This design comes from an exercise in tuning for small area on the open sky130 flow, not from production work. At most, simulation tests tie the RTL to the original design; equivalence was not proved. Some runs may be left out. An edit can pass the tests and still lose a function that they never use. Only the layout flow was run in run 2; the RTL was not checked for function there.

### run.sh
#!/bin/bash
# synth_recipe.tcl (not shown) runs the flow's synth.tcl, then flattens the netlist and writes it again
# the make line also repeats each setting of config.mk as NAME=value (left out here)
make -C /OpenROAD-flow-scripts/flow DESIGN_CONFIG=/design/flow/config.mk WORK_HOME=/design/flow/orfs CLKGATE_MAP_FILE= SYNTH_SCRIPT=/design/flow/synth_recipe.tcl finish
### config.mk
export PLATFORM = sky130hd
export DESIGN_NAME = main_calc_cu
export DESIGN_NICKNAME = main_calc_cu
export VERILOG_FILES = /design/flow/design.v
export SDC_FILE = /design/flow/constraint.sdc
export NUM_CORES = 4
export LEC_CHECK = 0
export ABC_AREA = 1
export CAP_MARGIN = 20
export CORE_MARGIN = 2
export CORE_UTILIZATION = 40
export SLEW_MARGIN = 20
### constraint.sdc
create_clock -name core_clock -period 32.0 [get_ports {Clk}]
set_input_delay 6.4000 -clock core_clock [delete_from_list [all_inputs] [get_ports {Clk}]]
set_output_delay 6.4000 -clock core_clock [all_outputs]
set_load 0.01 [all_outputs]
### design.v
module calc_rca(a, b, ci, s, co);
  parameter W = 8;
  input  [W-1:0] a, b;
  input          ci;
  output [W-1:0] s;
  output         co;
  wire [W:0] c;
  assign c[0] = ci;
  genvar k;
  generate for (k = 0; k < W; k = k + 1) begin : bit_
    assign s[k] = a[k] ^ b[k] ^ c[k];
    assign c[k+1] = (a[k] & b[k]) | (a[k] & c[k]) | (b[k] & c[k]);
  end endgenerate
  assign co = c[W];
endmodule
module calc_multiplier(a, b, p);
  input  [23:0] a;
  input  [7:0]  b;
  output [23:0] p;
  wire [23:0] S [7:0];
  assign S[0] = a & {24{b[0]}};
  genvar j, k;
  generate for (j = 1; j < 8; j = j + 1) begin : row
    wire [24:0] c;
    assign c[j] = 1'b0;
    assign S[j][j-1:0] = S[j-1][j-1:0];
    for (k = j; k < 24; k = k + 1) begin : bit_
      wire pp = a[k-j] & b[j];
      assign S[j][k] = S[j-1][k] ^ pp ^ c[k];
      assign c[k+1] = (S[j-1][k] & pp) | (S[j-1][k] & c[k]) | (pp & c[k]);
    end
  end endgenerate
  assign p = S[7];
endmodule
module calc_divider(A, B, dq, dr);
  input  [7:0] A, B;
  output [7:0] dq, dr;
  wire [8:0] hz;
  assign hz[8] = 1'b1;
  genvar j, b;
  generate for (j = 7; j >= 0; j = j - 1) begin : hzg
    assign hz[j] = hz[j+1] & !B[j];
  end endgenerate
  wire [7:0] P [8:0];
  assign P[8] = 8'd0;
  generate for (j = 7; j >= 0; j = j - 1) begin : st
    localparam W = 8 - j;
    wire [W-1:0] T;
    if (W == 1) begin : t1
      assign T = A[j];
    end else begin : tn
      assign T = {P[j+1][W-2:0], A[j]};
    end
    wire [W:0] br;
    wire [W-1:0] d;
    assign br[0] = 1'b0;
    for (b = 0; b < W; b = b + 1) begin : bb
      assign d[b] = T[b] ^ B[b] ^ br[b];
      assign br[b+1] = (!T[b] & (B[b] | br[b])) | (B[b] & br[b]);
    end
    wire q = hz[W] & !br[W];
    assign dq[j] = q;
    if (W < 8) begin : pad
      assign P[j][7:W] = 0;
    end
    assign P[j][W-1:0] = q ? d : T;
  end endgenerate
  assign dr = P[0];
endmodule
module  main_calc_cu (Clk, Reset, dataInBus, btl, btr, btd, btu, btc,
			sel1, sel2, sel3, sel4, sel5, sel6, sel7,
			add, sub, div, mult, gcd, isprime, sqrt, done,
			num1_out, num2_out,
			textOut);
input [7:0] dataInBus;
input btl, btr, btd, btu, btc;
input Clk, Reset;
output sel1, sel2, sel3, sel4, sel5, sel6, sel7;
output add, sub, div, mult, gcd, isprime, sqrt, done;
output [8*32:0] textOut;
output [7:0] num1_out, num2_out;
localparam K_ADD = 3'd0, K_SUB = 3'd1, K_DIV = 3'd2, K_MULT = 3'd3,
           K_GCD = 3'd4, K_PRIME = 3'd5, K_POW = 3'd6;
localparam C_TITLE = 4'd0, C_IN1 = 4'd1, C_IN2 = 4'd2, C_CALC0 = 4'd3,
           C_CALC1 = 4'd4, C_DIVB = 4'd5, C_DONE = 4'd6, C_RESET = 4'd7;
localparam E_START = 3'd0, E_LA = 3'd1, E_LB = 3'd2, E_BEGIN = 3'd3,
           E_CALC = 3'd4, E_PH2 = 3'd5, E_DONE = 3'd6;
reg       mop;      
reg [2:0] mk;
reg       numf;
reg [3:0] tcode;    
reg [2:0] scode;    
wire      edone = (scode == C_DONE[2:0]);
assign sel1 = !mop && mk == 3'd0;
assign sel2 = !mop && mk == 3'd1;
assign sel3 = !mop && mk == 3'd2;
assign sel4 = !mop && mk == 3'd3;
assign sel5 = !mop && mk == 3'd4;
assign sel6 = !mop && mk == 3'd5;
assign sel7 = !mop && mk == 3'd6;
assign add     = mop && mk == K_ADD;
assign sub     = mop && mk == K_SUB;
assign div     = mop && mk == K_DIV;
assign mult    = mop && mk == K_MULT;
assign gcd     = mop && mk == K_GCD;
assign isprime = mop && mk == K_PRIME;
assign sqrt    = mop && mk == K_POW;
assign done    = 1'b0;
assign num1_out = {4'b0000, numf, 1'b0, numf, 1'b0};
assign num2_out = {numf, numf, 1'b0, numf, numf, numf, 1'b0, numf};
reg [2:0] nk;
always @* begin
  nk = mk;
  case (mk)
    3'd0: if (btd) nk = 3'd4; else if (btr) nk = 3'd1; else if (btl) nk = 3'd3;
    3'd1: if (btd) nk = 3'd5; else if (btr) nk = 3'd2; else if (btl) nk = 3'd0;
    3'd2: if (btd) nk = 3'd6; else if (btl) nk = 3'd1; else if (btr) nk = 3'd3;
    3'd3: if (btd) nk = 3'd6; else if (btl) nk = 3'd2; else if (btr) nk = 3'd0;
    3'd4: if (btd) nk = 3'd0; else if (btl) nk = 3'd6; else if (btr) nk = 3'd5;
    3'd5: if (btd) nk = 3'd1; else if (btl) nk = 3'd4; else if (btr) nk = 3'd6;
    3'd6: if (btd) nk = 3'd2; else if (btl) nk = 3'd5; else if (btr) nk = 3'd4;
    default: nk = mk;
  endcase
end
always @(posedge Clk, posedge Reset)
  if (Reset) begin
    mop <= 1'b0;
    mk <= 3'd0;
    numf <= 1'b0;
    tcode <= C_RESET;
  end else begin
    tcode <= mop ? {1'b0, scode} : {1'b1, mk};
    if (mop && mk == K_ADD)
      numf <= 1'b1;
    if (!mop) begin
      if (btc)
        mop <= 1'b1;
      else
        mk <= nk;
    end else if (edone && btc)
      mop <= 1'b0;
  end
reg [2:0]  est;
reg        Ready, flag;
reg [7:0]  A, B, R;
reg [23:0] acc;
reg [3:0]  i;
wire       addm = (mk == K_ADD);
wire [8:0] as_sum;
calc_rca #(8) u_as(.a(A), .b(B ^ {8{!addm}}), .ci(!addm), .s(as_sum[7:0]), .co(as_sum[8]));
wire       a_lt_b = !as_sum[8];         
wire       a_eq_b = (A == B);
wire [23:0] mulp;
calc_multiplier u_mul(.a(acc), .b(A), .p(mulp));
wire [7:0] dq, dr;
calc_divider u_div(.A(A), .B(B), .dq(dq), .dr(dr));
wire bz = (B == 8'd0);
wire [7:0] ft = {R[6:0], 1'b0};
wire [7:0] fd;
wire       fco;
calc_rca #(8) u_fr(.a(ft), .b(~B), .ci(1'b1), .s(fd), .co(fco));
wire       fq = R[7] | fco;
wire [7:0] binc;
wire       binc_co;
calc_rca #(8) u_bi(.a(B), .b(8'd0), .ci(1'b1), .s(binc), .co(binc_co));
wire       idn = (est == E_PH2) && (mk == K_GCD);
wire [3:0] inext;
wire       inext_co;
calc_rca #(4) u_ic(.a(i), .b({idn, idn, idn, 1'b1}), .ci(1'b0), .s(inext), .co(inext_co));
always @(posedge Clk)
  if (!mop) begin
    est <= E_START;
    scode <= C_TITLE[2:0];
  end else begin
    case (est)
      E_START: begin
        scode <= C_TITLE[2:0];
        Ready <= 1'b0;
        flag <= 1'b0;
        i <= 4'd0;
        B <= 8'd2;
        if (btc)
          est <= E_LA;
      end
      E_LA: begin
        scode <= C_IN1[2:0];
        if (btc) begin
          A <= dataInBus;
          est <= (mk == K_PRIME) ? E_CALC : E_LB;
        end
      end
      E_LB: begin
        scode <= C_IN2[2:0];
        if (btc) begin
          B <= (mk == K_POW) ? ~dataInBus : dataInBus;
          if (mk == K_POW) begin
            acc <= 24'd1;
            Ready <= (dataInBus == 8'd0);
          end
          if (mk == K_MULT)
            acc <= {8'd0, dataInBus, 8'd0};
          est <= (mk == K_DIV) ? E_BEGIN : E_CALC;
        end
      end
      E_BEGIN: begin
        scode <= C_DIVB[2:0];
        acc <= {bz ? 8'd0 : dq, 16'd0};
        R <= dr;
        Ready <= bz || (dr == 8'd0);
        est <= E_CALC;
      end
      E_CALC: begin
        scode <= Ready ? C_CALC1[2:0] : C_CALC0[2:0];
        case (mk)
          K_ADD, K_SUB: begin
            acc[23:12] <= {3'b000, as_sum};
            if (mk == K_SUB && a_lt_b) begin
              A <= B;
              B <= A;
              flag <= 1'b1;
            end
            if (btc)
              est <= E_DONE;
          end
          K_MULT: begin
            if (!flag) begin
              acc <= mulp;
              flag <= 1'b1;
            end
            if (btc)
              est <= E_DONE;
          end
          K_POW: begin
            if (!Ready) begin
              acc <= mulp;
              B <= binc;
              if (B == 8'hFE)
                Ready <= 1'b1;
            end else if (btc)
              est <= E_DONE;
          end
          K_PRIME: begin
            if (!Ready) begin
              if (dq[7:1] == 7'd0)
                Ready <= 1'b1;
              else if (dr == 8'd0) begin
                flag <= 1'b1;
                Ready <= 1'b1;
              end
              B <= binc;
            end else if (btc)
              est <= E_DONE;
          end
          K_GCD: begin
            if (!Ready) begin
              if (a_eq_b) begin
                if (i == 4'd0)
                  Ready <= 1'b1;
                else
                  est <= E_PH2;
                acc[23:16] <= A;
              end else if (a_lt_b) begin
                A <= B;
                B <= A;
              end else begin
                case ({A[0], B[0]})
                  2'b11: A <= as_sum[7:0];
                  2'b10: B <= B >> 1;
                  2'b01: A <= A >> 1;
                  2'b00: begin
                    i <= inext;
                    A <= A >> 1;
                    B <= B >> 1;
                  end
                endcase
              end
            end else if (btc)
              est <= E_DONE;
          end
          default: begin  
            if (!Ready)
              est <= E_PH2;
            else if (btc)
              est <= E_DONE;
          end
        endcase
      end
      E_PH2: begin
        scode <= Ready ? C_CALC1[2:0] : C_CALC0[2:0];
        if (mk == K_GCD) begin
          if (!Ready) begin
            if (i == 4'd0)
              Ready <= 1'b1;
            else begin
              acc[23:16] <= {acc[22:16], 1'b0};
              i <= inext;
            end
          end else if (btc)
            est <= E_DONE;
        end else begin  
          if (!Ready) begin
            R <= fq ? fd : ft;
            acc[15:0] <= {acc[14:0], fq};
            i <= inext;
            if (i == 4'd15)
              Ready <= 1'b1;
            est <= E_CALC;
          end else if (btc)
            est <= E_DONE;
        end
      end
      default: begin  
        scode <= C_DONE[2:0];
        if (mk == K_ADD || mk == K_SUB)
          acc[23:12] <= {3'b000, as_sum};
      end
    endcase
  end
function [7:0] hx;
  input [3:0] d;
  hx = (d < 4'd10) ? (8'h30 + {4'd0, d}) : (8'h37 + {4'd0, d});
endfunction
wire [3:0] N0 = acc[23:20], N1 = acc[19:16], N2 = acc[15:12],
           N3 = acc[11:8],  N4 = acc[7:4],   N5 = acc[3:0];
reg [256:0] txt;
always @* begin
  txt = 257'd0;
  casez (tcode)
    C_RESET: txt[255:0] = "xxxxxxxxxxresetxxxxxxxxxxxxxxxxx";
    4'b1???: begin
      txt[255:0] = " Add Sub Div Mlt GCD isPrme Pow ";
      case (tcode[2:0])
        3'd0: txt[255 - 8*0  -: 8] = "*";
        3'd1: txt[255 - 8*4  -: 8] = "*";
        3'd2: txt[255 - 8*8  -: 8] = "*";
        3'd3: txt[255 - 8*12 -: 8] = "*";
        3'd4: txt[255 - 8*16 -: 8] = "*";
        3'd5: txt[255 - 8*20 -: 8] = "*";
        default: txt[255 - 8*27 -: 8] = "*";
      endcase
    end
    C_TITLE: case (mk)
      K_ADD:   txt[255:0] = "Addition        Adds 2 Numbers  ";
      K_SUB:   txt[255:0] = "Subtraction     Subs 2 Numbers  ";
      K_DIV:   txt[255:0] = "Division        Divides 2 Nums  ";
      K_MULT:  txt[255:0] = "Multiplication  *'s 2 Numbers   ";
      K_GCD:   txt[255:0] = "Finds the GCD   Of Two Numbers  ";
      K_PRIME: txt[255:0] = "Determinses if  A # is Prime    ";
      default: txt[255:0] = "Pow             Powers a Number ";
    endcase
    C_IN1:   txt[255:0] = "Input 1st #     Then Press Btnc ";
    C_IN2:   txt[255:0] = "Input 2nd #     Then Press Btnc ";
    C_CALC0: txt[255:0] = "Calculating...                  ";
    C_CALC1: txt[255:0] = "Calculating...  Press Btnc      ";
    C_DIVB:  txt = {1'b1, "alculating...  00.0             "};
    default: case (mk)  
      K_ADD:   txt[255:0] = {"The Sum is:     ", hx(N0), hx(N1), hx(N2), "             "};
      K_SUB:   txt[255:0] = {"The Diff is:    ", flag ? "-" : " ", hx(N1), hx(N2), "             "};
      K_DIV:   txt[255:0] = {"The Quotient is:", hx(N0), hx(N1), ".", hx(N2), hx(N3), hx(N4), hx(N5), "         "};
      K_MULT:  txt[255:0] = {"The Product is: ", hx(N0), hx(N1), hx(N2), hx(N3), "            "};
      K_GCD:   txt[255:0] = {"The GCD is:     ", hx(N0), hx(N1), "              "};
      K_PRIME: txt[255:0] = {"The Number is:  ", flag ? "not" : "   ", " Prime       "};
      default: txt[255:0] = {"The Power is:   ", hx(N0), hx(N1), hx(N2), hx(N3), hx(N4), hx(N5), "          "};
    endcase
  endcase
end
assign textOut = txt;
endmodule
Figure 1. Where the registers sit (run 1).
(2 px per um) Other sequential cells in the stronger gray, the rest of the logic in the fainter gray.
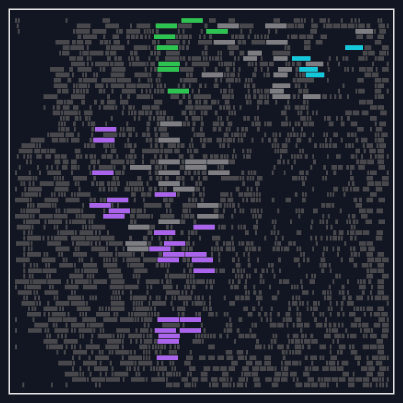
- purple: acc (sequential cells 24)
- cyan: tcode (sequential cells 4; where top right)
- green: R (sequential cells 8; where top middle)
- not colored: 33

Figure 2. Clock tree after CTS (run 1).
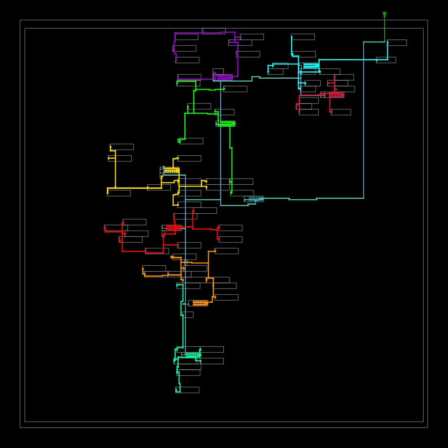
Clock Tree Root: clkbuf_16
number of CTS-inserted buffers: 9

Figure 3. Cells by drive strength (run 1).
(2 px per um)
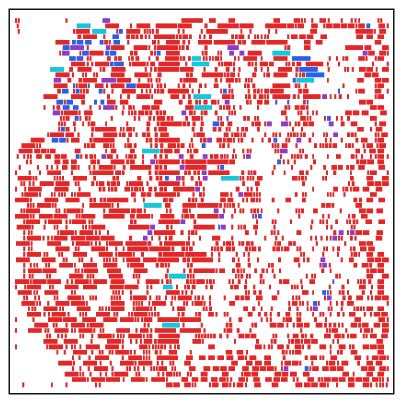
- blue: _2 cells (cells 59; share 2.7%; most used nand3_2)
- purple: _3 and _4 cells (cells 48; share 2.2%; most used buf_4)
- red: _0 and _1 cells (cells 2071; share 94%; most used nand2_1)
- cyan: _6 and larger (cells 15; share 0.68%; most used clkbuf_16)

Figure 4. Placement view (run 1).
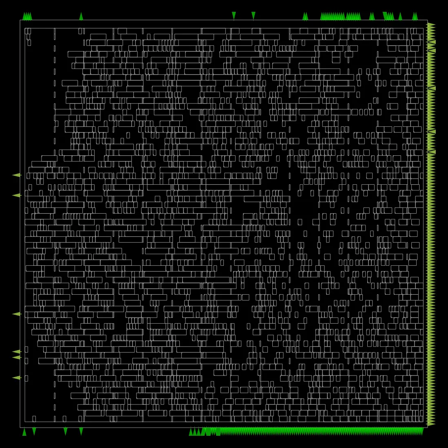
proportion of cell area occupied by registers: 11.64%
number of rows in the core area: 68
Tap Cells: 455
Core Util, Final: 48.90%
non-filler cells, final: 2648

==> results by group, run 1 <==
Floorplan
  • Die W: about 190 um
  • Floorplan core area: roughly 0.035 sq mm
  • Die Ht: between 150 and 200 um
  • Effective utilization at floorplan: between 40 and 50%
  • Die area: approximately 0.037 sq mm
  • I/O pins: 303

Placement
  • Detailed placer's ending HPWL: ~47000 um
  • Count of input and output buffers: about 240
  • Final RePlAce weighted congestion: between 1 and 1.5

Global routing
  • Antenna violations before repair: 0
  • Overall track demand over capacity in global routing: approximately a third
  • Maximum number of pins on one net before global-route repair: 49
  • First-pass GRT wire length: slightly below 90000 um
  • Via count of the first global-routing pass: between 10000 and 15000
  • Total congestion overflow: 0

Critical path
  • Data required, critical path: 32040 ps
  • Cell family with most CP delay: adder cells
  • Endpoint class of the critical path: flop
  • CP startpoint kind: flop
  • Cell at the slowest stage of the critical path: edfxtp_1
  • Startpoint-to-endpoint class of the critical path: flop to flop
  • Worst reg2reg startpoint: B[5]$_DFFE_PP_
  • Dominant cell type by count on the critical path: fa_1
  • Buf+Inv Stages, Crit Path: 11
  • Max stage delay on crit path: about 660 ps
  • CP Max Fanout: 11
  • Arrival time at the worst endpoint: 16740 ps
  • CP startpoint: B[5]$_DFFE_PP_

Timing
  • Final hold violation count: 0
  • Relative slew slack: between 20 and 30%
  • Worst-margin pin slew: 1061 ps
  • Min Tclk post-route: between 15000 and 20000 ps
  • Setup repair after global routing missed its margin: false
  • Setup-violating endpoint count in the final report: 0
  • Setup Skew: ~14 ps
  • Aggregate negative setup slack: 0 ps
  • Highest clock frequency the design can meet: roughly 60 MHz
  • Share of the clock period used by the worst path after layout: between 50% and 60%
  • Number of max-slew violations in the final report: 0

Yosys
  • Main combinational cell family by area after synthesis: adder cells
  • Post-synthesis cell count: around 2000
  • Cell area after synthesis: ~0.014 sq mm
  • FF+latch count, synth: between 60 and 70
  • Share of synthesized area spent on multiplexers: less than 1%
  • Simple-gate share of the synthesized area: 24.40%
  • Post-Synth Adder-Cell Area: about 27%
  • Number of different library cells in the post-synthesis netlist: 64
  • Post-synth EDFFs: 54
  • Most area-hungry cell type in the Yosys netlist: fa_1
  • Post-synthesis sequential area ratio: between 10 and 15%
  • Count of warnings emitted by yosys: 3
  • Commonest register cell after synthesis: edfxtp_1
  • Area share of the largest cell type after synthesis: between 20 and 25%
  • Most common cell in the synthesized netlist: nand2_1
  • Post-synthesis compound-gate area fraction: 14.66%
  • XOR/XNOR Fraction of Synth Area: ~2.0%
  • Async S/R FF share, synth: 13.04%
  • Area contributors post-synth: fa_1 24%, nand2_1 12%, edfxtp_1 12%, inv_1 10%, nor2_1 4.9%
  • Mean instance size in the synthesized netlist: 6.996 sq um
  • Post-synth top cells: 437 x nand2_1, 376 x inv_1, 185 x nor2_1

Status
  • Result of the run: timing/DRC/antenna clean

CTS
  • Setup repair bufs after CTS: 0
  • Post-CTS resize count: 0
  • Register clock-pin slew on the reported worst setup and hold paths: about 60 ps
  • Clock tree from TritonCTS: built
  • Clock latency at the later pin of the worst-skew pair: about 360 ps
  • Number of buffers on the longest clock path: 2
  • CTS sink cnt: just under 70
  • H-tree depth: 3
  • CTS hold repair buffers: 0

Flow run
  • Total of max-cap violations: 0

Routing
  • DRC errors left: 0
  • Antenna-violating nets left: 0
  • Number of vias per cell: approximately 5.5
  • Number of DRC markers after the initial detailed-route iteration: roughly 1400
  • Routed wirelength normalized by instance count: 22.10 um
  • Total vias in the final route: 14538
  • Iteration count of the initial detailed-routing pass: 6
  • Overall routed net length: between 50000 and 60000 um

Cells and area
  • Antenna Diode Count: 0
  • Ratio of cells with drive above 1 in the final layout: under 10%
  • Number of inserted filler cells in the final layout: 3559
  • Number of nets in the layout: between 2000 and 2500
  • Area growth, synth to finish: 20.35%

Hold path
  • Worst hold-check path type: flop to flop
  • Hold Path Origin: scode[2]$_SDFF_PN0_
run 1: layer usage:
layer / routed length, um / GRT usage (%)
met2: 28280 / 54.97
met5: 0 / 0
met4: 3320 / 16.66
met3: 4451 / 3.653
met1: 22480 / 38.93
run 1: metrics by stage:
| step | hold WS, ps | cells | setup WS (ps) | area (sq um) |
|---|---|---|---|---|
| 5_1_grt | 476.5 | 2648 | 14350 | 16930 |
| 4_1_cts | 440.4 | 2648 | 15230 | 16930 |
| 3_5_place_dp | 428.1 | 2632 | 15290 | 16640 |
| 3_3_place_gp | 426.0 | 2632 | 15440 | 16630 |
| 2_1_floorplan | 407.2 | 2066 | 16550 | 14280 |
| 6_report | 438.1 | 2648 | 15300 | 16930 |
run 1: logic make-up (layout without fill, tap and decap cells):
logic type      Yosys count  after routing
xor+xnor                 32             32
compound gates          345            345
other cells               2             57
simple gates            791            791
fa+ha+maj               206            206
buf+inv                 564            691
flops                    69             69
mux                       2              2
run 1: layout by cell type (no fill, tap or decap), types with 16 or more instances in the layout:
cell | netlist | layout
nand2_1 | 437 | 437
inv_1 | 376 | 376
clkdlybuf4s50_1 | 0 | 244
nor2_1 | 185 | 182
fa_1 | 170 | 170
o21ai_0 | 122 | 122
a21oi_1 | 93 | 93
nand3_1 | 68 | 68
conb_1 | 2 | 57
edfxtp_1 | 54 | 54
buf_4 | 78 | 37
o211ai_1 | 36 | 36
ha_1 | 36 | 36
xor2_1 | 25 | 25
a31oi_1 | 23 | 23
nand4_1 | 19 | 19
o22ai_1 | 16 | 16
run 1: state kept, by name (all words and copies together) (netlist names):
| register | count |
|---|---|
| Ready | 1 |
| acc | 24 |
| flag | 1 |
| tcode | 4 |
| B | 8 |
| numf | 1 |
| R | 8 |
| est | 3 |
| mop | 1 |
| i | 4 |
| A | 8 |
| mk | 3 |
| scode | 3 |
run 1: layout make-up:
type / instances / area (sq um) / area share, %
Clock buffer: 15 / 289.0 / 1.707
Clock inverter: 1 / 5.005 / 0.02956
Inverter: 394 / 1483 / 8.756
Multi-Input combinational cell: 1433 / 9896 / 58.44
Sequential cell: 69 / 1971 / 11.64
Tap cell: 455 / 569.3 / 3.362
Timing Repair Buffer: 281 / 2720 / 16.06
run 1: path summary, 6_finish.rpt:
| kind | endpoint | slack (ps) | cells past startpoint |
|---|---|---|---|
| setup / recovery | flag$_DFFE_PP_ | 15300 | 68 |
| min in group asynchronous | numf$_DFFE_PP0P_ | 6330 | 2 |
| setup reg to reg | flag$_DFFE_PP_ | 15300 | 68 |
| max in group asynchronous | tcode[0]$_DFF_PP1_ | 25360 | 2 |
| hold / removal | tcode[2]$_DFF_PP1_ | 440 | 2 |
| hold reg to reg | tcode[2]$_DFF_PP1_ | 440 | 2 |
run 1: worst min-delay path, delay by kind of cell (launching register included):
family	cells	cell delay [ps]
AOI/OAI and AO/OA	1	70
DFF	1	290
and+or+nand+nor	1	60
==> inputs of run 2 (changes only) <==
--- a/design.v
+++ b/design.v
@@ -144,3 +144,3 @@
 reg        Ready, flag;
-reg [7:0]  A, B, R;
+reg [7:0]  A, B;        
 reg [23:0] acc;
@@ -157,3 +157,3 @@
 wire bz = (B == 8'd0);
-wire [7:0] ft = {R[6:0], 1'b0};
+wire [7:0] ft = {A[6:0], 1'b0};
 wire [7:0] fd;
@@ -161,3 +161,3 @@
 calc_rca #(8) u_fr(.a(ft), .b(~B), .ci(1'b1), .s(fd), .co(fco));
-wire       fq = R[7] | fco;
+wire       fq = A[7] | fco;
 wire [7:0] binc;
@@ -207,3 +207,3 @@
         acc <= {bz ? 8'd0 : dq, 16'd0};
-        R <= dr;
+        A <= dr;
         Ready <= bz || (dr == 8'd0);
@@ -260,3 +260,2 @@
                   est <= E_PH2;
-                acc[23:16] <= A;
               end else if (a_lt_b) begin
@@ -294,3 +293,3 @@
             else begin
-              acc[23:16] <= {acc[22:16], 1'b0};
+              A <= ft;
               i <= inext;
@@ -301,3 +300,3 @@
           if (!Ready) begin
-            R <= fq ? fd : ft;
+            A <= fq ? fd : ft;
             acc[15:0] <= {acc[14:0], fq};
@@ -315,2 +314,4 @@
           acc[23:12] <= {3'b000, as_sum};
+        if (mk == K_GCD)
+          acc[23:16] <= A;
       end
==> flow/run.sh (new file) <==
#!/bin/bash
# Standard layout, with small port buffers and a lean clock tree.
set -euo pipefail
# buffer every port with the smallest buffer instead of the resizer's default pick
export BUFFER_PORTS_ARGS="-buffer_cell sky130_fd_sc_hd__buf_1"
# no dummy loads on the clock tree
export CTS_ARGS="-sink_clustering_enable -repair_clock_nets -dont_use_dummy_load"
bash standard.sh > standard.log 2>&1
==> standard.sh (new file) <==
#!/bin/bash
# synth_recipe.tcl (not shown) runs the flow's synth.tcl, then flattens the netlist and writes it again
# the make line also repeats each setting of config.mk as NAME=value (left out here)
make -C /OpenROAD-flow-scripts/flow DESIGN_CONFIG=/design/flow/config.mk WORK_HOME=/design/flow/orfs CLKGATE_MAP_FILE= SYNTH_SCRIPT=/design/flow/synth_recipe.tcl "${@:-finish}"
removed: run.sh
==> run 2 against run 1 <==
Net effect: via count shrank 1.5%; clock skew grew 5.1 ps; still clean on timing, DRC and antenna; critical path depth shrank 4; critical path type unchanged; count of clock-buffer cells in the layout shrank 6; die area shrank 1.0%; synthesized cell count shrank 1.2%.
==> results by group, run 2 <==
CTS
  • CTS hold repair buffers: 0 (unchanged)
  • Post-CTS resize count: 0 (unchanged)
  • Register clock-pin slew on the reported worst setup and hold paths: 60 ps (about the same)
  • Number of buffers on the longest clock path: 2 (unchanged)
  • Clock latency at the later pin of the worst-skew pair: 340 ps (-20 ps)
  • Clock tree from TritonCTS: built
  • Clock Tree Root: clkbuf_16
  • Number of CTS-inserted buffers: 9 (unchanged)
  • Setup repair bufs after CTS: 0 (unchanged)

Floorplan
  • Die W: 190.6 um (-0.52%)
  • Number of rows in the core area: 68 (unchanged)
  • Effective utilization at floorplan: 40.50% (-0.13 points)
  • Die area: 0.03631 sq mm (-1.0%)
  • Die Ht: 190.6 um (-0.52%)
  • I/O pins: 303 (unchanged)

Yosys
  • Post-synthesis sequential area ratio: 12.43% (-1.6 points)
  • Post-synthesis cell count: 1987 (-1.2%)
  • Post-synth EDFFs: 46 (-15%)
  • Most common cell in the synthesized netlist: nand2_1
  • FF+latch count, synth: 61 (-12%)
  • Most area-hungry cell type in the Yosys netlist: fa_1
  • Post-synth top cells: 458 x nand2_1, 363 x inv_1, 170 x fa_1
  • Number of different library cells in the post-synthesis netlist: 67 (+4.7%)
  • Count of warnings emitted by yosys: 3 (unchanged)
  • Area contributors post-synth: fa_1 24%, nand2_1 12%, edfxtp_1 9.9%, inv_1 9.8%, nor2_1 4.2%
  • Cell area after synthesis: 0.01392 sq mm (-1.0%)
  • Area share of the largest cell type after synthesis: 24.45% (+0.26 points)
  • Mean instance size in the synthesized netlist: 7.007 sq um (+0.15%)

Routing
  • Routed wirelength normalized by instance count: 22.76 um (+3.0%)
  • Antenna-violating nets left: 0 (unchanged)
  • Number of DRC markers after the initial detailed-route iteration: 1211 (-13%)
  • Number of vias per cell: 5.480 (-0.18%)
  • Iteration count of the initial detailed-routing pass: 5 (-1)
  • DRC errors left: 0 (unchanged)

Cells and area
  • Number of flip-flops in the largest register: 24 (unchanged)
  • Area growth, synth to finish: 8.475%
  • Ratio of cells with drive above 1 in the final layout: 6.540% (+0.98 points)
  • Number of nets in the layout: 2379 (-1.2%)
  • Leading registers by flop count: acc x24, A x8, B x8
  • Largest Register: acc
  • Top library cells by usage in the layout, fill and taps aside: 458 x nand2_1, 363 x inv_1, 244 x buf_1, 170 x fa_1, 155 x nor2_1
  • Most frequent standard cell in the layout excluding fill and tap cells: nand2_1

Placement
  • Final RePlAce weighted congestion: 1.012 (-2.2%)
  • Detailed placer's ending HPWL: 48830 um (+3.4%)
  • Count of input and output buffers: 244 (unchanged)

Global routing
  • Total congestion overflow: 0 (unchanged)
  • Antenna violations before repair: 0 (unchanged)
  • First-pass GRT wire length: 87660 um (+1.1%)
  • Overall track demand over capacity in global routing: 32.59% (+0.77 points)
  • Maximum number of pins on one net before global-route repair: 36 (-27%)

Timing
  • Highest clock frequency the design can meet: 58.12 MHz (-3.0%)
  • Number of max-slew violations in the final report: 0 (unchanged)
  • Relative slew slack: 26.46% (-2.6 points)
  • Aggregate negative setup slack: 0 ps (unchanged)
  • Final hold violation count: 0 (unchanged)
  • Worst-margin pin slew: 1100 ps (+39.79 ps)
  • Share of the clock period used by the worst path after layout: 53.77% (+1.6 points)
  • Setup repair after global routing missed its margin: false
  • Min Tclk post-route: 17210 ps (+510.0 ps)
  • Setup Skew: 19.13 ps (+5.052 ps)
  • Post-route worst hold slack: 423.6 ps (-14.51 ps)
  • Setup-violating endpoint count in the final report: 0 (unchanged)

Critical path
  • CP Max Fanout: 14 (+3)
  • Dominant cell type by count on the critical path: fa_1
  • Cell at the slowest stage of the critical path: edfxtp_1
  • Cell family with most CP delay: adder cells
  • Startpoint-to-endpoint class of the critical path: flop to flop
  • Data required, critical path: 32000 ps (-40 ps)
  • CP startpoint kind: flop
  • Endpoint class of the critical path: flop
  • Buf+Inv Stages, Crit Path: 9 (-2)
  • Max stage delay on crit path: 700 ps (+40 ps)
  • Register-to-register path setup slack: 14790 ps (-510 ps)
  • Arrival time at the worst endpoint: 17210 ps (+470 ps)

Status
  • Result of the run: timing/DRC/antenna clean

Flow run
  • Total of max-cap violations: 0 (unchanged)

Hold path
  • Worst hold-check path type: flop to flop
-- run 2: changes by cell type after synthesis, moves of 8 or more --
cell	change
nor2_1	-29
nand3_1	-11
o21ai_0	-12
inv_1	-13
o211ai_1	-8
a31oi_1	-9
edfxtp_1	-8
nand2_1	+21
a21oi_1	-9
-- run 2: logic make-up (layout without fill, tap and decap cells) --
family	Yosys count	after routing	synth area share, %
xor+xnor	32	32	2.013
simple gates	802	802	25.89
other cells	2	58	0.05394
buf+inv	558	672	17.63
compound gates	325	325	14.23
fa+ha+maj	206	206	27.68
mux	1	1	0.07190
flops	61	61	12.43
-- run 2: stage by stage --
stage / setup slack [ps] / util [%] / instances / area (sq um)
after floorplan: 16660 / - / 2042 / 14130
after detailed placement: 14820 / 43.27 / 2602 / 14870
after CTS: 14810 / 43.93 / 2611 / 15100
after global routing: 14070 / 43.93 / 2611 / 15100
after global placement: 15040 / 43.27 / 2602 / 14870
final: 14790 / 43.94 / 2612 / 15100
-- run 2: worst reg2reg max path, delay by kind of cell (launching register included) --
| family | cells | cell delay (ps) |
|---|---|---|
| AO/OA/AOI/OAI | 6 | 1180 |
| adder cells (fa/ha/maj) | 28 | 11260 |
| AND/OR/NAND/NOR | 21 | 2900 |
| flip-flops | 1 | 700 |
| buffers and inverters | 9 | 840 |
-- run 2: final cells by class --
type,count,area (sq um),area share [%]
flip-flops and latches,61,1730,11.46
well taps,455,569.3,3.770
clock buffers,9,225.2,1.491
inverters,384,1444,9.561
multi-input cells,1423,9952,65.90
repair buffers,279,1179,7.804
diodes,1,2.502,0.01657
-- run 2: path summary, 6_finish.rpt --
path	startpoint	to	cells after the start
min	scode[1]$_SDFF_PN0_	mop$_DFF_PP0_	1
min in group asynchronous	Reset	mop$_DFF_PP0_	2
max	B[7]$_DFFE_PP_	flag$_DFFE_PP_	64
min reg2reg	scode[1]$_SDFF_PN0_	mop$_DFF_PP0_	1
max reg2reg	B[7]$_DFFE_PP_	flag$_DFFE_PP_	64
max in group asynchronous	Reset	tcode[0]$_DFF_PP1_	2
-- run 2: layer usage --
layer | up-vias | share of wire, % | global-route usage (%)
met2 | 704 | 48 | 56.90
li1 | 6457 | - | -
met5 | - | 0 | 0
met1 | 6975 | 38 | 38.23
met4 | 0 | 7.4 | 21.17
met3 | 179 | 6.0 | 3.147
Figure 5. Clock tree after CTS (run 2).
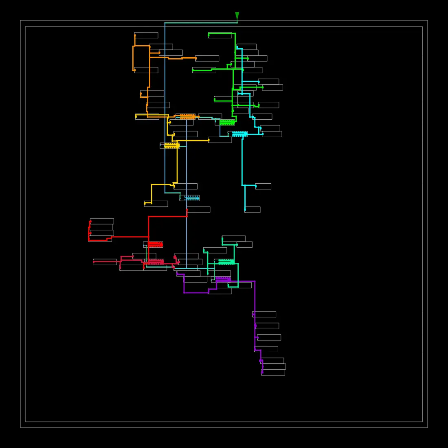
H-tree depth: 3
CTS sink cnt: 61
Seq Cell Count: 61

Figure 6. Layout detail (run 2).
Region (35, 130) to (60, 155) um. Cells in gray, sequential cells in the stronger gray; small squares are vias.
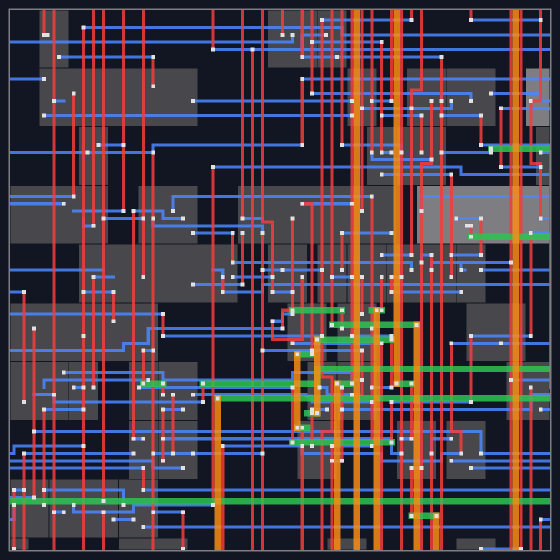
- red: metal 2
- green: metal 3
- orange: metal 4
- blue: metal 1
- netlist names of flops here include: A (1)
- cells with their middle in the window: 38
- sequential cells in the window: 1

Figure 7. Where the registers sit (run 2).
(2 px per um) Other sequential cells in the stronger gray, the rest of the logic in the fainter gray.
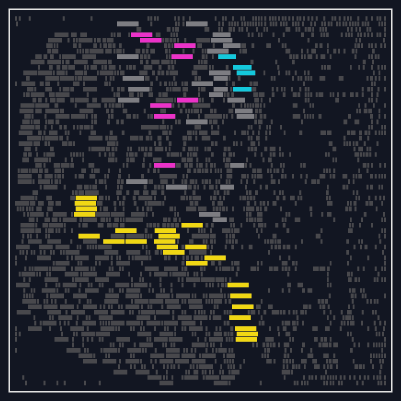
- yellow: acc (sequential cells 24)
- magenta: B (sequential cells 8; where top middle)
- cyan: tcode (sequential cells 4; where top middle)

Figure 8. Placement view (run 2).
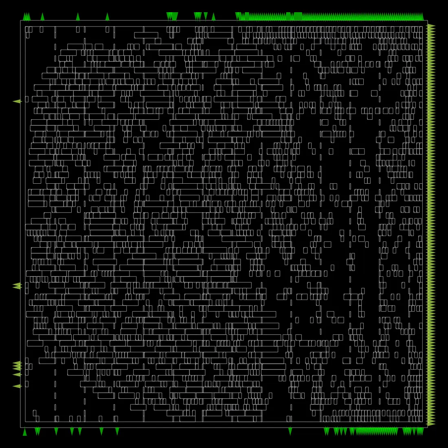
number of inserted filler cells in the final layout: 3685
floorplan core area: 0.03437 sq mm
Core Util, Final: 43.94%
proportion of cell area occupied by registers: 11.46%

==> inputs of run 3 (changes only) <==
--- a/design.v
+++ b/design.v
@@ -19,16 +19,23 @@
   output [23:0] p;
-  wire [23:0] S [7:0];
-  assign S[0] = a & {24{b[0]}};
-  genvar j, k;
-  generate for (j = 1; j < 8; j = j + 1) begin : row
-    wire [24:0] c;
-    assign c[j] = 1'b0;
-    assign S[j][j-1:0] = S[j-1][j-1:0];
-    for (k = j; k < 24; k = k + 1) begin : bit_
-      wire pp = a[k-j] & b[j];
-      assign S[j][k] = S[j-1][k] ^ pp ^ c[k];
-      assign c[k+1] = (S[j-1][k] & pp) | (S[j-1][k] & c[k]) | (pp & c[k]);
-    end
+  wire [8:0] bb = {b, 1'b0};
+  wire [23:0] V [3:0];
+  wire [3:0] neg;
+  wire [23:0] x2 = {a[22:0], 1'b0};
+  genvar k;
+  generate for (k = 0; k < 4; k = k + 1) begin : dig
+    wire b0 = bb[2*k], b1 = bb[2*k+1], b2 = bb[2*k+2];
+    wire one = b1 ^ b0;
+    wire two = (b2 & !b1 & !b0) | (!b2 & b1 & b0);
+    assign neg[k] = b2 & !(b1 & b0);
+    assign V[k] = ((a & {24{one}}) | (x2 & {24{two}})) ^ {24{neg[k]}};
   end endgenerate
-  assign p = S[7];
+  wire [23:0] T1, T2, T3, T4;
+  calc_rca #(24) r1(.a(V[0]), .b({V[1][21:0], 2'b00}), .ci(neg[0]), .s(T1), .co());
+  assign T2[1:0] = T1[1:0];
+  calc_rca #(22) r2(.a(T1[23:2]), .b({V[2][19:0], 2'b00}), .ci(neg[1]), .s(T2[23:2]), .co());
+  assign T3[3:0] = T2[3:0];
+  calc_rca #(20) r3(.a(T2[23:4]), .b({V[3][17:0], 2'b00}), .ci(neg[2]), .s(T3[23:4]), .co());
+  assign T4[5:0] = T3[5:0];
+  calc_rca #(18) r4(.a(T3[23:6]), .b({a[15:0] & {16{b[7]}}, 2'b00}), .ci(neg[3]), .s(T4[23:6]), .co());
+  assign p = T4;
 endmodule
@@ -149,3 +156,5 @@
 wire [8:0] as_sum;
-calc_rca #(8) u_as(.a(A), .b(B ^ {8{!addm}}), .ci(!addm), .s(as_sum[7:0]), .co(as_sum[8]));
+wire [7:0] ft = {A[6:0], 1'b0};
+wire [7:0] asx = (mk == K_DIV) ? ft : A;
+calc_rca #(8) u_as(.a(asx), .b(B ^ {8{!addm}}), .ci(!addm), .s(as_sum[7:0]), .co(as_sum[8]));
 wire       a_lt_b = !as_sum[8];         
@@ -157,7 +166,3 @@
 wire bz = (B == 8'd0);
-wire [7:0] ft = {A[6:0], 1'b0};
-wire [7:0] fd;
-wire       fco;
-calc_rca #(8) u_fr(.a(ft), .b(~B), .ci(1'b1), .s(fd), .co(fco));
-wire       fq = A[7] | fco;
+wire       fq = A[7] | as_sum[8];
 wire [7:0] binc;
@@ -300,4 +305,4 @@
           if (!Ready) begin
-            A <= fq ? fd : ft;
-            acc[15:0] <= {acc[14:0], fq};
+            A <= fq ? as_sum[7:0] : ft;
+            acc[15:0] <= {acc[14:12], fq, acc[10:0], acc[15]};
             i <= inext;
@@ -359,3 +364,3 @@
       K_SUB:   txt[255:0] = {"The Diff is:    ", flag ? "-" : " ", hx(N1), hx(N2), "             "};
-      K_DIV:   txt[255:0] = {"The Quotient is:", hx(N0), hx(N1), ".", hx(N2), hx(N3), hx(N4), hx(N5), "         "};
+      K_DIV:   txt[255:0] = {"The Quotient is:", hx(N0), hx(N1), ".", hx(N3), hx(N4), hx(N5), hx(N2), "         "};
       K_MULT:  txt[255:0] = {"The Product is: ", hx(N0), hx(N1), hx(N2), hx(N3), "            "};
==> flow/run.sh (replaced) <==
#!/bin/bash
# Own flow: the standard layout with
#  - synthesis as the standard one, but with an area-oriented ABC script (flow/area.abc);
#    flip-flops are mapped before ABC runs, so the registers are the standard synthesis's;
#  - the smallest buffer on every port;
#  - a small clock tree without dummy loads.
set -euo pipefail
W=$(pwd)
# ORFS synth.tcl with the ABC script swapped for ours
sed 's|^  log_cmd abc {\*}\$abc_args|  set abc_args [lreplace $abc_args 1 1 '"$W"'/flow/area.abc]\n  log_cmd abc {*}$abc_args|' \
  "$FLOW_HOME/scripts/synth.tcl" > "$W/own_synth_body.tcl"
grep -q "flow/area.abc" "$W/own_synth_body.tcl"
sed "s|source \$::env(SCRIPTS_DIR)/synth.tcl|source $W/own_synth_body.tcl|" synth_recipe.tcl > "$W/own_synth.tcl"
grep -q own_synth_body "$W/own_synth.tcl"
sed "s|SYNTH_SCRIPT=[^ ]*|SYNTH_SCRIPT=$W/own_synth.tcl|" standard.sh > "$W/own_standard.sh"
grep -q own_synth.tcl "$W/own_standard.sh"
export BUFFER_PORTS_ARGS="-buffer_cell sky130_fd_sc_hd__buf_1"
export CTS_ARGS="-sink_clustering_enable -repair_clock_nets -dont_use_dummy_load -buf_list sky130_fd_sc_hd__clkbuf_8"
bash "$W/own_standard.sh" > "$W/flow.log" 2>&1
==> flow/area.abc (new file) <==
strash
balance -l; resub -K 6 -l; rewrite -l; resub -K 6 -N 2 -l; refactor -l; resub -K 8 -l; balance -l; resub -K 8 -N 2 -l; rewrite -l; resub -K 10 -l; rewrite -z -l; resub -K 10 -N 2 -l; balance -l; resub -K 12 -l; refactor -z -l; resub -K 12 -N 2 -l; rewrite -z -l; balance -l
dch -f
map -a
strash
balance -l; resub -K 6 -l; rewrite -l; resub -K 6 -N 2 -l; refactor -l; resub -K 8 -l; balance -l; resub -K 8 -N 2 -l; rewrite -l; resub -K 10 -l; rewrite -z -l; resub -K 10 -N 2 -l; balance -l; resub -K 12 -l; refactor -z -l; resub -K 12 -N 2 -l; rewrite -z -l; balance -l
dch -f
map -a
strash
dch -f
map -a
topo
stime -c
==> run 3 against run 2 <==
Net effect: setup slack worse by 2100 ps; fmax is 11% lower; register-to-register slack worse by 2100 ps; critical path depth is 2 lower; flip-flop and latch count stayed put; still clean; critical endpoint unchanged.
==> results by group, run 3 <==
Critical path
  • Startpoint-to-endpoint class of the critical path: flop to flop
  • Cell at the slowest stage of the critical path: nor4_1
  • Arrival time at the worst endpoint: 19410 ps (+2200 ps)
  • CP startpoint kind: flop
  • CP Max Fanout: 11 (-3)
  • Endpoint class of the critical path: flop
  • Max stage delay on crit path: 630 ps (-70 ps)
  • Data required, critical path: 32060 ps (+60 ps)
  • Dominant cell type by count on the critical path: fa_1

Cells and area
  • Top library cells by usage in the layout, fill and taps aside: 255 x nand2_1, 244 x buf_1, 239 x nor2_1, 229 x clkinv_1, 153 x o21ai_0
  • Number of flip-flops in the largest register: 24 (unchanged)
  • Ratio of cells with drive above 1 in the final layout: 2.753% (-3.8 points)
  • Leading registers by flop count: acc x24, A x8, B x8
  • Number of nets in the layout: 2091 (-12%)
  • Area growth, synth to finish: 12.01%
  • Most frequent standard cell in the layout excluding fill and tap cells: nand2_1
  • Largest Register: acc
  • Number of inserted filler cells in the final layout: 3185 (-14%)
  • Antenna Diode Count: 0 (-1)

Routing
  • Routed wirelength normalized by instance count: 24.23 um (+6.4%)
  • Total vias in the final route: around 14000
  • Iteration count of the initial detailed-routing pass: 5 (unchanged)
  • Number of DRC markers after the initial detailed-route iteration: 1454 (+20%)
  • Number of vias per cell: 5.933 (+8.3%)
  • Overall routed net length: approximately 56000 um
  • DRC errors left: 0 (unchanged)
  • Antenna-violating nets left: 0 (unchanged)

CTS
  • Register clock-pin slew on the reported worst setup and hold paths: 80 ps (+20 ps)
  • Clock latency at the later pin of the worst-skew pair: 380 ps (+40 ps)
  • Clock tree from TritonCTS: built
  • Post-CTS resize count: 0 (unchanged)
  • H-tree depth: 3 (unchanged)
  • CTS sink cnt: 61 (unchanged)
  • Number of buffers on the longest clock path: 2 (unchanged)
  • Number of CTS-inserted buffers: 9 (unchanged)
  • Setup repair bufs after CTS: 0 (unchanged)
  • CTS hold repair buffers: 0 (unchanged)

Yosys
  • Post-synthesis compound-gate area fraction: 21.70% (+7.5 points)
  • Mean instance size in the synthesized netlist: 7.045 sq um (+0.55%)
  • Cell area after synthesis: 0.01171 sq mm (-16%)
  • FF+latch count, synth: 61 (unchanged)
  • Most common cell in the synthesized netlist: nand2_1
  • Async S/R FF share, synth: between 10% and 20%
  • Most area-hungry cell type in the Yosys netlist: fa_1
  • Number of different library cells in the post-synthesis netlist: 45 (-33%)
  • Main combinational cell family by area after synthesis: adder cells
  • Post-synthesis sequential area ratio: 14.78% (+2.3 points)
  • Count of warnings emitted by yosys: 3 (unchanged)
  • Commonest register cell after synthesis: edfxtp_1
  • Post-synth top cells: 255 x nand2_1, 240 x nor2_1, 229 x clkinv_1
  • Post-synthesis cell count: 1662 (-16%)
  • Post-Synth Adder-Cell Area: 22.91% (-4.8 points)
  • XOR/XNOR Fraction of Synth Area: 6.283% (+4.3 points)
  • Share of synthesized area spent on multiplexers: 0.1710% (+0.099 points)
  • Simple-gate share of the synthesized area: 21.75% (-4.1 points)
  • Area share of the largest cell type after synthesis: 18.64% (-5.8 points)
  • Area contributors post-synth: fa_1 19%, edfxtp_1 12%, nand2_1 8.2%, nor2_1 7.7%, clkinv_1 7.3%
  • Post-synth EDFFs: 46 (unchanged)

Placement
  • Final RePlAce weighted congestion: 0.9945 (-1.7%)
  • Count of input and output buffers: 244 (unchanged)
  • Detailed placer's ending HPWL: 44800 um (-8.2%)

Timing
  • Setup repair after global routing missed its margin: false
  • Worst-margin pin slew: 1022 ps (-78.13 ps)
  • Min Tclk post-route: 19350 ps (+2148 ps)
  • Aggregate negative setup slack: 0 ps (unchanged)
  • Number of max-slew violations in the final report: 0 (unchanged)
  • Post-route worst hold slack: 430.4 ps (+6.797 ps)
  • Highest clock frequency the design can meet: 51.67 MHz (-11%)
  • Share of the clock period used by the worst path after layout: 60.48% (+6.7 points)
  • Final hold violation count: 0 (unchanged)
  • Setup-violating endpoint count in the final report: 0 (unchanged)
  • Relative slew slack: 31.64% (+5.2 points)
  • Setup Skew: 31.36 ps (+12.22 ps)

Global routing
  • Total congestion overflow: 0 (unchanged)
  • Maximum number of pins on one net before global-route repair: 51 (+42%)
  • Antenna violations before repair: 0 (unchanged)
  • Overall track demand over capacity in global routing: 35.95% (+3.4 points)
  • Via count of the first global-routing pass: 12954
  • First-pass GRT wire length: 82800 um (-5.5%)

Floorplan
  • Die Ht: 175.1 um (-8.1%)
  • Die area: 0.03066 sq mm (-16%)
  • Number of rows in the core area: 62 (-8.8%)
  • Die W: 175.1 um (-8.1%)
  • Effective utilization at floorplan: 40.68% (+0.18 points)
  • I/O pins: 303 (unchanged)
  • Floorplan core area: 0.02878 sq mm (-16%)

Hold path
  • Worst hold-check path type: flop to flop

Flow run
  • Total of max-cap violations: 0 (unchanged)

Status
  • Result of the run: timing/DRC/antenna clean
## run 3: worst paths after layout
path                                startpoint                 end  slack [ps]  cells past startpoint
setup / recovery                B[6]$_DFFE_PP_      flag$_DFFE_PP_       12650                     62
hold / removal             scode[2]$_SDFF_PN0_  tcode[2]$_DFF_PP1_         430                      2
setup reg to reg                B[6]$_DFFE_PP_      flag$_DFFE_PP_       12650                     62
hold reg to reg            scode[2]$_SDFF_PN0_  tcode[2]$_DFF_PP1_         430                      2
max in group asynchronous                Reset  tcode[1]$_DFF_PP1_       25820                      2
min in group asynchronous                Reset    numf$_DFFE_PP0P_        5910                      2
## run 3: per-stage QoR
step | util [%] | instances | worst slack (ps) | area, sq um
3_5_place_dp | 45.14 | 2300 | 12760 | 12990
5_1_grt | 45.57 | 2309 | 11310 | 13120
6_report | 45.57 | 2309 | 12650 | 13120
3_3_place_gp | 45.14 | 2300 | 13040 | 12990
2_1_floorplan | - | 1717 | 14720 | 11920
4_1_cts | 45.57 | 2309 | 12690 | 13120
## run 3: per-layer routing
| layer | vias up | GRT usage (%) | wire length [um] |
|---|---|---|---|
| li1 | 6100 | - | - |
| met4 | 0 | 22.12 | 3780 |
| met5 | - | 0 | 0 |
| met1 | 6573 | 45.47 | 21710 |
| met2 | 855 | 58.58 | 26140 |
| met3 | 172 | 4.460 | 4310 |
## run 3: kinds of logic (layout without fill, tap and decap cells)
family                   after synthesis  after routing
AO/OA/AOI/OAI                        429            429
adder cells (fa/ha/maj)              149            149
XOR/XNOR                              84             84
other                                  2             57
AND/OR/NAND/NOR                      626            626
buffers and inverters                309            517
multiplexers                           2              2
flip-flops                            61             61
## run 3: layout make-up
class                      instances  area [sq um]  area share, %
clock buffer                       9         123.9         0.9445
inverter                         229         859.6          6.554
multi-input combinational       1347          8742          66.66
sequential                        61          1730          13.19
tap                              384         480.5          3.663
timing repair buffer             279          1179          8.987
## run 3: worst max-delay path: cells and delay by family, from the launching register on
kind            cells  cell delay, ps
compound gates      7            1430
fa+ha+maj          26           10300
buf+inv             8            1710
flops               1             620
mux                 1             150
simple gates       20            4810
Figure 9. Where the registers sit (run 3).
(3 px per um) Other sequential cells in the stronger gray, the rest of the logic in the fainter gray.
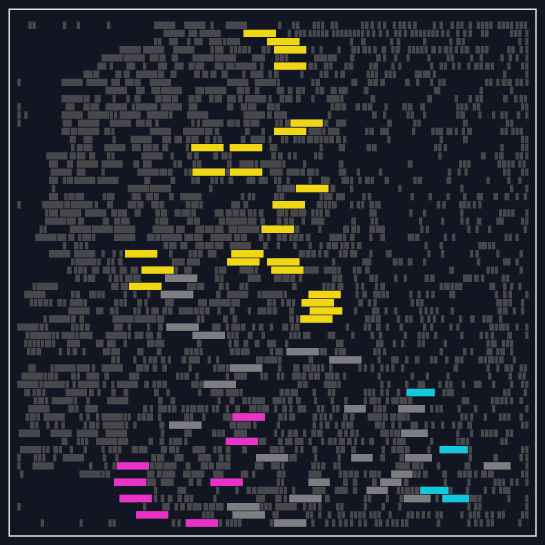
- cyan: tcode (sequential cells 4; where bottom right)
- yellow: acc (sequential cells 24)
- magenta: B (sequential cells 8)

Figure 10. Layout detail (run 3).
Region (31, 119) to (56, 144) um. Cells in gray, sequential cells in the stronger gray; small squares are vias.
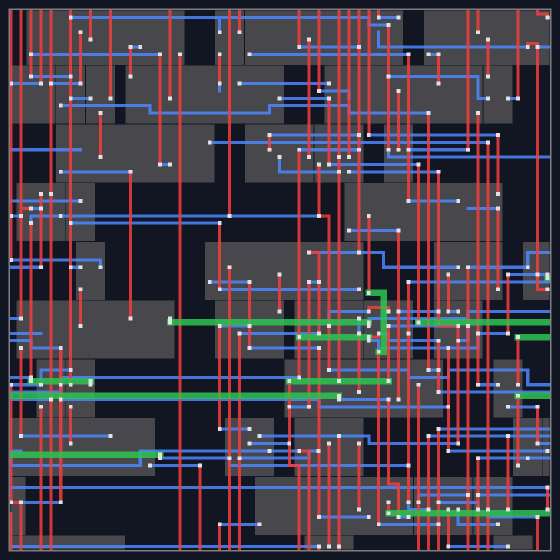

Figure 11. Signal wires on met1 (run 3).
(4 px per um)
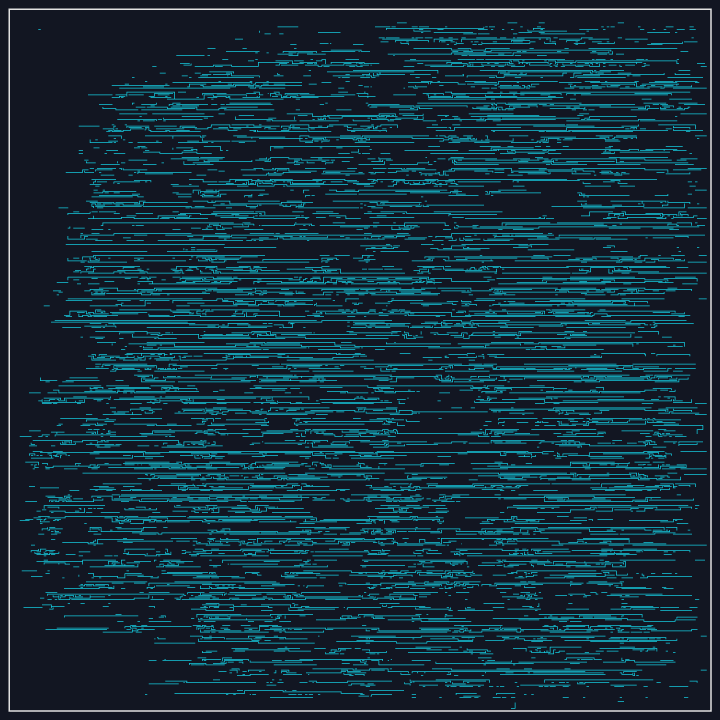
- wire length on this layer: 21.7 mm
- longest straight run: 65.3 um
- nets with wire on the layer: 1811
- main direction: horizontal
- share of all routed wire: 39%

Figure 12. Clock tree after CTS (run 3).
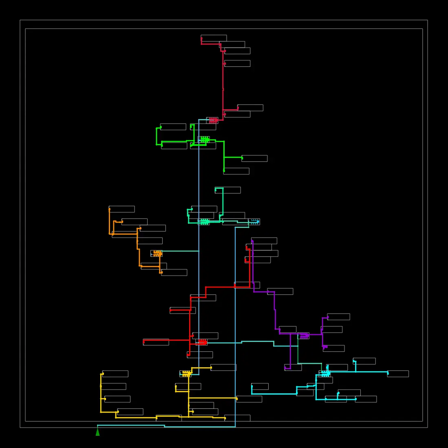
Clock Tree Root: clkbuf_8

==> inputs of run 4 (changes only) <==
--- a/flow/run.sh
+++ b/flow/run.sh
@@ -17,3 +17,3 @@
 export BUFFER_PORTS_ARGS="-buffer_cell sky130_fd_sc_hd__buf_1"
-export CTS_ARGS="-sink_clustering_enable -repair_clock_nets -dont_use_dummy_load -buf_list sky130_fd_sc_hd__clkbuf_8"
+export CTS_ARGS="-sink_clustering_enable -repair_clock_nets -dont_use_dummy_load -buf_list sky130_fd_sc_hd__clkbuf_8 -sink_clustering_size 30 -sink_clustering_max_diameter 100"
 bash "$W/own_standard.sh" > "$W/flow.log" 2>&1
==> run 4 against run 3 <==
Net effect: cell count unchanged; flip-flop and latch count unchanged; sequential share of layout area unchanged; hold slack unchanged; still clean; synthesized area unchanged; critical path depth unchanged; non-clock buffer count unchanged; count of clock-buffer cells in the layout unchanged; synthesized cell count unchanged; critical endpoint unchanged.
==> results by group, run 4 <==
Floorplan
  • Die Ht: 175.1 um (unchanged)
  • Die area: 0.03066 sq mm (unchanged)
  • Number of rows in the core area: 62 (unchanged)
  • Effective utilization at floorplan: 40.68% (unchanged)
  • I/O pins: 303 (unchanged)
  • Die W: 175.1 um (unchanged)

Yosys
  • Async S/R FF share, synth: 14.75% (unchanged)
  • Post-synthesis cell count: 1662 (unchanged)
  • Number of different library cells in the post-synthesis netlist: 45 (unchanged)
  • Area contributors post-synth: fa_1 19%, edfxtp_1 12%, nand2_1 8.2%, nor2_1 7.7%, clkinv_1 7.3%
  • FF+latch count, synth: 61 (unchanged)
  • Mean instance size in the synthesized netlist: 7.045 sq um (unchanged)
  • Post-synth top cells: 255 x nand2_1, 240 x nor2_1, 229 x clkinv_1
  • Count of warnings emitted by yosys: 3 (unchanged)
  • Area share of the largest cell type after synthesis: 18.64% (unchanged)
  • Most common cell in the synthesized netlist: nand2_1
  • Cell area after synthesis: 0.01171 sq mm (unchanged)
  • Post-synthesis sequential area ratio: 14.78% (unchanged)
  • Most area-hungry cell type in the Yosys netlist: fa_1
  • Commonest register cell after synthesis: edfxtp_1
  • Post-synth EDFFs: 46 (unchanged)

Critical path
  • Worst reg2reg startpoint: B[6]$_DFFE_PP_
  • Endpoint class of the critical path: flop
  • Cell at the slowest stage of the critical path: nor4_1
  • Buf+Inv Stages, Crit Path: 8 (unchanged)
  • End point of the critical path: flag$_DFFE_PP_
  • Reg-to-Reg End: flag$_DFFE_PP_
  • Depth of the critical timing path with buffers and inverters included: 62 (unchanged)
  • Arrival time at the worst endpoint: 19410 ps (about the same)
  • Length in cells of the worst reg-to-reg path: 62 (unchanged)
  • CP startpoint kind: flop
  • CP startpoint: B[6]$_DFFE_PP_
  • Dominant cell type by count on the critical path: fa_1
  • Data required, critical path: 32060 ps (about the same)
  • Register-to-register path setup slack: 12650 ps (about the same)
  • Cell family with most CP delay: adder cells
  • Max stage delay on crit path: 630 ps (about the same)
  • CP Max Fanout: 11 (unchanged)
  • Startpoint-to-endpoint class of the critical path: flop to flop

Cells and area
  • Core Util, Final: 45.57% (unchanged)
  • Area growth, synth to finish: 12.01% (unchanged)
  • Top library cells by usage in the layout, fill and taps aside: 255 x nand2_1, 244 x buf_1, 239 x nor2_1, 229 x clkinv_1, 153 x o21ai_0
  • Antenna Diode Count: 0 (unchanged)
  • Largest Register: acc
  • Most frequent standard cell in the layout excluding fill and tap cells: nand2_1
  • Number of nets in the layout: 2091 (unchanged)
  • Leading registers by flop count: acc x24, A x8, B x8
  • Ratio of cells with drive above 1 in the final layout: 2.753% (unchanged)
  • Number of flip-flops in the largest register: 24 (unchanged)

Global routing
  • First-pass GRT wire length: 82800 um (unchanged)
  • Maximum number of pins on one net before global-route repair: 51 (unchanged)
  • Total congestion overflow: 0 (unchanged)
  • Overall track demand over capacity in global routing: 35.95% (unchanged)
  • Via count of the first global-routing pass: 12954 (unchanged)
  • Antenna violations before repair: 0 (unchanged)

Placement
  • Worst Setup Slack post-DPL: 12760 ps (unchanged)
  • Count of input and output buffers: 244 (unchanged)
  • Final RePlAce weighted congestion: 0.9945 (unchanged)
  • Detailed placer's ending HPWL: 44800 um (unchanged)

CTS
  • CTS sink cnt: 61 (unchanged)
  • Clock latency at the later pin of the worst-skew pair: 380 ps (about the same)
  • Clock Tree Root: clkbuf_8
  • Clock tree from TritonCTS: built
  • Number of CTS-inserted buffers: 9 (unchanged)
  • Number of buffers on the longest clock path: 2 (unchanged)
  • Setup repair bufs after CTS: 0 (unchanged)
  • CTS hold repair buffers: 0 (unchanged)
  • Register clock-pin slew on the reported worst setup and hold paths: 80 ps (about the same)
  • Post-CTS resize count: 0 (unchanged)
  • H-tree depth: 3 (unchanged)

Timing
  • Worst-margin pin slew: 1022 ps (unchanged)
  • Post-route worst hold slack: 430.4 ps (unchanged)
  • Aggregate negative setup slack: 0 ps (unchanged)
  • Final hold violation count: 0 (unchanged)
  • Setup Skew: 31.36 ps (unchanged)
  • Number of max-slew violations in the final report: 0 (unchanged)
  • Setup ws final: 12650 ps (unchanged)
  • Relative slew slack: 31.64% (unchanged)
  • Setup-violating endpoint count in the final report: 0 (unchanged)
  • Setup repair after global routing missed its margin: false
  • Min Tclk post-route: 19350 ps (unchanged)
  • Highest clock frequency the design can meet: 51.67 MHz (unchanged)
  • Share of the clock period used by the worst path after layout: 60.48% (unchanged)

Routing
  • DRC errors left: 0 (unchanged)
  • Number of DRC markers after the initial detailed-route iteration: 1454 (unchanged)
  • Total vias in the final route: 13700 (unchanged)
  • Overall routed net length: 55940 um (unchanged)
  • Iteration count of the initial detailed-routing pass: 5 (unchanged)
  • Number of vias per cell: 5.933 (unchanged)
  • Antenna-violating nets left: 0 (unchanged)
  • Routed wirelength normalized by instance count: 24.23 um (unchanged)

Flow run
  • Total of max-cap violations: 0 (unchanged)

Hold path
  • Worst hold-check path type: flop to flop
  • Hold Path Origin: scode[2]$_SDFF_PN0_

Status
  • Result of the run: timing/DRC/antenna clean
==> run 4: cell counts after synthesis <==
No cell type changed its count.
==> run 4: worst min-delay path by stage <==
stage	to	cells after the start
floorplan	tcode[2]$_DFF_PP1_	2
global placement	mop$_DFF_PP0_	1
detailed placement	tcode[2]$_DFF_PP1_	2
CTS	tcode[2]$_DFF_PP1_	2
global route	mop$_DFF_PP0_	1
finish	tcode[2]$_DFF_PP1_	2
==> run 4: cells by family (layout without fill, tap and decap cells) <==
| kind of cell | after synthesis | after routing | synth area share (%) |
|---|---|---|---|
| simple gates | 626 | 626 | 21.75 |
| compound gates | 429 | 429 | 21.70 |
| xor+xnor | 84 | 84 | 6.283 |
| buf+inv | 309 | 517 | 12.34 |
| flops | 61 | 61 | 14.78 |
| fa+ha+maj | 149 | 149 | 22.91 |
| mux | 2 | 2 | 0.1710 |
| other cells | 2 | 57 | 0.06414 |
==> run 4: cell type report <==
cell class	count	area, sq um	share of cell area [%]
Multi-Input combinational cell	1347	8742	66.66
Sequential cell	61	1730	13.19
Timing Repair Buffer	279	1179	8.987
Inverter	229	859.6	6.554
Tap cell	384	480.5	3.663
Clock buffer	9	123.9	0.9445
==> run 4: per-layer routing <==
layer	GRT usage [%]	up-vias	share of wire (%)
met5	0	-	0
met2	58.58	855	47
met4	22.12	0	6.8
li1	-	6100	-
met3	4.460	172	7.7
met1	45.47	6573	39
==> run 4: worst register-to-register path, delay by kind of cell (launching register included) <==
| family | cells | cell delay, ps |
|---|---|---|
| AOI/OAI and AO/OA | 7 | 1430 |
| adders and majority gates | 26 | 10300 |
| muxes | 1 | 150 |
| DFF | 1 | 620 |
| buffers and inverters | 8 | 1720 |
| and+or+nand+nor | 20 | 4810 |
==> run 4: stage by stage <==
stage	instance area (sq um)	cells
3_5_place_dp	12990	2300
5_1_grt	13120	2309
2_1_floorplan	11920	1717
6_report	13120	2309
4_1_cts	13120	2309
3_3_place_gp	12990	2300
Figure 13. Placement view (run 4).
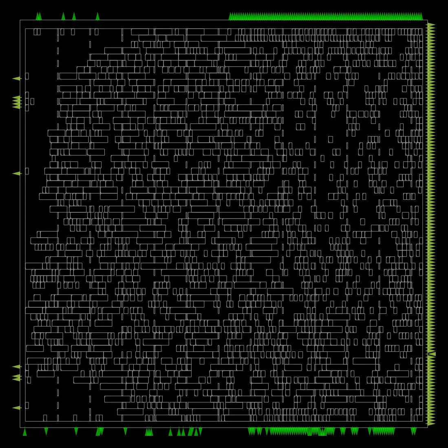
non-filler cells, final: 2309
proportion of cell area occupied by registers: 13.19%
number of inserted filler cells in the final layout: 3185
floorplan core area: 0.02878 sq mm

Figure 14. Cells by drive strength (run 4).
(3 px per um)
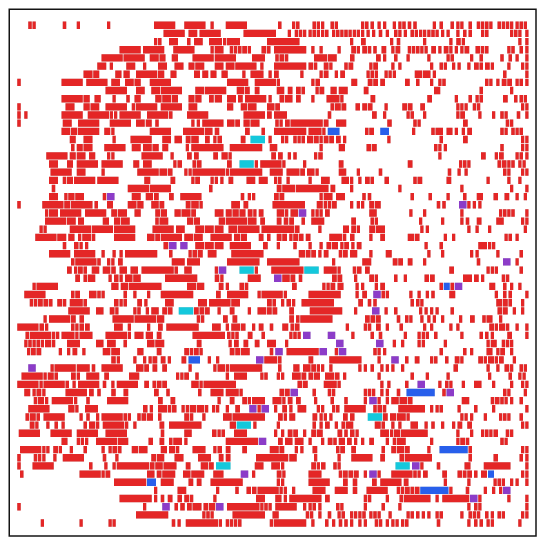
- blue: _2 cells (cells 9; share 0.47%; most used dfstp_2)
- red: _0 and _1 cells (cells 1872; share 97%; most used nand2_1)
- purple: _3 and _4 cells (cells 35; share 1.8%; most used buf_4)
- cyan: _6 and larger (cells 9; share 0.47%; most used clkbuf_8)

==> inputs of run 5 (changes only) <==
--- a/design.v
+++ b/design.v
@@ -100,9 +100,9 @@
 wire      edone = (scode == C_DONE[2:0]);
-assign sel1 = !mop && mk == 3'd0;
-assign sel2 = !mop && mk == 3'd1;
-assign sel3 = !mop && mk == 3'd2;
-assign sel4 = !mop && mk == 3'd3;
-assign sel5 = !mop && mk == 3'd4;
-assign sel6 = !mop && mk == 3'd5;
-assign sel7 = !mop && mk == 3'd6;
+assign sel1 = !mop && mk == K_ADD;
+assign sel2 = !mop && mk == K_SUB;
+assign sel3 = !mop && mk == K_DIV;
+assign sel4 = !mop && mk == K_MULT;
+assign sel5 = !mop && mk == K_GCD;
+assign sel6 = !mop && mk == K_PRIME;
+assign sel7 = !mop && mk == K_POW;
 assign add     = mop && mk == K_ADD;
@@ -121,9 +121,9 @@
   case (mk)
-    3'd0: if (btd) nk = 3'd4; else if (btr) nk = 3'd1; else if (btl) nk = 3'd3;
-    3'd1: if (btd) nk = 3'd5; else if (btr) nk = 3'd2; else if (btl) nk = 3'd0;
-    3'd2: if (btd) nk = 3'd6; else if (btl) nk = 3'd1; else if (btr) nk = 3'd3;
-    3'd3: if (btd) nk = 3'd6; else if (btl) nk = 3'd2; else if (btr) nk = 3'd0;
-    3'd4: if (btd) nk = 3'd0; else if (btl) nk = 3'd6; else if (btr) nk = 3'd5;
-    3'd5: if (btd) nk = 3'd1; else if (btl) nk = 3'd4; else if (btr) nk = 3'd6;
-    3'd6: if (btd) nk = 3'd2; else if (btl) nk = 3'd5; else if (btr) nk = 3'd4;
+    K_ADD: if (btd) nk = K_GCD; else if (btr) nk = K_SUB; else if (btl) nk = K_MULT;
+    K_SUB: if (btd) nk = K_PRIME; else if (btr) nk = K_DIV; else if (btl) nk = K_ADD;
+    K_DIV: if (btd) nk = K_POW; else if (btl) nk = K_SUB; else if (btr) nk = K_MULT;
+    K_MULT: if (btd) nk = K_POW; else if (btl) nk = K_DIV; else if (btr) nk = K_ADD;
+    K_GCD: if (btd) nk = K_ADD; else if (btl) nk = K_POW; else if (btr) nk = K_PRIME;
+    K_PRIME: if (btd) nk = K_SUB; else if (btl) nk = K_GCD; else if (btr) nk = K_POW;
+    K_POW: if (btd) nk = K_DIV; else if (btl) nk = K_PRIME; else if (btr) nk = K_GCD;
     default: nk = mk;
@@ -134,3 +134,3 @@
     mop <= 1'b0;
-    mk <= 3'd0;
+    mk <= K_ADD;
     numf <= 1'b0;
@@ -153,3 +153,3 @@
 reg [23:0] acc;
-reg [3:0]  i;
+reg [2:0]  i;        
 wire       addm = (mk == K_ADD);
@@ -158,3 +158,3 @@
 wire [7:0] asx = (mk == K_DIV) ? ft : A;
-calc_rca #(8) u_as(.a(asx), .b(B ^ {8{!addm}}), .ci(!addm), .s(as_sum[7:0]), .co(as_sum[8]));
+calc_rca #(8) u_as(.a(asx), .b(~B), .ci(!addm), .s(as_sum[7:0]), .co(as_sum[8]));
 wire       a_lt_b = !as_sum[8];         
@@ -170,6 +170,6 @@
 calc_rca #(8) u_bi(.a(B), .b(8'd0), .ci(1'b1), .s(binc), .co(binc_co));
-wire       idn = (est == E_PH2) && (mk == K_GCD);
-wire [3:0] inext;
+wire       idn = (est == E_PH2);
+wire [2:0] inext;
 wire       inext_co;
-calc_rca #(4) u_ic(.a(i), .b({idn, idn, idn, 1'b1}), .ci(1'b0), .s(inext), .co(inext_co));
+calc_rca #(3) u_ic(.a(i), .b({idn, idn, 1'b1}), .ci(1'b0), .s(inext), .co(inext_co));
 always @(posedge Clk)
@@ -184,3 +184,3 @@
         flag <= 1'b0;
-        i <= 4'd0;
+        i <= 3'd0;
         B <= 8'd2;
@@ -199,3 +199,3 @@
         if (btc) begin
-          B <= (mk == K_POW) ? ~dataInBus : dataInBus;
+          B <= (mk == K_POW || mk == K_ADD) ? ~dataInBus : dataInBus;
           if (mk == K_POW) begin
@@ -211,3 +211,3 @@
         scode <= C_DIVB[2:0];
-        acc <= {bz ? 8'd0 : dq, 16'd0};
+        acc <= {bz ? 8'd0 : dq, 3'd0, !(bz || dr == 8'd0), 12'd0};
         A <= dr;
@@ -261,3 +261,3 @@
               if (a_eq_b) begin
-                if (i == 4'd0)
+                if (i == 3'd0)
                   Ready <= 1'b1;
@@ -295,3 +295,3 @@
           if (!Ready) begin
-            if (i == 4'd0)
+            if (i == 3'd0)
               Ready <= 1'b1;
@@ -307,4 +307,3 @@
             acc[15:0] <= {acc[14:12], fq, acc[10:0], acc[15]};
-            i <= inext;
-            if (i == 4'd15)
+            if (acc[11])
               Ready <= 1'b1;
@@ -338,9 +337,10 @@
       case (tcode[2:0])
-        3'd0: txt[255 - 8*0  -: 8] = "*";
-        3'd1: txt[255 - 8*4  -: 8] = "*";
-        3'd2: txt[255 - 8*8  -: 8] = "*";
-        3'd3: txt[255 - 8*12 -: 8] = "*";
-        3'd4: txt[255 - 8*16 -: 8] = "*";
-        3'd5: txt[255 - 8*20 -: 8] = "*";
-        default: txt[255 - 8*27 -: 8] = "*";
+        K_ADD: txt[255 - 8*0 -: 8] = "*";
+        K_SUB: txt[255 - 8*4 -: 8] = "*";
+        K_DIV: txt[255 - 8*8 -: 8] = "*";
+        K_MULT: txt[255 - 8*12 -: 8] = "*";
+        K_GCD: txt[255 - 8*16 -: 8] = "*";
+        K_PRIME: txt[255 - 8*20 -: 8] = "*";
+        K_POW: txt[255 - 8*27 -: 8] = "*";
+        default: ;
       endcase
--- a/flow/run.sh
+++ b/flow/run.sh
@@ -5,3 +5,6 @@
 #  - the smallest buffer on every port;
-#  - a small clock tree without dummy loads.
+#  - a small clock tree without dummy loads;
+#  - synthesis buffers removed before placement, placement not timing driven
+#    (GPL_TIMING_DRIVEN 0 in config.mk), and power recovery (downsizing) after routing.
+# Each tool's output goes to flow.log here and to ORFS's own logs under orfs/logs.
 set -euo pipefail
@@ -18,2 +21,7 @@
 export CTS_ARGS="-sink_clustering_enable -repair_clock_nets -dont_use_dummy_load -buf_list sky130_fd_sc_hd__clkbuf_8 -sink_clustering_size 30 -sink_clustering_max_diameter 100"
+# downsize cells on paths with slack to spare, after global routing
+export RECOVER_POWER=100
+export SKIP_REPAIR_TIE_FANOUT=1
+# remove the synthesis buffers before placement (timing-driven placement, which would, is off)
+export PRE_GLOBAL_PLACE_TCL="$W/flow/pre_gpl.tcl"
 bash "$W/own_standard.sh" > "$W/flow.log" 2>&1
==> flow/area.abc (replaced) <==
strash
&get -n
&deepsyn -T 60
&put
dch -f
map -a
strash
dch -f
map -a
topo
stime -c
==> flow/pre_gpl.tcl (new file) <==
remove_buffers
--- a/config.mk
+++ b/config.mk
@@ -11,2 +11,3 @@
 export CORE_UTILIZATION = 40
+export GPL_TIMING_DRIVEN = 0
 export SLEW_MARGIN = 20
==> run 5 against run 4 <==
Net effect: now fails the layout checks on capacitance limit, slew limit; count of clock-buffer cells in the layout unchanged; critical path depth decreased by 4; cell count down 5.5%; hold slack improved by 8.3 ps; synthesized area fell by 2.7%; highest routed layer is now met5.
==> results by group, run 5 <==
Cells and area
  • Largest Register: acc
  • Antenna Diode Count: 0 (unchanged)
  • Area used by multi-input combinational logic: 0.008174 sq mm (-6.5%)
  • Leading registers by flop count: acc x24, A x8, B x8
  • Number of nets in the layout: 1971 (-5.7%)
  • Area occupied by registers: 0.001700 sq mm (-1.7%)
  • Most frequent standard cell in the layout excluding fill and tap cells: nor2_1
  • Number of flip-flops in the largest register: 24 (unchanged)
  • Top library cells by usage in the layout, fill and taps aside: 259 x nor2_1, 252 x clkinv_1, 242 x buf_1, 207 x nand2_1, 123 x o21ai_0
  • Area growth, synth to finish: 8.487%
  • Ratio of cells with drive above 1 in the final layout: 1.385% (-1.4 points)

Critical path
  • Data required, critical path: 32030 ps (-30 ps)
  • Arrival time at the worst endpoint: 18850 ps (-560 ps)
  • Dominant cell type by count on the critical path: fa_1
  • Reg-to-Reg End: flag$_DFFE_PP_
  • Worst reg2reg startpoint: A[7]$_DFFE_PP_
  • Cell at the slowest stage of the critical path: clkinv_1
  • CP startpoint kind: flop
  • Startpoint-to-endpoint class of the critical path: flop to flop
  • Length in cells of the worst reg-to-reg path: 58 (-6.5%)
  • CP Max Fanout: 19 (+8)
  • Max stage delay on crit path: 760 ps (+130 ps)
  • Register-to-register path setup slack: 13190 ps (+540 ps)
  • Endpoint class of the critical path: flop

Timing
  • Setup-violating endpoint count in the final report: 0 (unchanged)
  • Setup Skew: 30.22 ps (-1.140 ps)
  • Post-route worst hold slack: 438.7 ps (+8.250 ps)
  • Setup repair after global routing missed its margin: false
  • Aggregate negative setup slack: 0 ps (unchanged)
  • Final hold violation count: 0 (unchanged)
  • Share of the clock period used by the worst path after layout: 58.79% (-1.7 points)
  • Min Tclk post-route: 18810 ps (-539.3 ps)
  • Number of max-slew violations in the final report: 20 (+20)
  • Highest clock frequency the design can meet: 53.15 MHz (+2.9%)
  • Relative slew slack: -2.594% (-34 points)

Global routing
  • First-pass GRT wire length: 83310 um (+0.62%)
  • Maximum number of pins on one net before global-route repair: 46 (-9.8%)
  • Antenna violations before repair: 2 (+2)
  • Overall track demand over capacity in global routing: 36.65% (+0.70 points)
  • Total congestion overflow: 0 (unchanged)
  • Via count of the first global-routing pass: 12886 (-0.52%)

Yosys
  • Post-synth EDFFs: 45 (-2.2%)
  • Commonest register cell after synthesis: edfxtp_1
  • Post-synthesis sequential area ratio: 14.92% (+0.14 points)
  • Mean instance size in the synthesized netlist: 6.996 sq um (-0.70%)
  • Async S/R FF share, synth: 15.00% (+0.25 points)
  • Area contributors post-synth: fa_1 19%, edfxtp_1 12%, nor2_1 8.7%, clkinv_1 8.3%, nand2_1 6.8%
  • Post-synthesis cell count: 1629 (-2.0%)
  • Most common cell in the synthesized netlist: nor2_1
  • Area share of the largest cell type after synthesis: 19.15% (+0.51 points)
  • Number of different library cells in the post-synthesis netlist: 37 (-18%)
  • Cell area after synthesis: 0.01140 sq mm (-2.7%)
  • Post-synth top cells: 263 x nor2_1, 252 x clkinv_1, 207 x nand2_1
  • Count of warnings emitted by yosys: 3 (unchanged)
  • Most area-hungry cell type in the Yosys netlist: fa_1

Routing
  • Total vias in the final route: 13328 (-2.7%)
  • Iteration count of the initial detailed-routing pass: 5 (unchanged)
  • Routed wirelength normalized by instance count: 25.51 um (+5.3%)
  • Number of DRC markers after the initial detailed-route iteration: 1511 (+3.9%)
  • Number of vias per cell: 6.105 (+2.9%)
  • DRC errors left: 0 (unchanged)
  • Antenna-violating nets left: 0 (unchanged)

Floorplan
  • Effective utilization at floorplan: 40.80% (+0.11 points)
  • Floorplan core area: 0.02793 sq mm (-2.9%)
  • Die Ht: 172.8 um (-1.3%)
  • I/O pins: 303 (unchanged)
  • Die W: 172.8 um (-1.3%)
  • Number of rows in the core area: 61 (-1.6%)
  • Die area: 0.02986 sq mm (-2.6%)

Placement
  • Total instance count after detailed placement: 2174 (-5.5%)
  • Count of input and output buffers: 244 (unchanged)
  • Detailed placer's ending HPWL: 45000 um (+0.44%)

Hold path
  • Cells on Worst Hold Path: 1 (-1)
  • Worst hold-check path type: flop to flop

CTS
  • Clock tree from TritonCTS: built
  • Register clock-pin slew on the reported worst setup and hold paths: 60 ps (-20 ps)
  • Clock latency at the later pin of the worst-skew pair: 370 ps (about the same)
  • Setup repair bufs after CTS: 0 (unchanged)
  • CTS hold repair buffers: 0 (unchanged)
  • H-tree depth: 3 (unchanged)
  • Number of buffers on the longest clock path: 2 (unchanged)
  • Clock Tree Root: clkbuf_8

Status
  • Result of the run: finished with violations
  • Failed layout checks: capacitance limit, slew limit

Flow run
  • Total of max-cap violations: 2 (+2)
run 5: cell count changes in the layout (fill, tap and decap cells not counted), moves of 8 or more:
cell | before | now
o211ai_1 | 33 | 14
nor3_1 | 25 | 33
a22oi_1 | 23 | 35
o21ai_0 | 153 | 123
nand2_1 | 255 | 207
nor2_1 | 239 | 259
o22ai_1 | 73 | 82
xor2_1 | 73 | 42
clkinv_1 | 229 | 252
o221ai_1 | 5 | 13
a21oi_1 | 91 | 111
buf_4 | 35 | 0
conb_1 | 57 | 2
run 5: cells by family after synthesis:
kind of cell	count (synthesis)	share of synthesized area (%)
buffers and inverters	332	13.44
XOR/XNOR	50	3.843
flip-flops	60	14.92
other	2	0.06590
adder cells (fa/ha/maj)	149	23.54
AND/OR/NAND/NOR	607	21.82
AO/OA/AOI/OAI	429	22.38
run 5: final cells by class:
class | instances | area share, %
repair buffers | 247 | 7.651
clock buffers | 9 | 1.002
multi-input cells | 1237 | 66.12
well taps | 378 | 3.826
flip-flops and latches | 60 | 13.75
inverters | 252 | 7.651
run 5: how the worst max path moves through the flow:
stage / start / endpoint / cells past startpoint
3_3_place_gp: A[7]$_DFFE_PP_ / flag$_DFFE_PP_ / 58
3_5_place_dp: A[7]$_DFFE_PP_ / flag$_DFFE_PP_ / 58
4_1_cts: A[7]$_DFFE_PP_ / flag$_DFFE_PP_ / 58
5_1_grt: A[7]$_DFFE_PP_ / flag$_DFFE_PP_ / 58
2_1_floorplan: B[5]$_DFFE_PP_ / flag$_DFFE_PP_ / 61
6_report: A[7]$_DFFE_PP_ / flag$_DFFE_PP_ / 58
run 5: critical path: cells and delay by family (launching register included):
family | cells | cell delay [ps]
buffers and inverters | 5 | 1690
adders and majority gates | 27 | 10730
and+or+nand+nor | 17 | 3560
AOI/OAI and AO/OA | 9 | 1760
DFF | 1 | 730
run 5: routing by layer:
metal	part of all wire, %	wire, um	global-route usage (%)	up-vias
met5	0.023	13	0	-
met4	5.5	3085	18.15	2
met3	8.6	4785	5.409	151
met2	47	26040	60.94	864
met1	39	21760	46.68	6427
li1	-	-	-	5884
run 5: metrics by stage:
stage	util, %	setup WS [ps]	cell area [sq um]
6_report	44.26	13190	12360
3_5_place_dp	43.86	13350	12250
2_1_floorplan	-	15860	11400
4_1_cts	44.30	13270	12380
5_1_grt	44.26	12030	12360
3_3_place_gp	43.67	13450	12200
Figure 15. Clock tree after CTS (run 5).
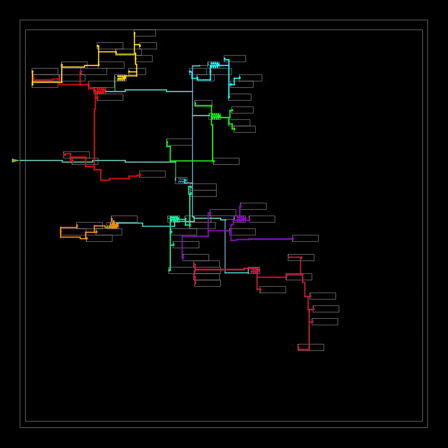
Seq Cell Count: 60
CTS sink cnt: 60

Figure 16. Layout detail (run 5).
Region (31, 117) to (56, 142) um. Cells in gray, sequential cells in the stronger gray; small squares are vias.
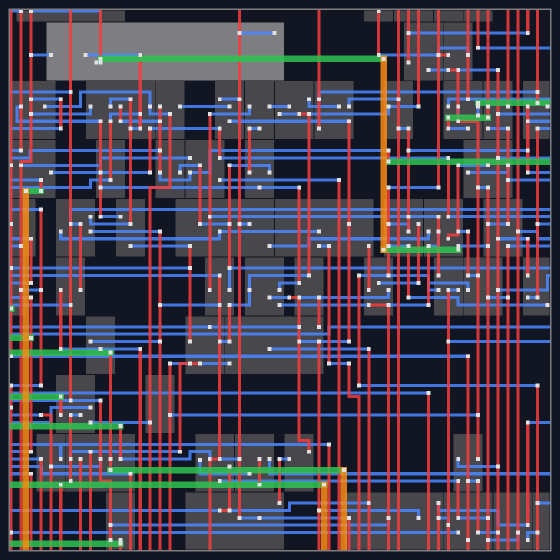
- red: metal 2
- blue: metal 1
- green: metal 3
- orange: metal 4
- most frequent: clkinv_1 (11), nor2_1 (10)
- cells with their middle in the window: 52
- sequential cells in the window: 1
- netlist names of flops here include: B (1)

Figure 17. Where the registers sit (run 5).
(3 px per um) Other sequential cells in the stronger gray, the rest of the logic in the fainter gray.
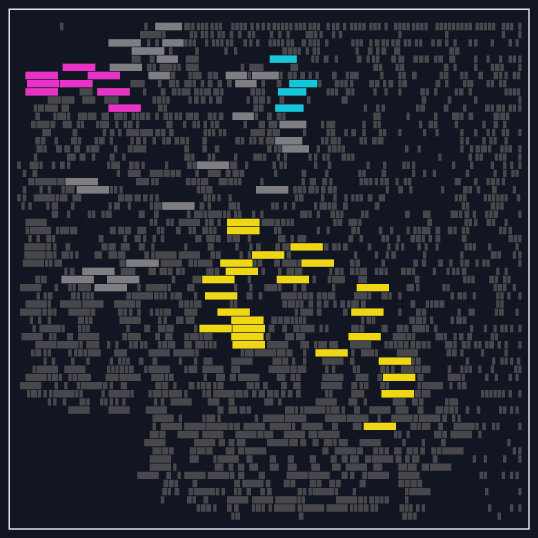
- yellow: acc (sequential cells 24; where middle)
- magenta: B (sequential cells 8; where top left)
- cyan: tcode (sequential cells 4; where top middle)
- not colored: 24

Figure 18. Placement view (run 5).
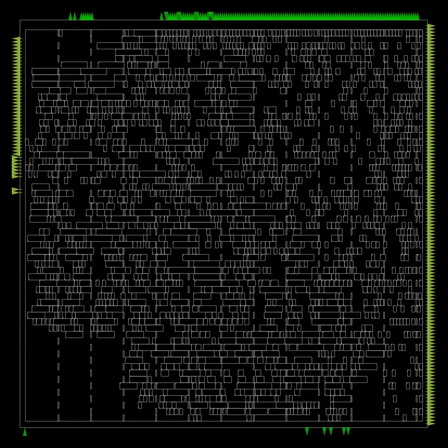
number of inserted filler cells in the final layout: 3042
non-filler cells, final: 2183

==> inputs of run 6 (changes only) <==
--- a/flow/run.sh
+++ b/flow/run.sh
@@ -23,3 +23,2 @@
 export RECOVER_POWER=100
-export SKIP_REPAIR_TIE_FANOUT=1
 # remove the synthesis buffers before placement (timing-driven placement, which would, is off)
==> run 6 against run 5 <==
Net effect: hold slack improved by 24 ps; die area unchanged; largest cell class unchanged; non-clock buffer count increased by 3; cell area increased by 2.0%; global-route usage increased by 1.2 points; setup slack got worse by 270 ps; the layout still fails its checks (capacitance limit, slew limit).
==> results by group, run 6 <==
Routing
  • Routed wirelength normalized by instance count: 25.66 um (+0.58%)
  • Iteration count of the initial detailed-routing pass: 6 (+1)
  • Overall routed net length: around 58000 um
  • DRC errors left: 0 (unchanged)
  • Antenna-violating nets left: 0 (unchanged)
  • Total vias in the final route: 13673 (+2.6%)
  • Number of vias per cell: 6.101 (about the same)
  • Number of DRC markers after the initial detailed-route iteration: 1717 (+14%)

Timing
  • Relative slew slack: -7.068% (-4.5 points)
  • Final hold violation count: 0 (unchanged)
  • Highest clock frequency the design can meet: 52.41 MHz (-1.4%)
  • Worst-margin pin slew: 1600 ps
  • Number of max-slew violations in the final report: 17 (-15%)
  • Setup Skew: 44.17 ps (+13.95 ps)
  • Setup ws final: 12920 ps (-265.8 ps)
  • Setup repair after global routing missed its margin: false
  • Min Tclk post-route: 19080 ps (+265.8 ps)
  • Setup-violating endpoint count in the final report: 0 (unchanged)
  • Share of the clock period used by the worst path after layout: 59.63% (+0.83 points)
  • Aggregate negative setup slack: 0 ps (unchanged)

CTS
  • Number of CTS-inserted buffers: 9
  • Clock Tree Root: clkbuf_8
  • Post-CTS resize count: 0
  • Register clock-pin slew on the reported worst setup and hold paths: 100 ps (+40 ps)
  • CTS sink cnt: 60 (unchanged)
  • Number of buffers on the longest clock path: 2 (unchanged)
  • Clock latency at the later pin of the worst-skew pair: 390 ps (+20 ps)
  • Clock tree from TritonCTS: built
  • Setup repair bufs after CTS: 0 (unchanged)
  • H-tree depth: 3 (unchanged)
  • CTS hold repair buffers: 0 (unchanged)

Yosys
  • Post-synth EDFFs: 45 (unchanged)
  • Post-synthesis sequential area ratio: 14.92% (unchanged)
  • Post-synthesis cell count: 1629 (unchanged)
  • Main combinational cell family by area after synthesis: adder cells
  • Number of different library cells in the post-synthesis netlist: 37 (unchanged)
  • FF+latch count, synth: 60
  • Most area-hungry cell type in the Yosys netlist: fa_1
  • Area contributors post-synth: fa_1 19%, edfxtp_1 12%, nor2_1 8.7%, clkinv_1 8.3%, nand2_1 6.8%
  • Most common cell in the synthesized netlist: nor2_1
  • Cell area after synthesis: 0.01140 sq mm (unchanged)
  • Area share of the largest cell type after synthesis: 19.15% (unchanged)
  • Post-Synth Adder-Cell Area: 23.54% (unchanged)
  • Commonest register cell after synthesis: edfxtp_1
  • Post-synthesis compound-gate area fraction: 22.38% (unchanged)
  • Count of warnings emitted by yosys: 3 (unchanged)
  • Mean instance size in the synthesized netlist: 6.996 sq um (unchanged)
  • Share of synthesized area spent on multiplexers: 0% (unchanged)
  • Post-synth top cells: 263 x nor2_1, 252 x clkinv_1, 207 x nand2_1
  • XOR/XNOR Fraction of Synth Area: 3.843% (unchanged)
  • Simple-gate share of the synthesized area: 21.82% (unchanged)
  • Async S/R FF share, synth: 15.00% (unchanged)

Critical path
  • Startpoint-to-endpoint class of the critical path: flop to flop
  • Endpoint class of the critical path: flop
  • Length in cells of the worst reg-to-reg path: 58 (unchanged)
  • Arrival time at the worst endpoint: 19100 ps (+250 ps)
  • CP startpoint kind: flop
  • Data required, critical path: 32020 ps (about the same)
  • CP Max Fanout: 19 (unchanged)
  • Dominant cell type by count on the critical path: fa_1
  • Max stage delay on crit path: 730 ps (-30 ps)
  • Cell at the slowest stage of the critical path: clkinv_1

Global routing
  • Via count of the first global-routing pass: 13034 (+1.1%)
  • Antenna violations before repair: 1 (-1)
  • Overall track demand over capacity in global routing: 37.84% (+1.2 points)
  • Total congestion overflow: 0 (unchanged)
  • Maximum number of pins on one net before global-route repair: 30 (-35%)
  • First-pass GRT wire length: 85340 um (+2.4%)

Status
  • Failed layout checks: capacitance limit, slew limit
  • Result of the run: finished with violations

Placement
  • Placed Instance Area: 0.01251 sq mm (+2.1%)
  • Worst Setup Slack post-DPL: 13190 ps (-155.1 ps)
  • Total instance count after detailed placement: 2232 (+2.7%)
  • Count of input and output buffers: 244 (unchanged)
  • Detailed placer's ending HPWL: 46500 um (+3.3%)
  • Final RePlAce weighted congestion: approximately 1.1

Cells and area
  • Area used by multi-input combinational logic: 0.008383 sq mm (+2.6%)
  • Largest Register: acc
  • Number of nets in the layout: 2029 (+2.9%)
  • Antenna Diode Count: 0 (unchanged)
  • Ratio of cells with drive above 1 in the final layout: 1.503% (+0.12 points)
  • Leading registers by flop count: acc x24, A x8, B x8
  • Area growth, synth to finish: 10.62%
  • Most frequent standard cell in the layout excluding fill and tap cells: nor2_1
  • Number of inserted filler cells in the final layout: 3070 (+0.92%)
  • Number of flip-flops in the largest register: 24 (unchanged)
  • Top library cells by usage in the layout, fill and taps aside: 258 x nor2_1, 252 x clkinv_1, 242 x buf_1, 207 x nand2_1, 123 x o21ai_0
  • Cell area after layout: 0.01261 sq mm (+2.0%)
  • Area occupied by registers: 0.001700 sq mm (unchanged)

Hold path
  • Cells on Worst Hold Path: 2 (+1)
  • Worst hold-check path type: flop to flop

Floorplan
  • I/O pins: 303 (unchanged)
  • Die W: 172.8 um (unchanged)
  • Effective utilization at floorplan: 40.80% (unchanged)
  • Die Ht: 172.8 um (unchanged)
  • Die area: 0.02986 sq mm (unchanged)

Flow run
  • Total of max-cap violations: 1 (-1)
run 6: layout make-up:
class,instances,share of cell area [%]
multi-input combinational,1292,66.50
sequential,60,13.49
timing repair buffer,250,7.772
inverter,252,7.504
tap,378,3.752
clock buffer,9,0.9826
run 6: metrics by stage:
stage	utilization [%]	hold WS, ps
2_1_floorplan	-	407.2
3_3_place_gp	44.41	427.7
3_5_place_dp	44.79	437.5
4_1_cts	45.23	450.2
5_1_grt	45.13	492.9
6_report	45.13	462.9
run 6: critical path: cells and delay by family, from the launching register on:
family          cells  cell delay (ps)
buf+inv             5             1710
fa+ha+maj          27            10870
compound gates      9             1740
flops               1              720
simple gates       17             3670
run 6: kinds of logic after synthesis:
logic type               Yosys count
buffers and inverters            332
adder cells (fa/ha/maj)          149
other                              2
XOR/XNOR                          50
flip-flops                        60
AND/OR/NAND/NOR                  607
AO/OA/AOI/OAI                    429
run 6: path summary, 6_finish.rpt:
check / startpoint / endpoint / slack (ps)
setup / recovery: A[7]$_DFFE_PP_ / flag$_DFFE_PP_ / 12920
hold / removal: scode[1]$_SDFF_PN0_ / tcode[1]$_DFF_PP1_ / 460
setup reg to reg: A[7]$_DFFE_PP_ / flag$_DFFE_PP_ / 12920
hold reg to reg: scode[1]$_SDFF_PN0_ / tcode[1]$_DFF_PP1_ / 460
max in group asynchronous: Reset / tcode[2]$_DFF_PP1_ / 25830
min in group asynchronous: Reset / numf$_DFFE_PP0P_ / 5900
run 6: layer usage:
layer  GRT usage, %  share of wire, %  up-vias
met5              0             0.031        -
li1               -                 -     5942
met2          62.01                46      930
met1          47.17                38     6592
met3          7.212               9.0      207
met4          20.62               6.4        2
Figure 19. Cells by drive strength (run 6).
(3 px per um)
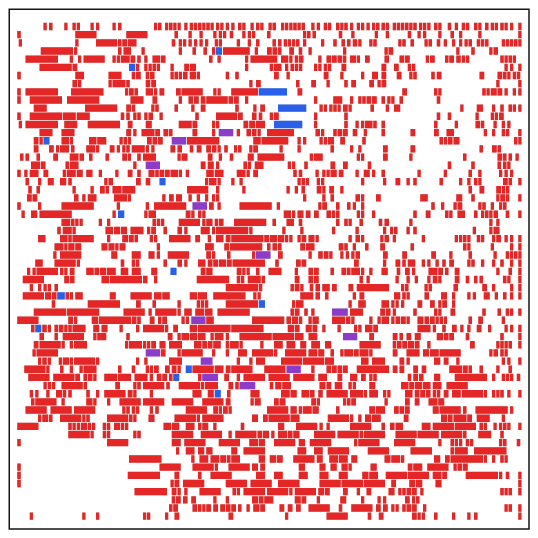
- blue: _2 cells (cells 15; share 0.81%; most used or2_2)
- purple: _6 and larger (cells 13; share 0.70%; most used clkbuf_8)
- red: _0 and _1 cells (cells 1835; share 98%; most used nor2_1)

Figure 20. Signal wires on met1 (run 6).
(4 px per um)
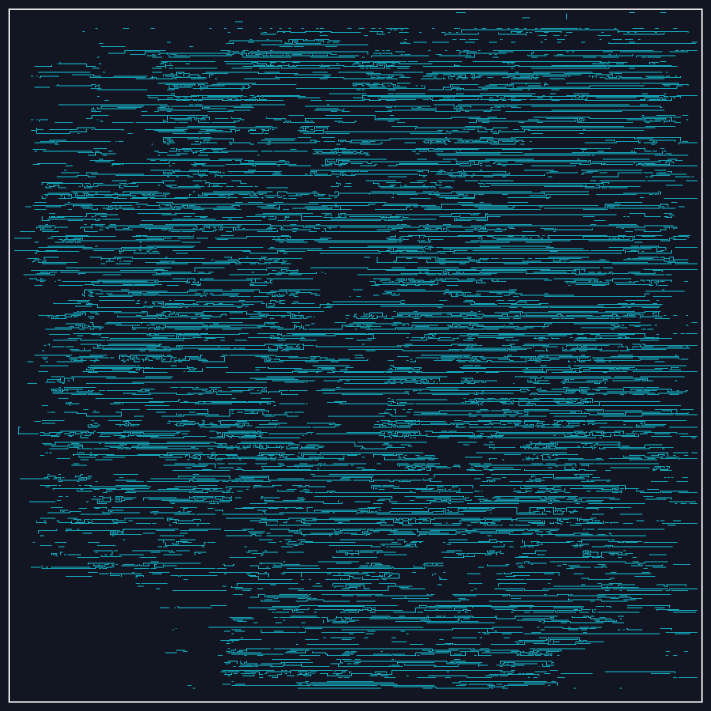
- longest straight run: 57.0 um
- share of all routed wire: 38%
- main direction: horizontal
- wire length on this layer: 22.0 mm

Figure 21. Layout detail (run 6).
Region (31, 117) to (56, 142) um. Cells in gray, sequential cells in the stronger gray; small squares are vias.
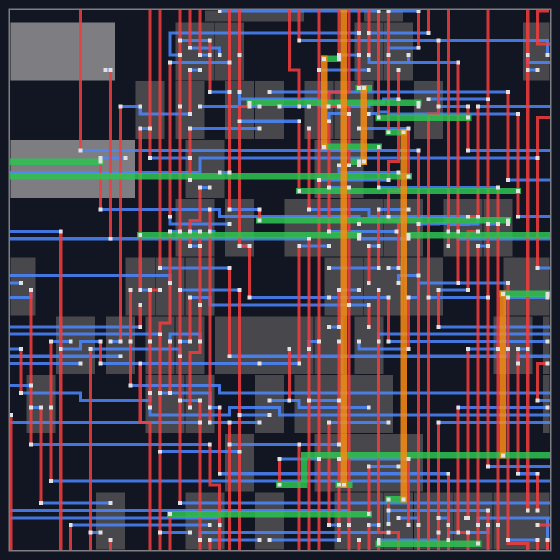
- red: metal 2
- green: metal 3
- orange: metal 4
- blue: metal 1
- cells with their middle in the window: 50
- most frequent: nor2_1 (16), clkinv_1 (9)
- sequential cells in the window: 1
- netlist names of flops here include: B (1)

Figure 22. Placement view (run 6).
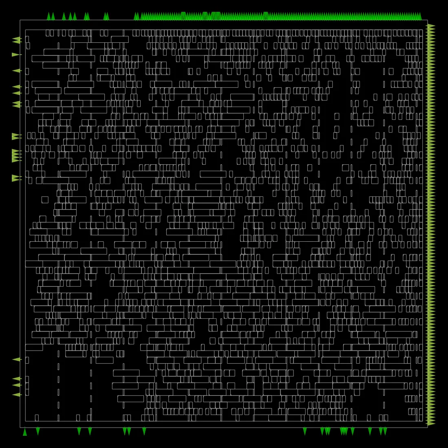
number of rows in the core area: 61
proportion of cell area occupied by registers: 13.49%
floorplan core area: 0.02793 sq mm
Tap Cells: 378
non-filler cells, final: 2241

==> inputs of run 7 (changes only) <==
--- a/flow/run.sh
+++ b/flow/run.sh
@@ -7,3 +7,3 @@
 #  - synthesis buffers removed before placement, placement not timing driven
-#    (GPL_TIMING_DRIVEN 0 in config.mk), and power recovery (downsizing) after routing.
+#    (GPL_TIMING_DRIVEN 0 in config.mk).
 # Each tool's output goes to flow.log here and to ORFS's own logs under orfs/logs.
@@ -21,4 +21,2 @@
 export CTS_ARGS="-sink_clustering_enable -repair_clock_nets -dont_use_dummy_load -buf_list sky130_fd_sc_hd__clkbuf_8 -sink_clustering_size 30 -sink_clustering_max_diameter 100"
-# downsize cells on paths with slack to spare, after global routing
-export RECOVER_POWER=100
 # remove the synthesis buffers before placement (timing-driven placement, which would, is off)
--- a/config.mk
+++ b/config.mk
@@ -8,3 +8,3 @@
 export ABC_AREA = 1
-export CAP_MARGIN = 20
+export CAP_MARGIN = 40
 export CORE_MARGIN = 2
@@ -12,2 +12,2 @@
 export GPL_TIMING_DRIVEN = 0
-export SLEW_MARGIN = 20
+export SLEW_MARGIN = 40
==> run 7 against run 6 <==
Net effect: now clean on timing, DRC and antenna; die area unchanged; synthesized cell count unchanged; hold slack worse by 23 ps; highest routed layer is now met4; largest cell class unchanged; critical path type unchanged; setup slack worse by 21 ps; via count up 0.22%.
==> results by group, run 7 <==
Placement
  • Count of input and output buffers: 244 (unchanged)
  • Detailed placer's ending HPWL: 46370 um (-0.29%)
  • Final RePlAce weighted congestion: 1.059 (unchanged)

Floorplan
  • Die Ht: 172.8 um (unchanged)
  • Number of rows in the core area: 61 (unchanged)
  • Die W: 172.8 um (unchanged)
  • Effective utilization at floorplan: 40.80% (unchanged)
  • I/O pins: 303 (unchanged)
  • Floorplan core area: 0.02793 sq mm (unchanged)
  • Die area: 0.02986 sq mm (unchanged)

Routing
  • Number of DRC markers after the initial detailed-route iteration: 1695 (-1.3%)
  • Routed wirelength normalized by instance count: 25.54 um (-0.46%)
  • Number of vias per cell: 6.115 (+0.22%)
  • Antenna-violating nets left: 0 (unchanged)
  • Total vias in the final route: 13703 (+0.22%)
  • Overall routed net length: 57240 um (-0.46%)
  • DRC errors left: 0 (unchanged)
  • Iteration count of the initial detailed-routing pass: 6 (unchanged)

Critical path
  • Data required, critical path: 32020 ps (about the same)
  • Dominant cell type by count on the critical path: fa_1
  • CP Max Fanout: 19 (unchanged)
  • Endpoint class of the critical path: flop
  • Startpoint-to-endpoint class of the critical path: flop to flop
  • Max stage delay on crit path: 760 ps (+30 ps)
  • CP startpoint kind: flop
  • Arrival time at the worst endpoint: 19120 ps (+20 ps)
  • Cell at the slowest stage of the critical path: clkinv_1

Cells and area
  • Area occupied by registers: 0.001702 sq mm (about the same)
  • Area used by multi-input combinational logic: 0.008448 sq mm (+0.78%)
  • Leading registers by flop count: acc x24, A x8, B x8
  • Number of nets in the layout: 2028 (-0.049%)
  • Number of flip-flops in the largest register: 24 (unchanged)
  • Largest Register: acc
  • Top library cells by usage in the layout, fill and taps aside: 251 x clkinv_1, 251 x nor2_1, 244 x buf_1, 206 x nand2_1, 123 x o21ai_0
  • Number of inserted filler cells in the final layout: 3060 (-0.33%)
  • Core Util, Final: 45.32% (+0.19 points)
  • Ratio of cells with drive above 1 in the final layout: 2.256% (+0.75 points)

CTS
  • CTS sink cnt: 60 (unchanged)
  • Number of buffers on the longest clock path: 2 (unchanged)
  • Post-CTS resize count: 0 (unchanged)
  • H-tree depth: 3 (unchanged)
  • Clock tree from TritonCTS: built
  • CTS hold repair buffers: 0 (unchanged)
  • Clock Tree Root: clkbuf_8
  • Clock latency at the later pin of the worst-skew pair: 390 ps (about the same)
  • Number of CTS-inserted buffers: 9 (unchanged)
  • Setup repair bufs after CTS: 0 (unchanged)
  • Register clock-pin slew on the reported worst setup and hold paths: 90 ps (about the same)

Yosys
  • Post-synthesis cell count: 1629 (unchanged)
  • FF+latch count, synth: 60 (unchanged)
  • Area share of the largest cell type after synthesis: 19.15% (unchanged)
  • Most common cell in the synthesized netlist: nor2_1
  • Commonest register cell after synthesis: edfxtp_1
  • Area contributors post-synth: fa_1 19%, edfxtp_1 12%, nor2_1 8.7%, clkinv_1 8.3%, nand2_1 6.8%
  • Cell area after synthesis: 0.01140 sq mm (unchanged)
  • Async S/R FF share, synth: 15.00% (unchanged)
  • Post-synth EDFFs: 45 (unchanged)
  • Post-synthesis sequential area ratio: 14.92% (unchanged)
  • Post-synth top cells: 263 x nor2_1, 252 x clkinv_1, 207 x nand2_1
  • Mean instance size in the synthesized netlist: 6.996 sq um (unchanged)
  • Most area-hungry cell type in the Yosys netlist: fa_1
  • Count of warnings emitted by yosys: 3 (unchanged)
  • Number of different library cells in the post-synthesis netlist: 37 (unchanged)

Flow run
  • Total of max-cap violations: 0 (-1)

Global routing
  • Overall track demand over capacity in global routing: 37.75% (-0.094 points)
  • Via count of the first global-routing pass: 13020 (-0.11%)
  • First-pass GRT wire length: 85040 um (-0.35%)
  • Antenna violations before repair: 0 (-1)
  • Maximum number of pins on one net before global-route repair: 30 (unchanged)
  • Total congestion overflow: 0 (unchanged)

Timing
  • Worst-margin pin slew: 947.2 ps (-653.0 ps)
  • Setup Skew: 47.61 ps (+3.441 ps)
  • Relative slew slack: 36.05% (+43 points)
  • Setup-violating endpoint count in the final report: 0 (unchanged)
  • Number of max-slew violations in the final report: 0 (-17)
  • Share of the clock period used by the worst path after layout: 59.69% (+0.065 points)
  • Min Tclk post-route: 19100 ps (+20.90 ps)
  • Aggregate negative setup slack: 0 ps (unchanged)
  • Setup repair after global routing missed its margin: false
  • Highest clock frequency the design can meet: 52.35 MHz (-0.11%)
  • Final hold violation count: 0 (unchanged)

Status
  • Result of the run: timing/DRC/antenna clean

Hold path
  • Worst hold-check path type: flop to flop
-- run 7: cell counts after synthesis --
No cell type changed its count.
-- run 7: per-stage QoR --
step                instance area [sq um]  hold slack [ps]  worst slack [ps]  std cells
floorplan                           11600            407.2             15860       1684
global placement                    12410            427.7             13390       2226
detailed placement                  12510            432.2             13080       2230
CTS                                 12630            439.0             13010       2239
global route                        12660            475.1             11860       2240
finish                              12660            440.3             12900       2241
-- run 7: area by class of cell --
type	instances	area share (%)
repair buffers	249	7.610
multi-input cells	1292	66.73
well taps	378	3.736
clock buffers	9	0.9785
flip-flops and latches	60	13.44
diodes	1	0.01977
inverters	252	7.482
-- run 7: worst max-delay path: cells and delay by family (launching register included) --
family,cells,cell delay [ps]
adders and majority gates,27,10910
and+or+nand+nor,17,3640
buffers and inverters,5,1750
AOI/OAI and AO/OA,9,1720
DFF,1,720
-- run 7: logic make-up after synthesis --
logic type / after synthesis / synth area share [%]
AND/OR/NAND/NOR: 607 / 21.82
buffers and inverters: 332 / 13.44
AO/OA/AOI/OAI: 429 / 22.38
other: 2 / 0.06590
adder cells (fa/ha/maj): 149 / 23.54
flip-flops: 60 / 14.92
XOR/XNOR: 50 / 3.843
-- run 7: final timing paths --
check | depth (start not counted) | end | startpoint | slack (ps)
setup / recovery | 58 | flag$_DFFE_PP_ | A[7]$_DFFE_PP_ | 12900
hold / removal | 1 | mop$_DFF_PP0_ | scode[1]$_SDFF_PN0_ | 440
setup reg to reg | 58 | flag$_DFFE_PP_ | A[7]$_DFFE_PP_ | 12900
hold reg to reg | 1 | mop$_DFF_PP0_ | scode[1]$_SDFF_PN0_ | 440
max in group asynchronous | 2 | tcode[1]$_DFF_PP1_ | Reset | 25820
min in group asynchronous | 2 | numf$_DFFE_PP0P_ | Reset | 5930
-- run 7: layer usage --
metal  part of all wire (%)  track usage, %  up-vias
met5                      0               0        -
met4                    6.3           20.34        0
met3                    9.4           6.948      185
met2                     46           61.96      938
met1                     38           47.22     6645
li1                       -               -     5935
Figure 23. Cells by drive strength (run 7).
(3 px per um)
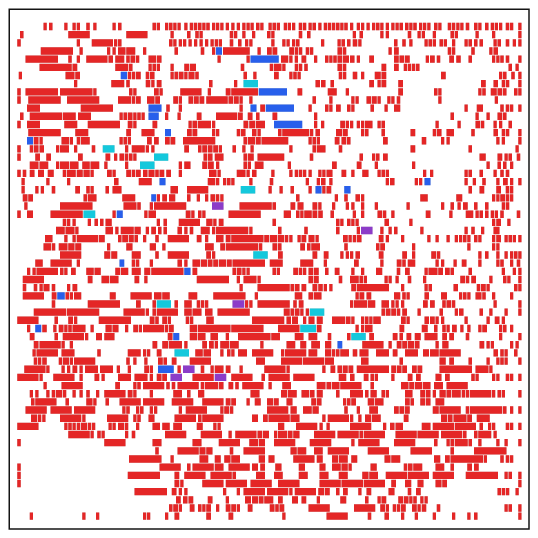
cell area after layout: 0.01266 sq mm
Area growth, synth to finish: 11.09%
setup ws final: 12900 ps
number of buffers outside the clock class in the layout: 249

Figure 24. Layout detail (run 7).
Region (31, 117) to (56, 142) um. Cells in gray, sequential cells in the stronger gray; small squares are vias.
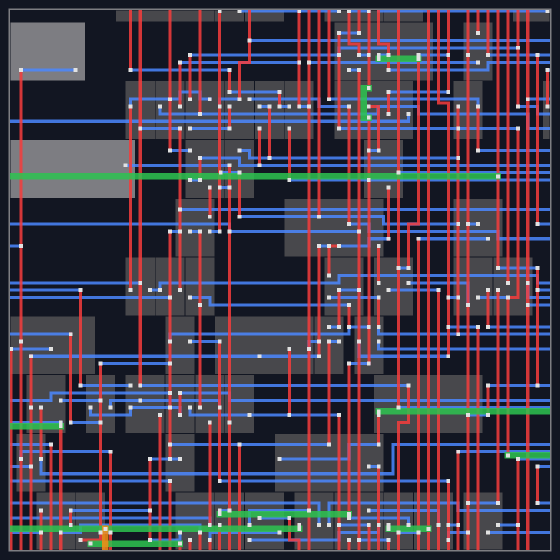
- red: metal 2
- orange: metal 4
- blue: metal 1
- green: metal 3
- sequential cells in the window: 1
- netlist names of flops here include: B (1)
- most frequent: nor2_1 (12), clkinv_1 (9), a21oi_1 (6)
- cells with their middle in the window: 49

Figure 25. Signal wires on met1 (run 7).
(4 px per um)
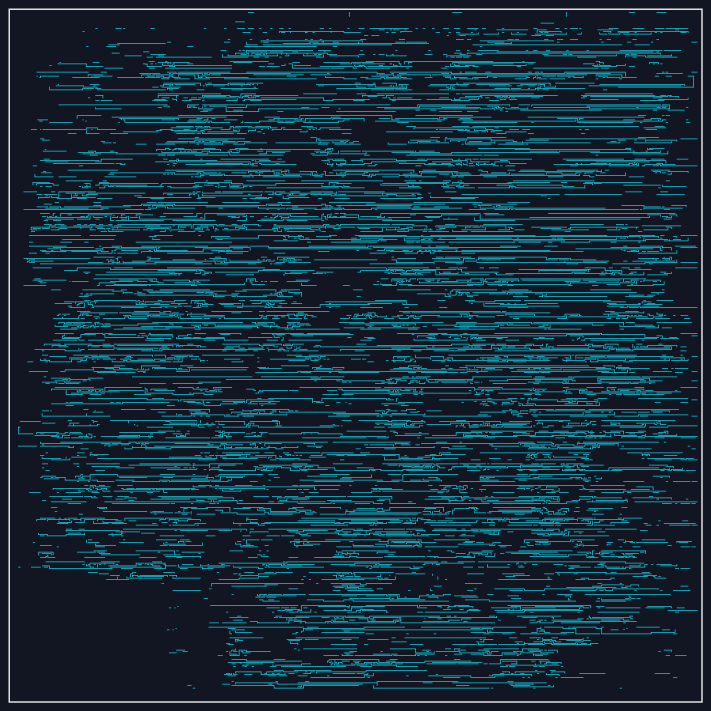
- nets with wire on the layer: 1780
- main direction: horizontal
- longest straight run: 70.4 um

Figure 26. Where the registers sit (run 7).
(3 px per um) Other sequential cells in the stronger gray, the rest of the logic in the fainter gray.
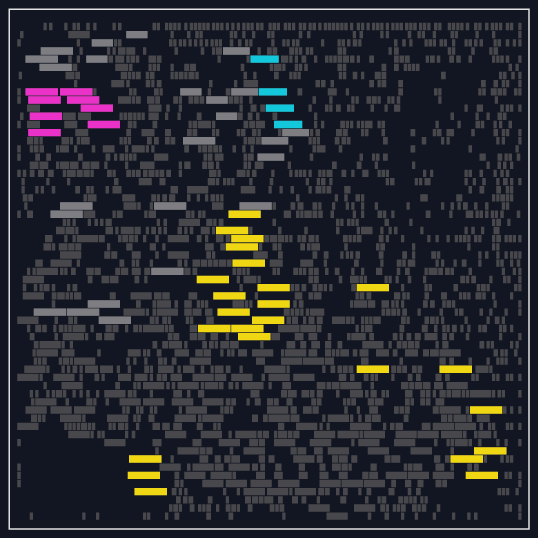
- cyan: tcode (sequential cells 4; where top middle)
- magenta: B (sequential cells 8; where top left)
- yellow: acc (sequential cells 24)
- not colored: 24

==> inputs of run 8 (changes only) <==
--- a/flow/run.sh
+++ b/flow/run.sh
@@ -23,2 +23,4 @@
 export PRE_GLOBAL_PLACE_TCL="$W/flow/pre_gpl.tcl"
+# one tie cell for the constant outputs
+export SKIP_REPAIR_TIE_FANOUT=1
 bash "$W/own_standard.sh" > "$W/flow.log" 2>&1
==> run 8 against run 7 <==
Net effect: sequential share of layout area grew 0.24 points; cell count shrank 2.5%; setup slack gained 280 ps; critical endpoint unchanged.
==> results by group, run 8 <==
Global routing
  • Maximum number of pins on one net before global-route repair: 46 (+53%)
  • Total congestion overflow: 0 (unchanged)
  • Overall track demand over capacity in global routing: 36.45% (-1.3 points)
  • Via count of the first global-routing pass: 13035 (+0.12%)
  • Antenna violations before repair: 0 (unchanged)
  • First-pass GRT wire length: 82860 um (-2.6%)

Yosys
  • Area share of the largest cell type after synthesis: 19.15% (unchanged)
  • Area contributors post-synth: fa_1 19%, edfxtp_1 12%, nor2_1 8.7%, clkinv_1 8.3%, nand2_1 6.8%
  • Commonest register cell after synthesis: edfxtp_1
  • Cell area after synthesis: 0.01140 sq mm (unchanged)
  • Post-synthesis sequential area ratio: 14.92% (unchanged)
  • Post-synthesis cell count: 1629 (unchanged)
  • Async S/R FF share, synth: 15.00% (unchanged)
  • Post-synth top cells: 263 x nor2_1, 252 x clkinv_1, 207 x nand2_1
  • Post-synth EDFFs: 45 (unchanged)
  • Most area-hungry cell type in the Yosys netlist: fa_1
  • FF+latch count, synth: 60 (unchanged)
  • Number of different library cells in the post-synthesis netlist: 37 (unchanged)
  • Count of warnings emitted by yosys: 3 (unchanged)
  • Most common cell in the synthesized netlist: nor2_1
  • Mean instance size in the synthesized netlist: 6.996 sq um (unchanged)

Timing
  • Min Tclk post-route: 18820 ps (-284.6 ps)
  • Final hold violation count: 0 (unchanged)
  • Setup-violating endpoint count in the final report: 0 (unchanged)
  • Highest clock frequency the design can meet: 53.14 MHz (+1.5%)
  • Share of the clock period used by the worst path after layout: 58.80% (-0.89 points)
  • Aggregate negative setup slack: 0 ps (unchanged)
  • Number of max-slew violations in the final report: 0 (unchanged)
  • Worst-margin pin slew: 890.1 ps (-57.03 ps)
  • Setup Skew: 27.63 ps (-19.97 ps)
  • Relative slew slack: 40.51% (+4.5 points)
  • Setup repair after global routing missed its margin: false

CTS
  • Setup repair bufs after CTS: 0 (unchanged)
  • H-tree depth: 3 (unchanged)
  • Number of buffers on the longest clock path: 2 (unchanged)
  • Post-CTS resize count: 0 (unchanged)
  • Clock tree from TritonCTS: built
  • Number of CTS-inserted buffers: 9 (unchanged)
  • Clock latency at the later pin of the worst-skew pair: 370 ps (-20 ps)
  • CTS hold repair buffers: 0 (unchanged)
  • CTS sink cnt: 60 (unchanged)
  • Register clock-pin slew on the reported worst setup and hold paths: 60 ps (-30 ps)
  • Clock Tree Root: clkbuf_8

Routing
  • Overall routed net length: 55690 um (-2.7%)
  • Iteration count of the initial detailed-routing pass: 5 (-1)
  • Total vias in the final route: 13447 (-1.9%)
  • Routed wirelength normalized by instance count: 25.50 um (-0.17%)
  • Antenna-violating nets left: 0 (unchanged)
  • Number of vias per cell: 6.157 (+0.69%)
  • Number of DRC markers after the initial detailed-route iteration: 1444 (-15%)
  • DRC errors left: 0 (unchanged)

Hold path
  • Endpoint with the worst hold slack: mop$_DFF_PP0_
  • Cells on Worst Hold Path: 1 (unchanged)
  • Hold Path Origin: scode[1]$_SDFF_PN0_
  • Worst hold-check path type: flop to flop

Critical path
  • Data required, critical path: 32040 ps (+20 ps)
  • Reg-to-Reg End: flag$_DFFE_PP_
  • CP Max Fanout: 19 (unchanged)
  • Startpoint-to-endpoint class of the critical path: flop to flop
  • Arrival time at the worst endpoint: 18860 ps (-260 ps)
  • CP startpoint kind: flop
  • Worst reg2reg startpoint: A[7]$_DFFE_PP_
  • Cell at the slowest stage of the critical path: clkinv_1
  • Length in cells of the worst reg-to-reg path: 58 (unchanged)
  • Cell family with most CP delay: adder cells
  • Register-to-register path setup slack: 13180 ps (+280 ps)
  • Dominant cell type by count on the critical path: fa_1
  • Endpoint class of the critical path: flop
  • Buf+Inv Stages, Crit Path: 5 (unchanged)
  • Max stage delay on crit path: 760 ps (about the same)

Cells and area
  • Leading registers by flop count: acc x24, A x8, B x8
  • Most frequent standard cell in the layout excluding fill and tap cells: clkinv_1
  • Largest Register: acc
  • Non-filler cells, final: 2184 (-2.5%)
  • Number of flip-flops in the largest register: 24 (unchanged)
  • Number of nets in the layout: 1972 (-2.8%)
  • Top library cells by usage in the layout, fill and taps aside: 251 x clkinv_1, 250 x nor2_1, 244 x buf_1, 207 x nand2_1, 123 x o21ai_0
  • Antenna Diode Count: 0 (-1)
  • Ratio of cells with drive above 1 in the final layout: 2.270% (+0.015 points)

Floorplan
  • Die area: 0.02986 sq mm (unchanged)
  • Die Ht: 172.8 um (unchanged)
  • Die W: 172.8 um (unchanged)
  • Floorplan core area: 0.02793 sq mm (unchanged)
  • Effective utilization at floorplan: 40.80% (unchanged)
  • Number of rows in the core area: 61 (unchanged)
  • I/O pins: 303 (unchanged)

Placement
  • Total instance count after detailed placement: 2175 (-2.5%)
  • Detailed placer's ending HPWL: 44910 um (-3.1%)
  • Final RePlAce weighted congestion: 1.062 (+0.32%)
  • Count of input and output buffers: 244 (unchanged)

Flow run
  • Total of max-cap violations: 0 (unchanged)

Status
  • Result of the run: timing/DRC/antenna clean
[run 8: cell counts after synthesis]
No cell type changed its count.
[run 8: cell type report]
cell class / instances / area, sq um / share of cell area (%)
clock buffers: 9 / 123.9 / 0.9956
inverters: 252 / 947.2 / 7.613
multi-input cells: 1237 / 8238 / 66.21
flip-flops and latches: 60 / 1702 / 13.68
well taps: 378 / 473.0 / 3.801
repair buffers: 248 / 958.4 / 7.703
[run 8: cells by family after synthesis]
family                   after synthesis  share of synthesized area (%)
AND/OR/NAND/NOR                      607                          21.82
XOR/XNOR                              50                          3.843
flip-flops                            60                          14.92
AO/OA/AOI/OAI                        429                          22.38
other                                  2                        0.06590
buffers and inverters                332                          13.44
adder cells (fa/ha/maj)              149                          23.54
[run 8: worst reg2reg max path, delay by kind of cell, from the launching register on]
kind            cells  cell delay [ps]
simple gates       17             3550
fa+ha+maj          27            10750
flops               1              730
buf+inv             5             1700
compound gates      9             1720
[run 8: how the worst max path moves through the flow]
stage,cells past startpoint,slack (ps),end,from
floorplan,61,15860,flag$_DFFE_PP_,B[5]$_DFFE_PP_
global placement,58,13450,flag$_DFFE_PP_,A[7]$_DFFE_PP_
detailed placement,58,13310,flag$_DFFE_PP_,A[7]$_DFFE_PP_
CTS,58,13270,flag$_DFFE_PP_,A[7]$_DFFE_PP_
global route,58,11930,flag$_DFFE_PP_,A[7]$_DFFE_PP_
finish,58,13180,flag$_DFFE_PP_,A[7]$_DFFE_PP_
[run 8: routing by layer]
layer  track usage, %  part of all wire [%]  wire length, um
met1            45.42                    38            21240
met2            60.34                    46            25840
met3            5.981                   9.2             5141
met4            20.20                   6.2             3473
met5                0                     0                0
[run 8: stage by stage]
stage / cell area [sq um] / setup WS (ps) / hold slack (ps)
after floorplan: 11400 / 15860 / 407.2
after CTS: 12430 / 13270 / 441.6
after global placement: 12200 / 13450 / 434.2
after detailed placement: 12300 / 13310 / 433.7
final: 12440 / 13180 / 439.0
after global routing: 12440 / 11930 / 470.8
Figure 27. Placement view (run 8).
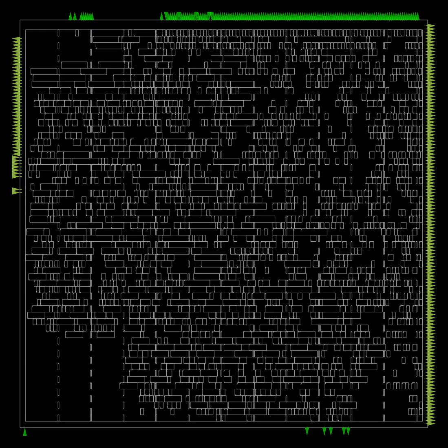
Core Util, Final: 44.54%
number of inserted filler cells in the final layout: 3083

Figure 28. Clock tree after CTS (run 8).
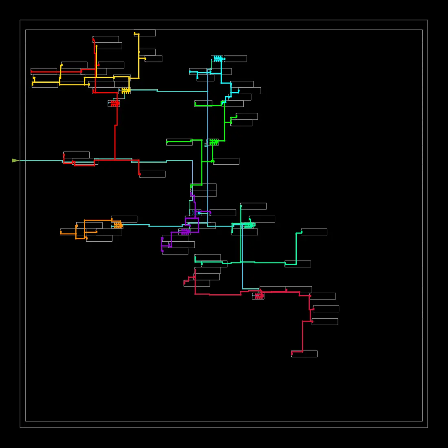

Figure 29. Where the registers sit (run 8).
(3 px per um) Other sequential cells in the stronger gray, the rest of the logic in the fainter gray.
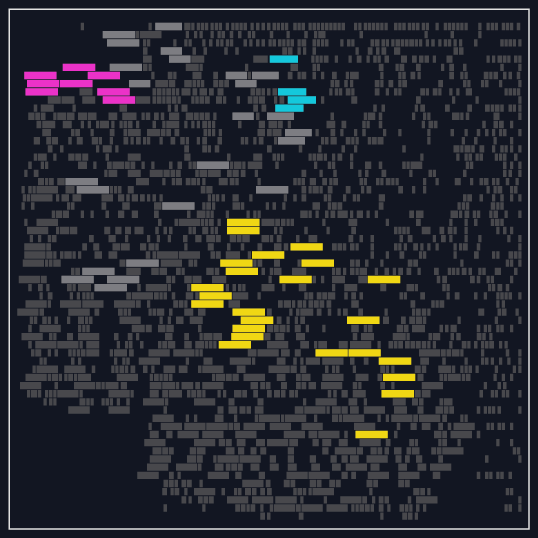
- cyan: tcode (sequential cells 4; where top middle)
- magenta: B (sequential cells 8; where top left)
- yellow: acc (sequential cells 24; where middle)

Figure 30. Cells by drive strength (run 8).
(3 px per um)
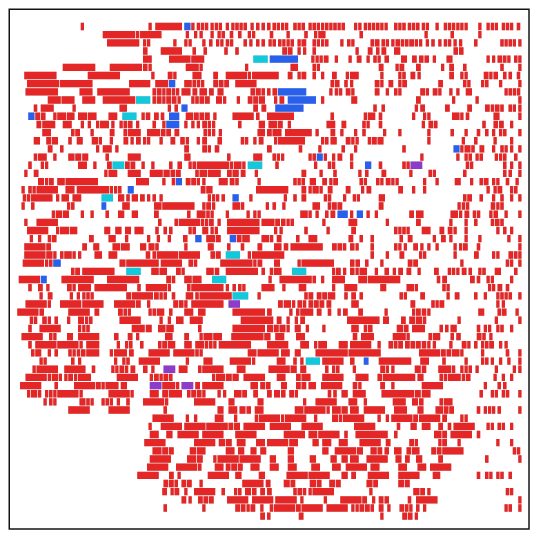
Area growth, synth to finish: 9.178%
cell area after layout: 0.01244 sq mm
setup ws final: 13180 ps
number of buffers outside the clock class in the layout: 248


==> gallery <==
Signal wires on met1.
panel A
(4 px per um)
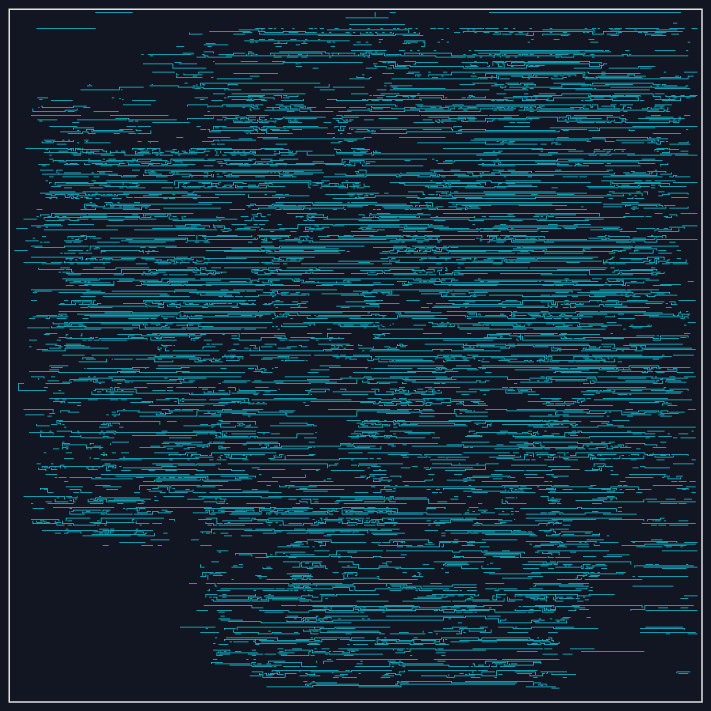
panel B
(3 px per um)
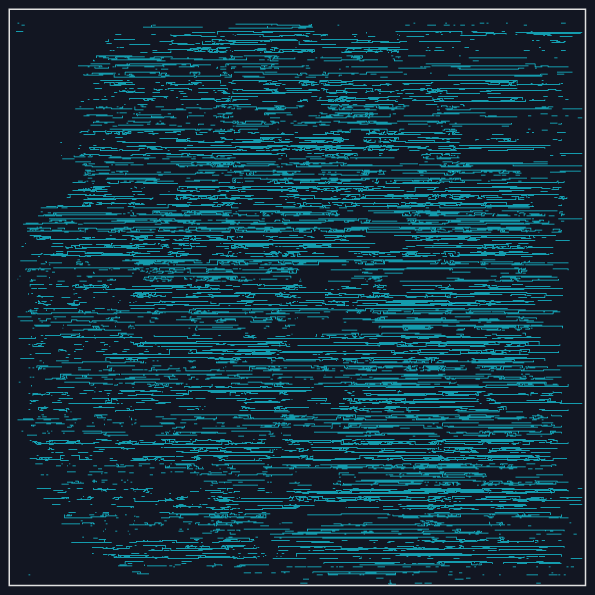
panel C
(4 px per um)
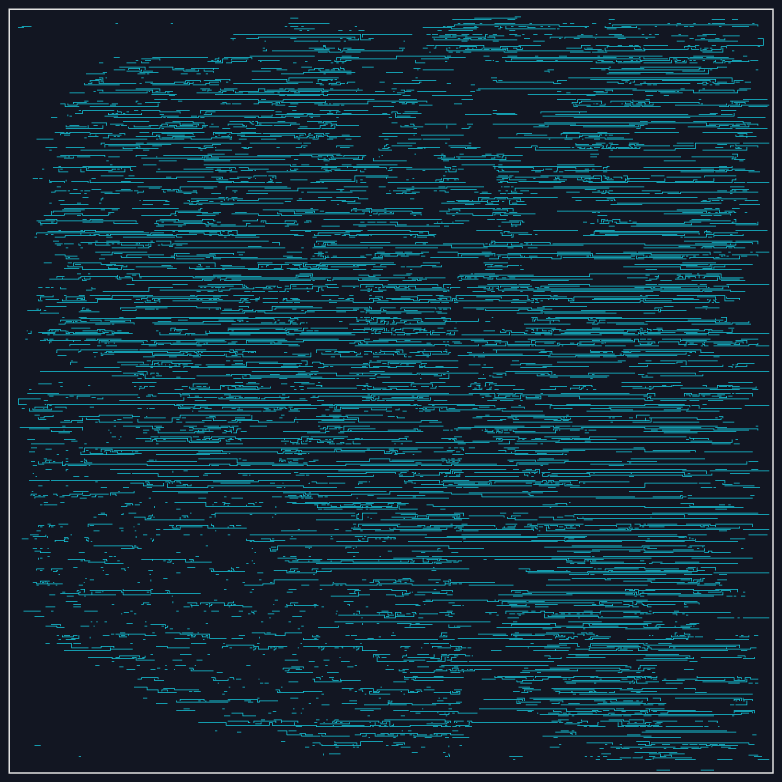
panel C: run 2
panel A: run 5
panel B: run 1
- smallest die: panel A

Key to panel C:
- wire length on this layer: 22.9 mm
- main direction: horizontal
- longest straight run: 89.7 um
- share of all routed wire: 38%
- nets with wire on the layer: 2109

separate check: timing with driven ports:
The flow's constraints put no driver on any port. The routed layouts listed below were extracted and timed again, unchanged, in two steps. Step 1 sets driving cells, clkbuf_16 on the clock port and buf_2 on the other inputs (assumed; they add their load-dependent delay and slew). Step 2 moves the port delays by t, midway between the first and last clock arrival at a register: inputs arrive t later, outputs are due t later. That takes back most of the time a late clock gives input paths. Three values: ideal ports, drivers, drivers and shift; two values: the first two.
| run | shift t [ns] | setup WS [ns] | latest minus earliest clock arrival (ns) | slew at the worst register clock pin (ns) |
|---|---|---|---|---|
| run 1 | 0.401 | 15.304 / 15.304 / 15.304 | 0.014 / 0.014 | 0.06 / 0.06 |
| run 2 | 0.370 | 14.794 / 14.794 / 14.794 | 0.019 / 0.019 | 0.06 / 0.06 |
| run 3 | 0.404 | 12.646 / 12.646 / 12.646 | 0.032 / 0.031 | 0.08 / 0.08 |
| run 4 | 0.404 | 12.646 / 12.646 / 12.646 | 0.032 / 0.031 | 0.08 / 0.08 |
| run 5 | 0.391 | 13.186 / 13.186 / 13.186 | 0.030 / 0.030 | 0.08 / 0.08 |
| run 6 | 0.413 | 12.920 / 12.920 / 12.920 | 0.044 / 0.045 | 0.10 / 0.10 |
| run 7 | 0.412 | 12.899 / 12.899 / 12.899 | 0.048 / 0.048 | 0.10 / 0.10 |
| run 8 | 0.393 | 13.183 / 13.183 / 13.183 | 0.028 / 0.028 | 0.08 / 0.08 |
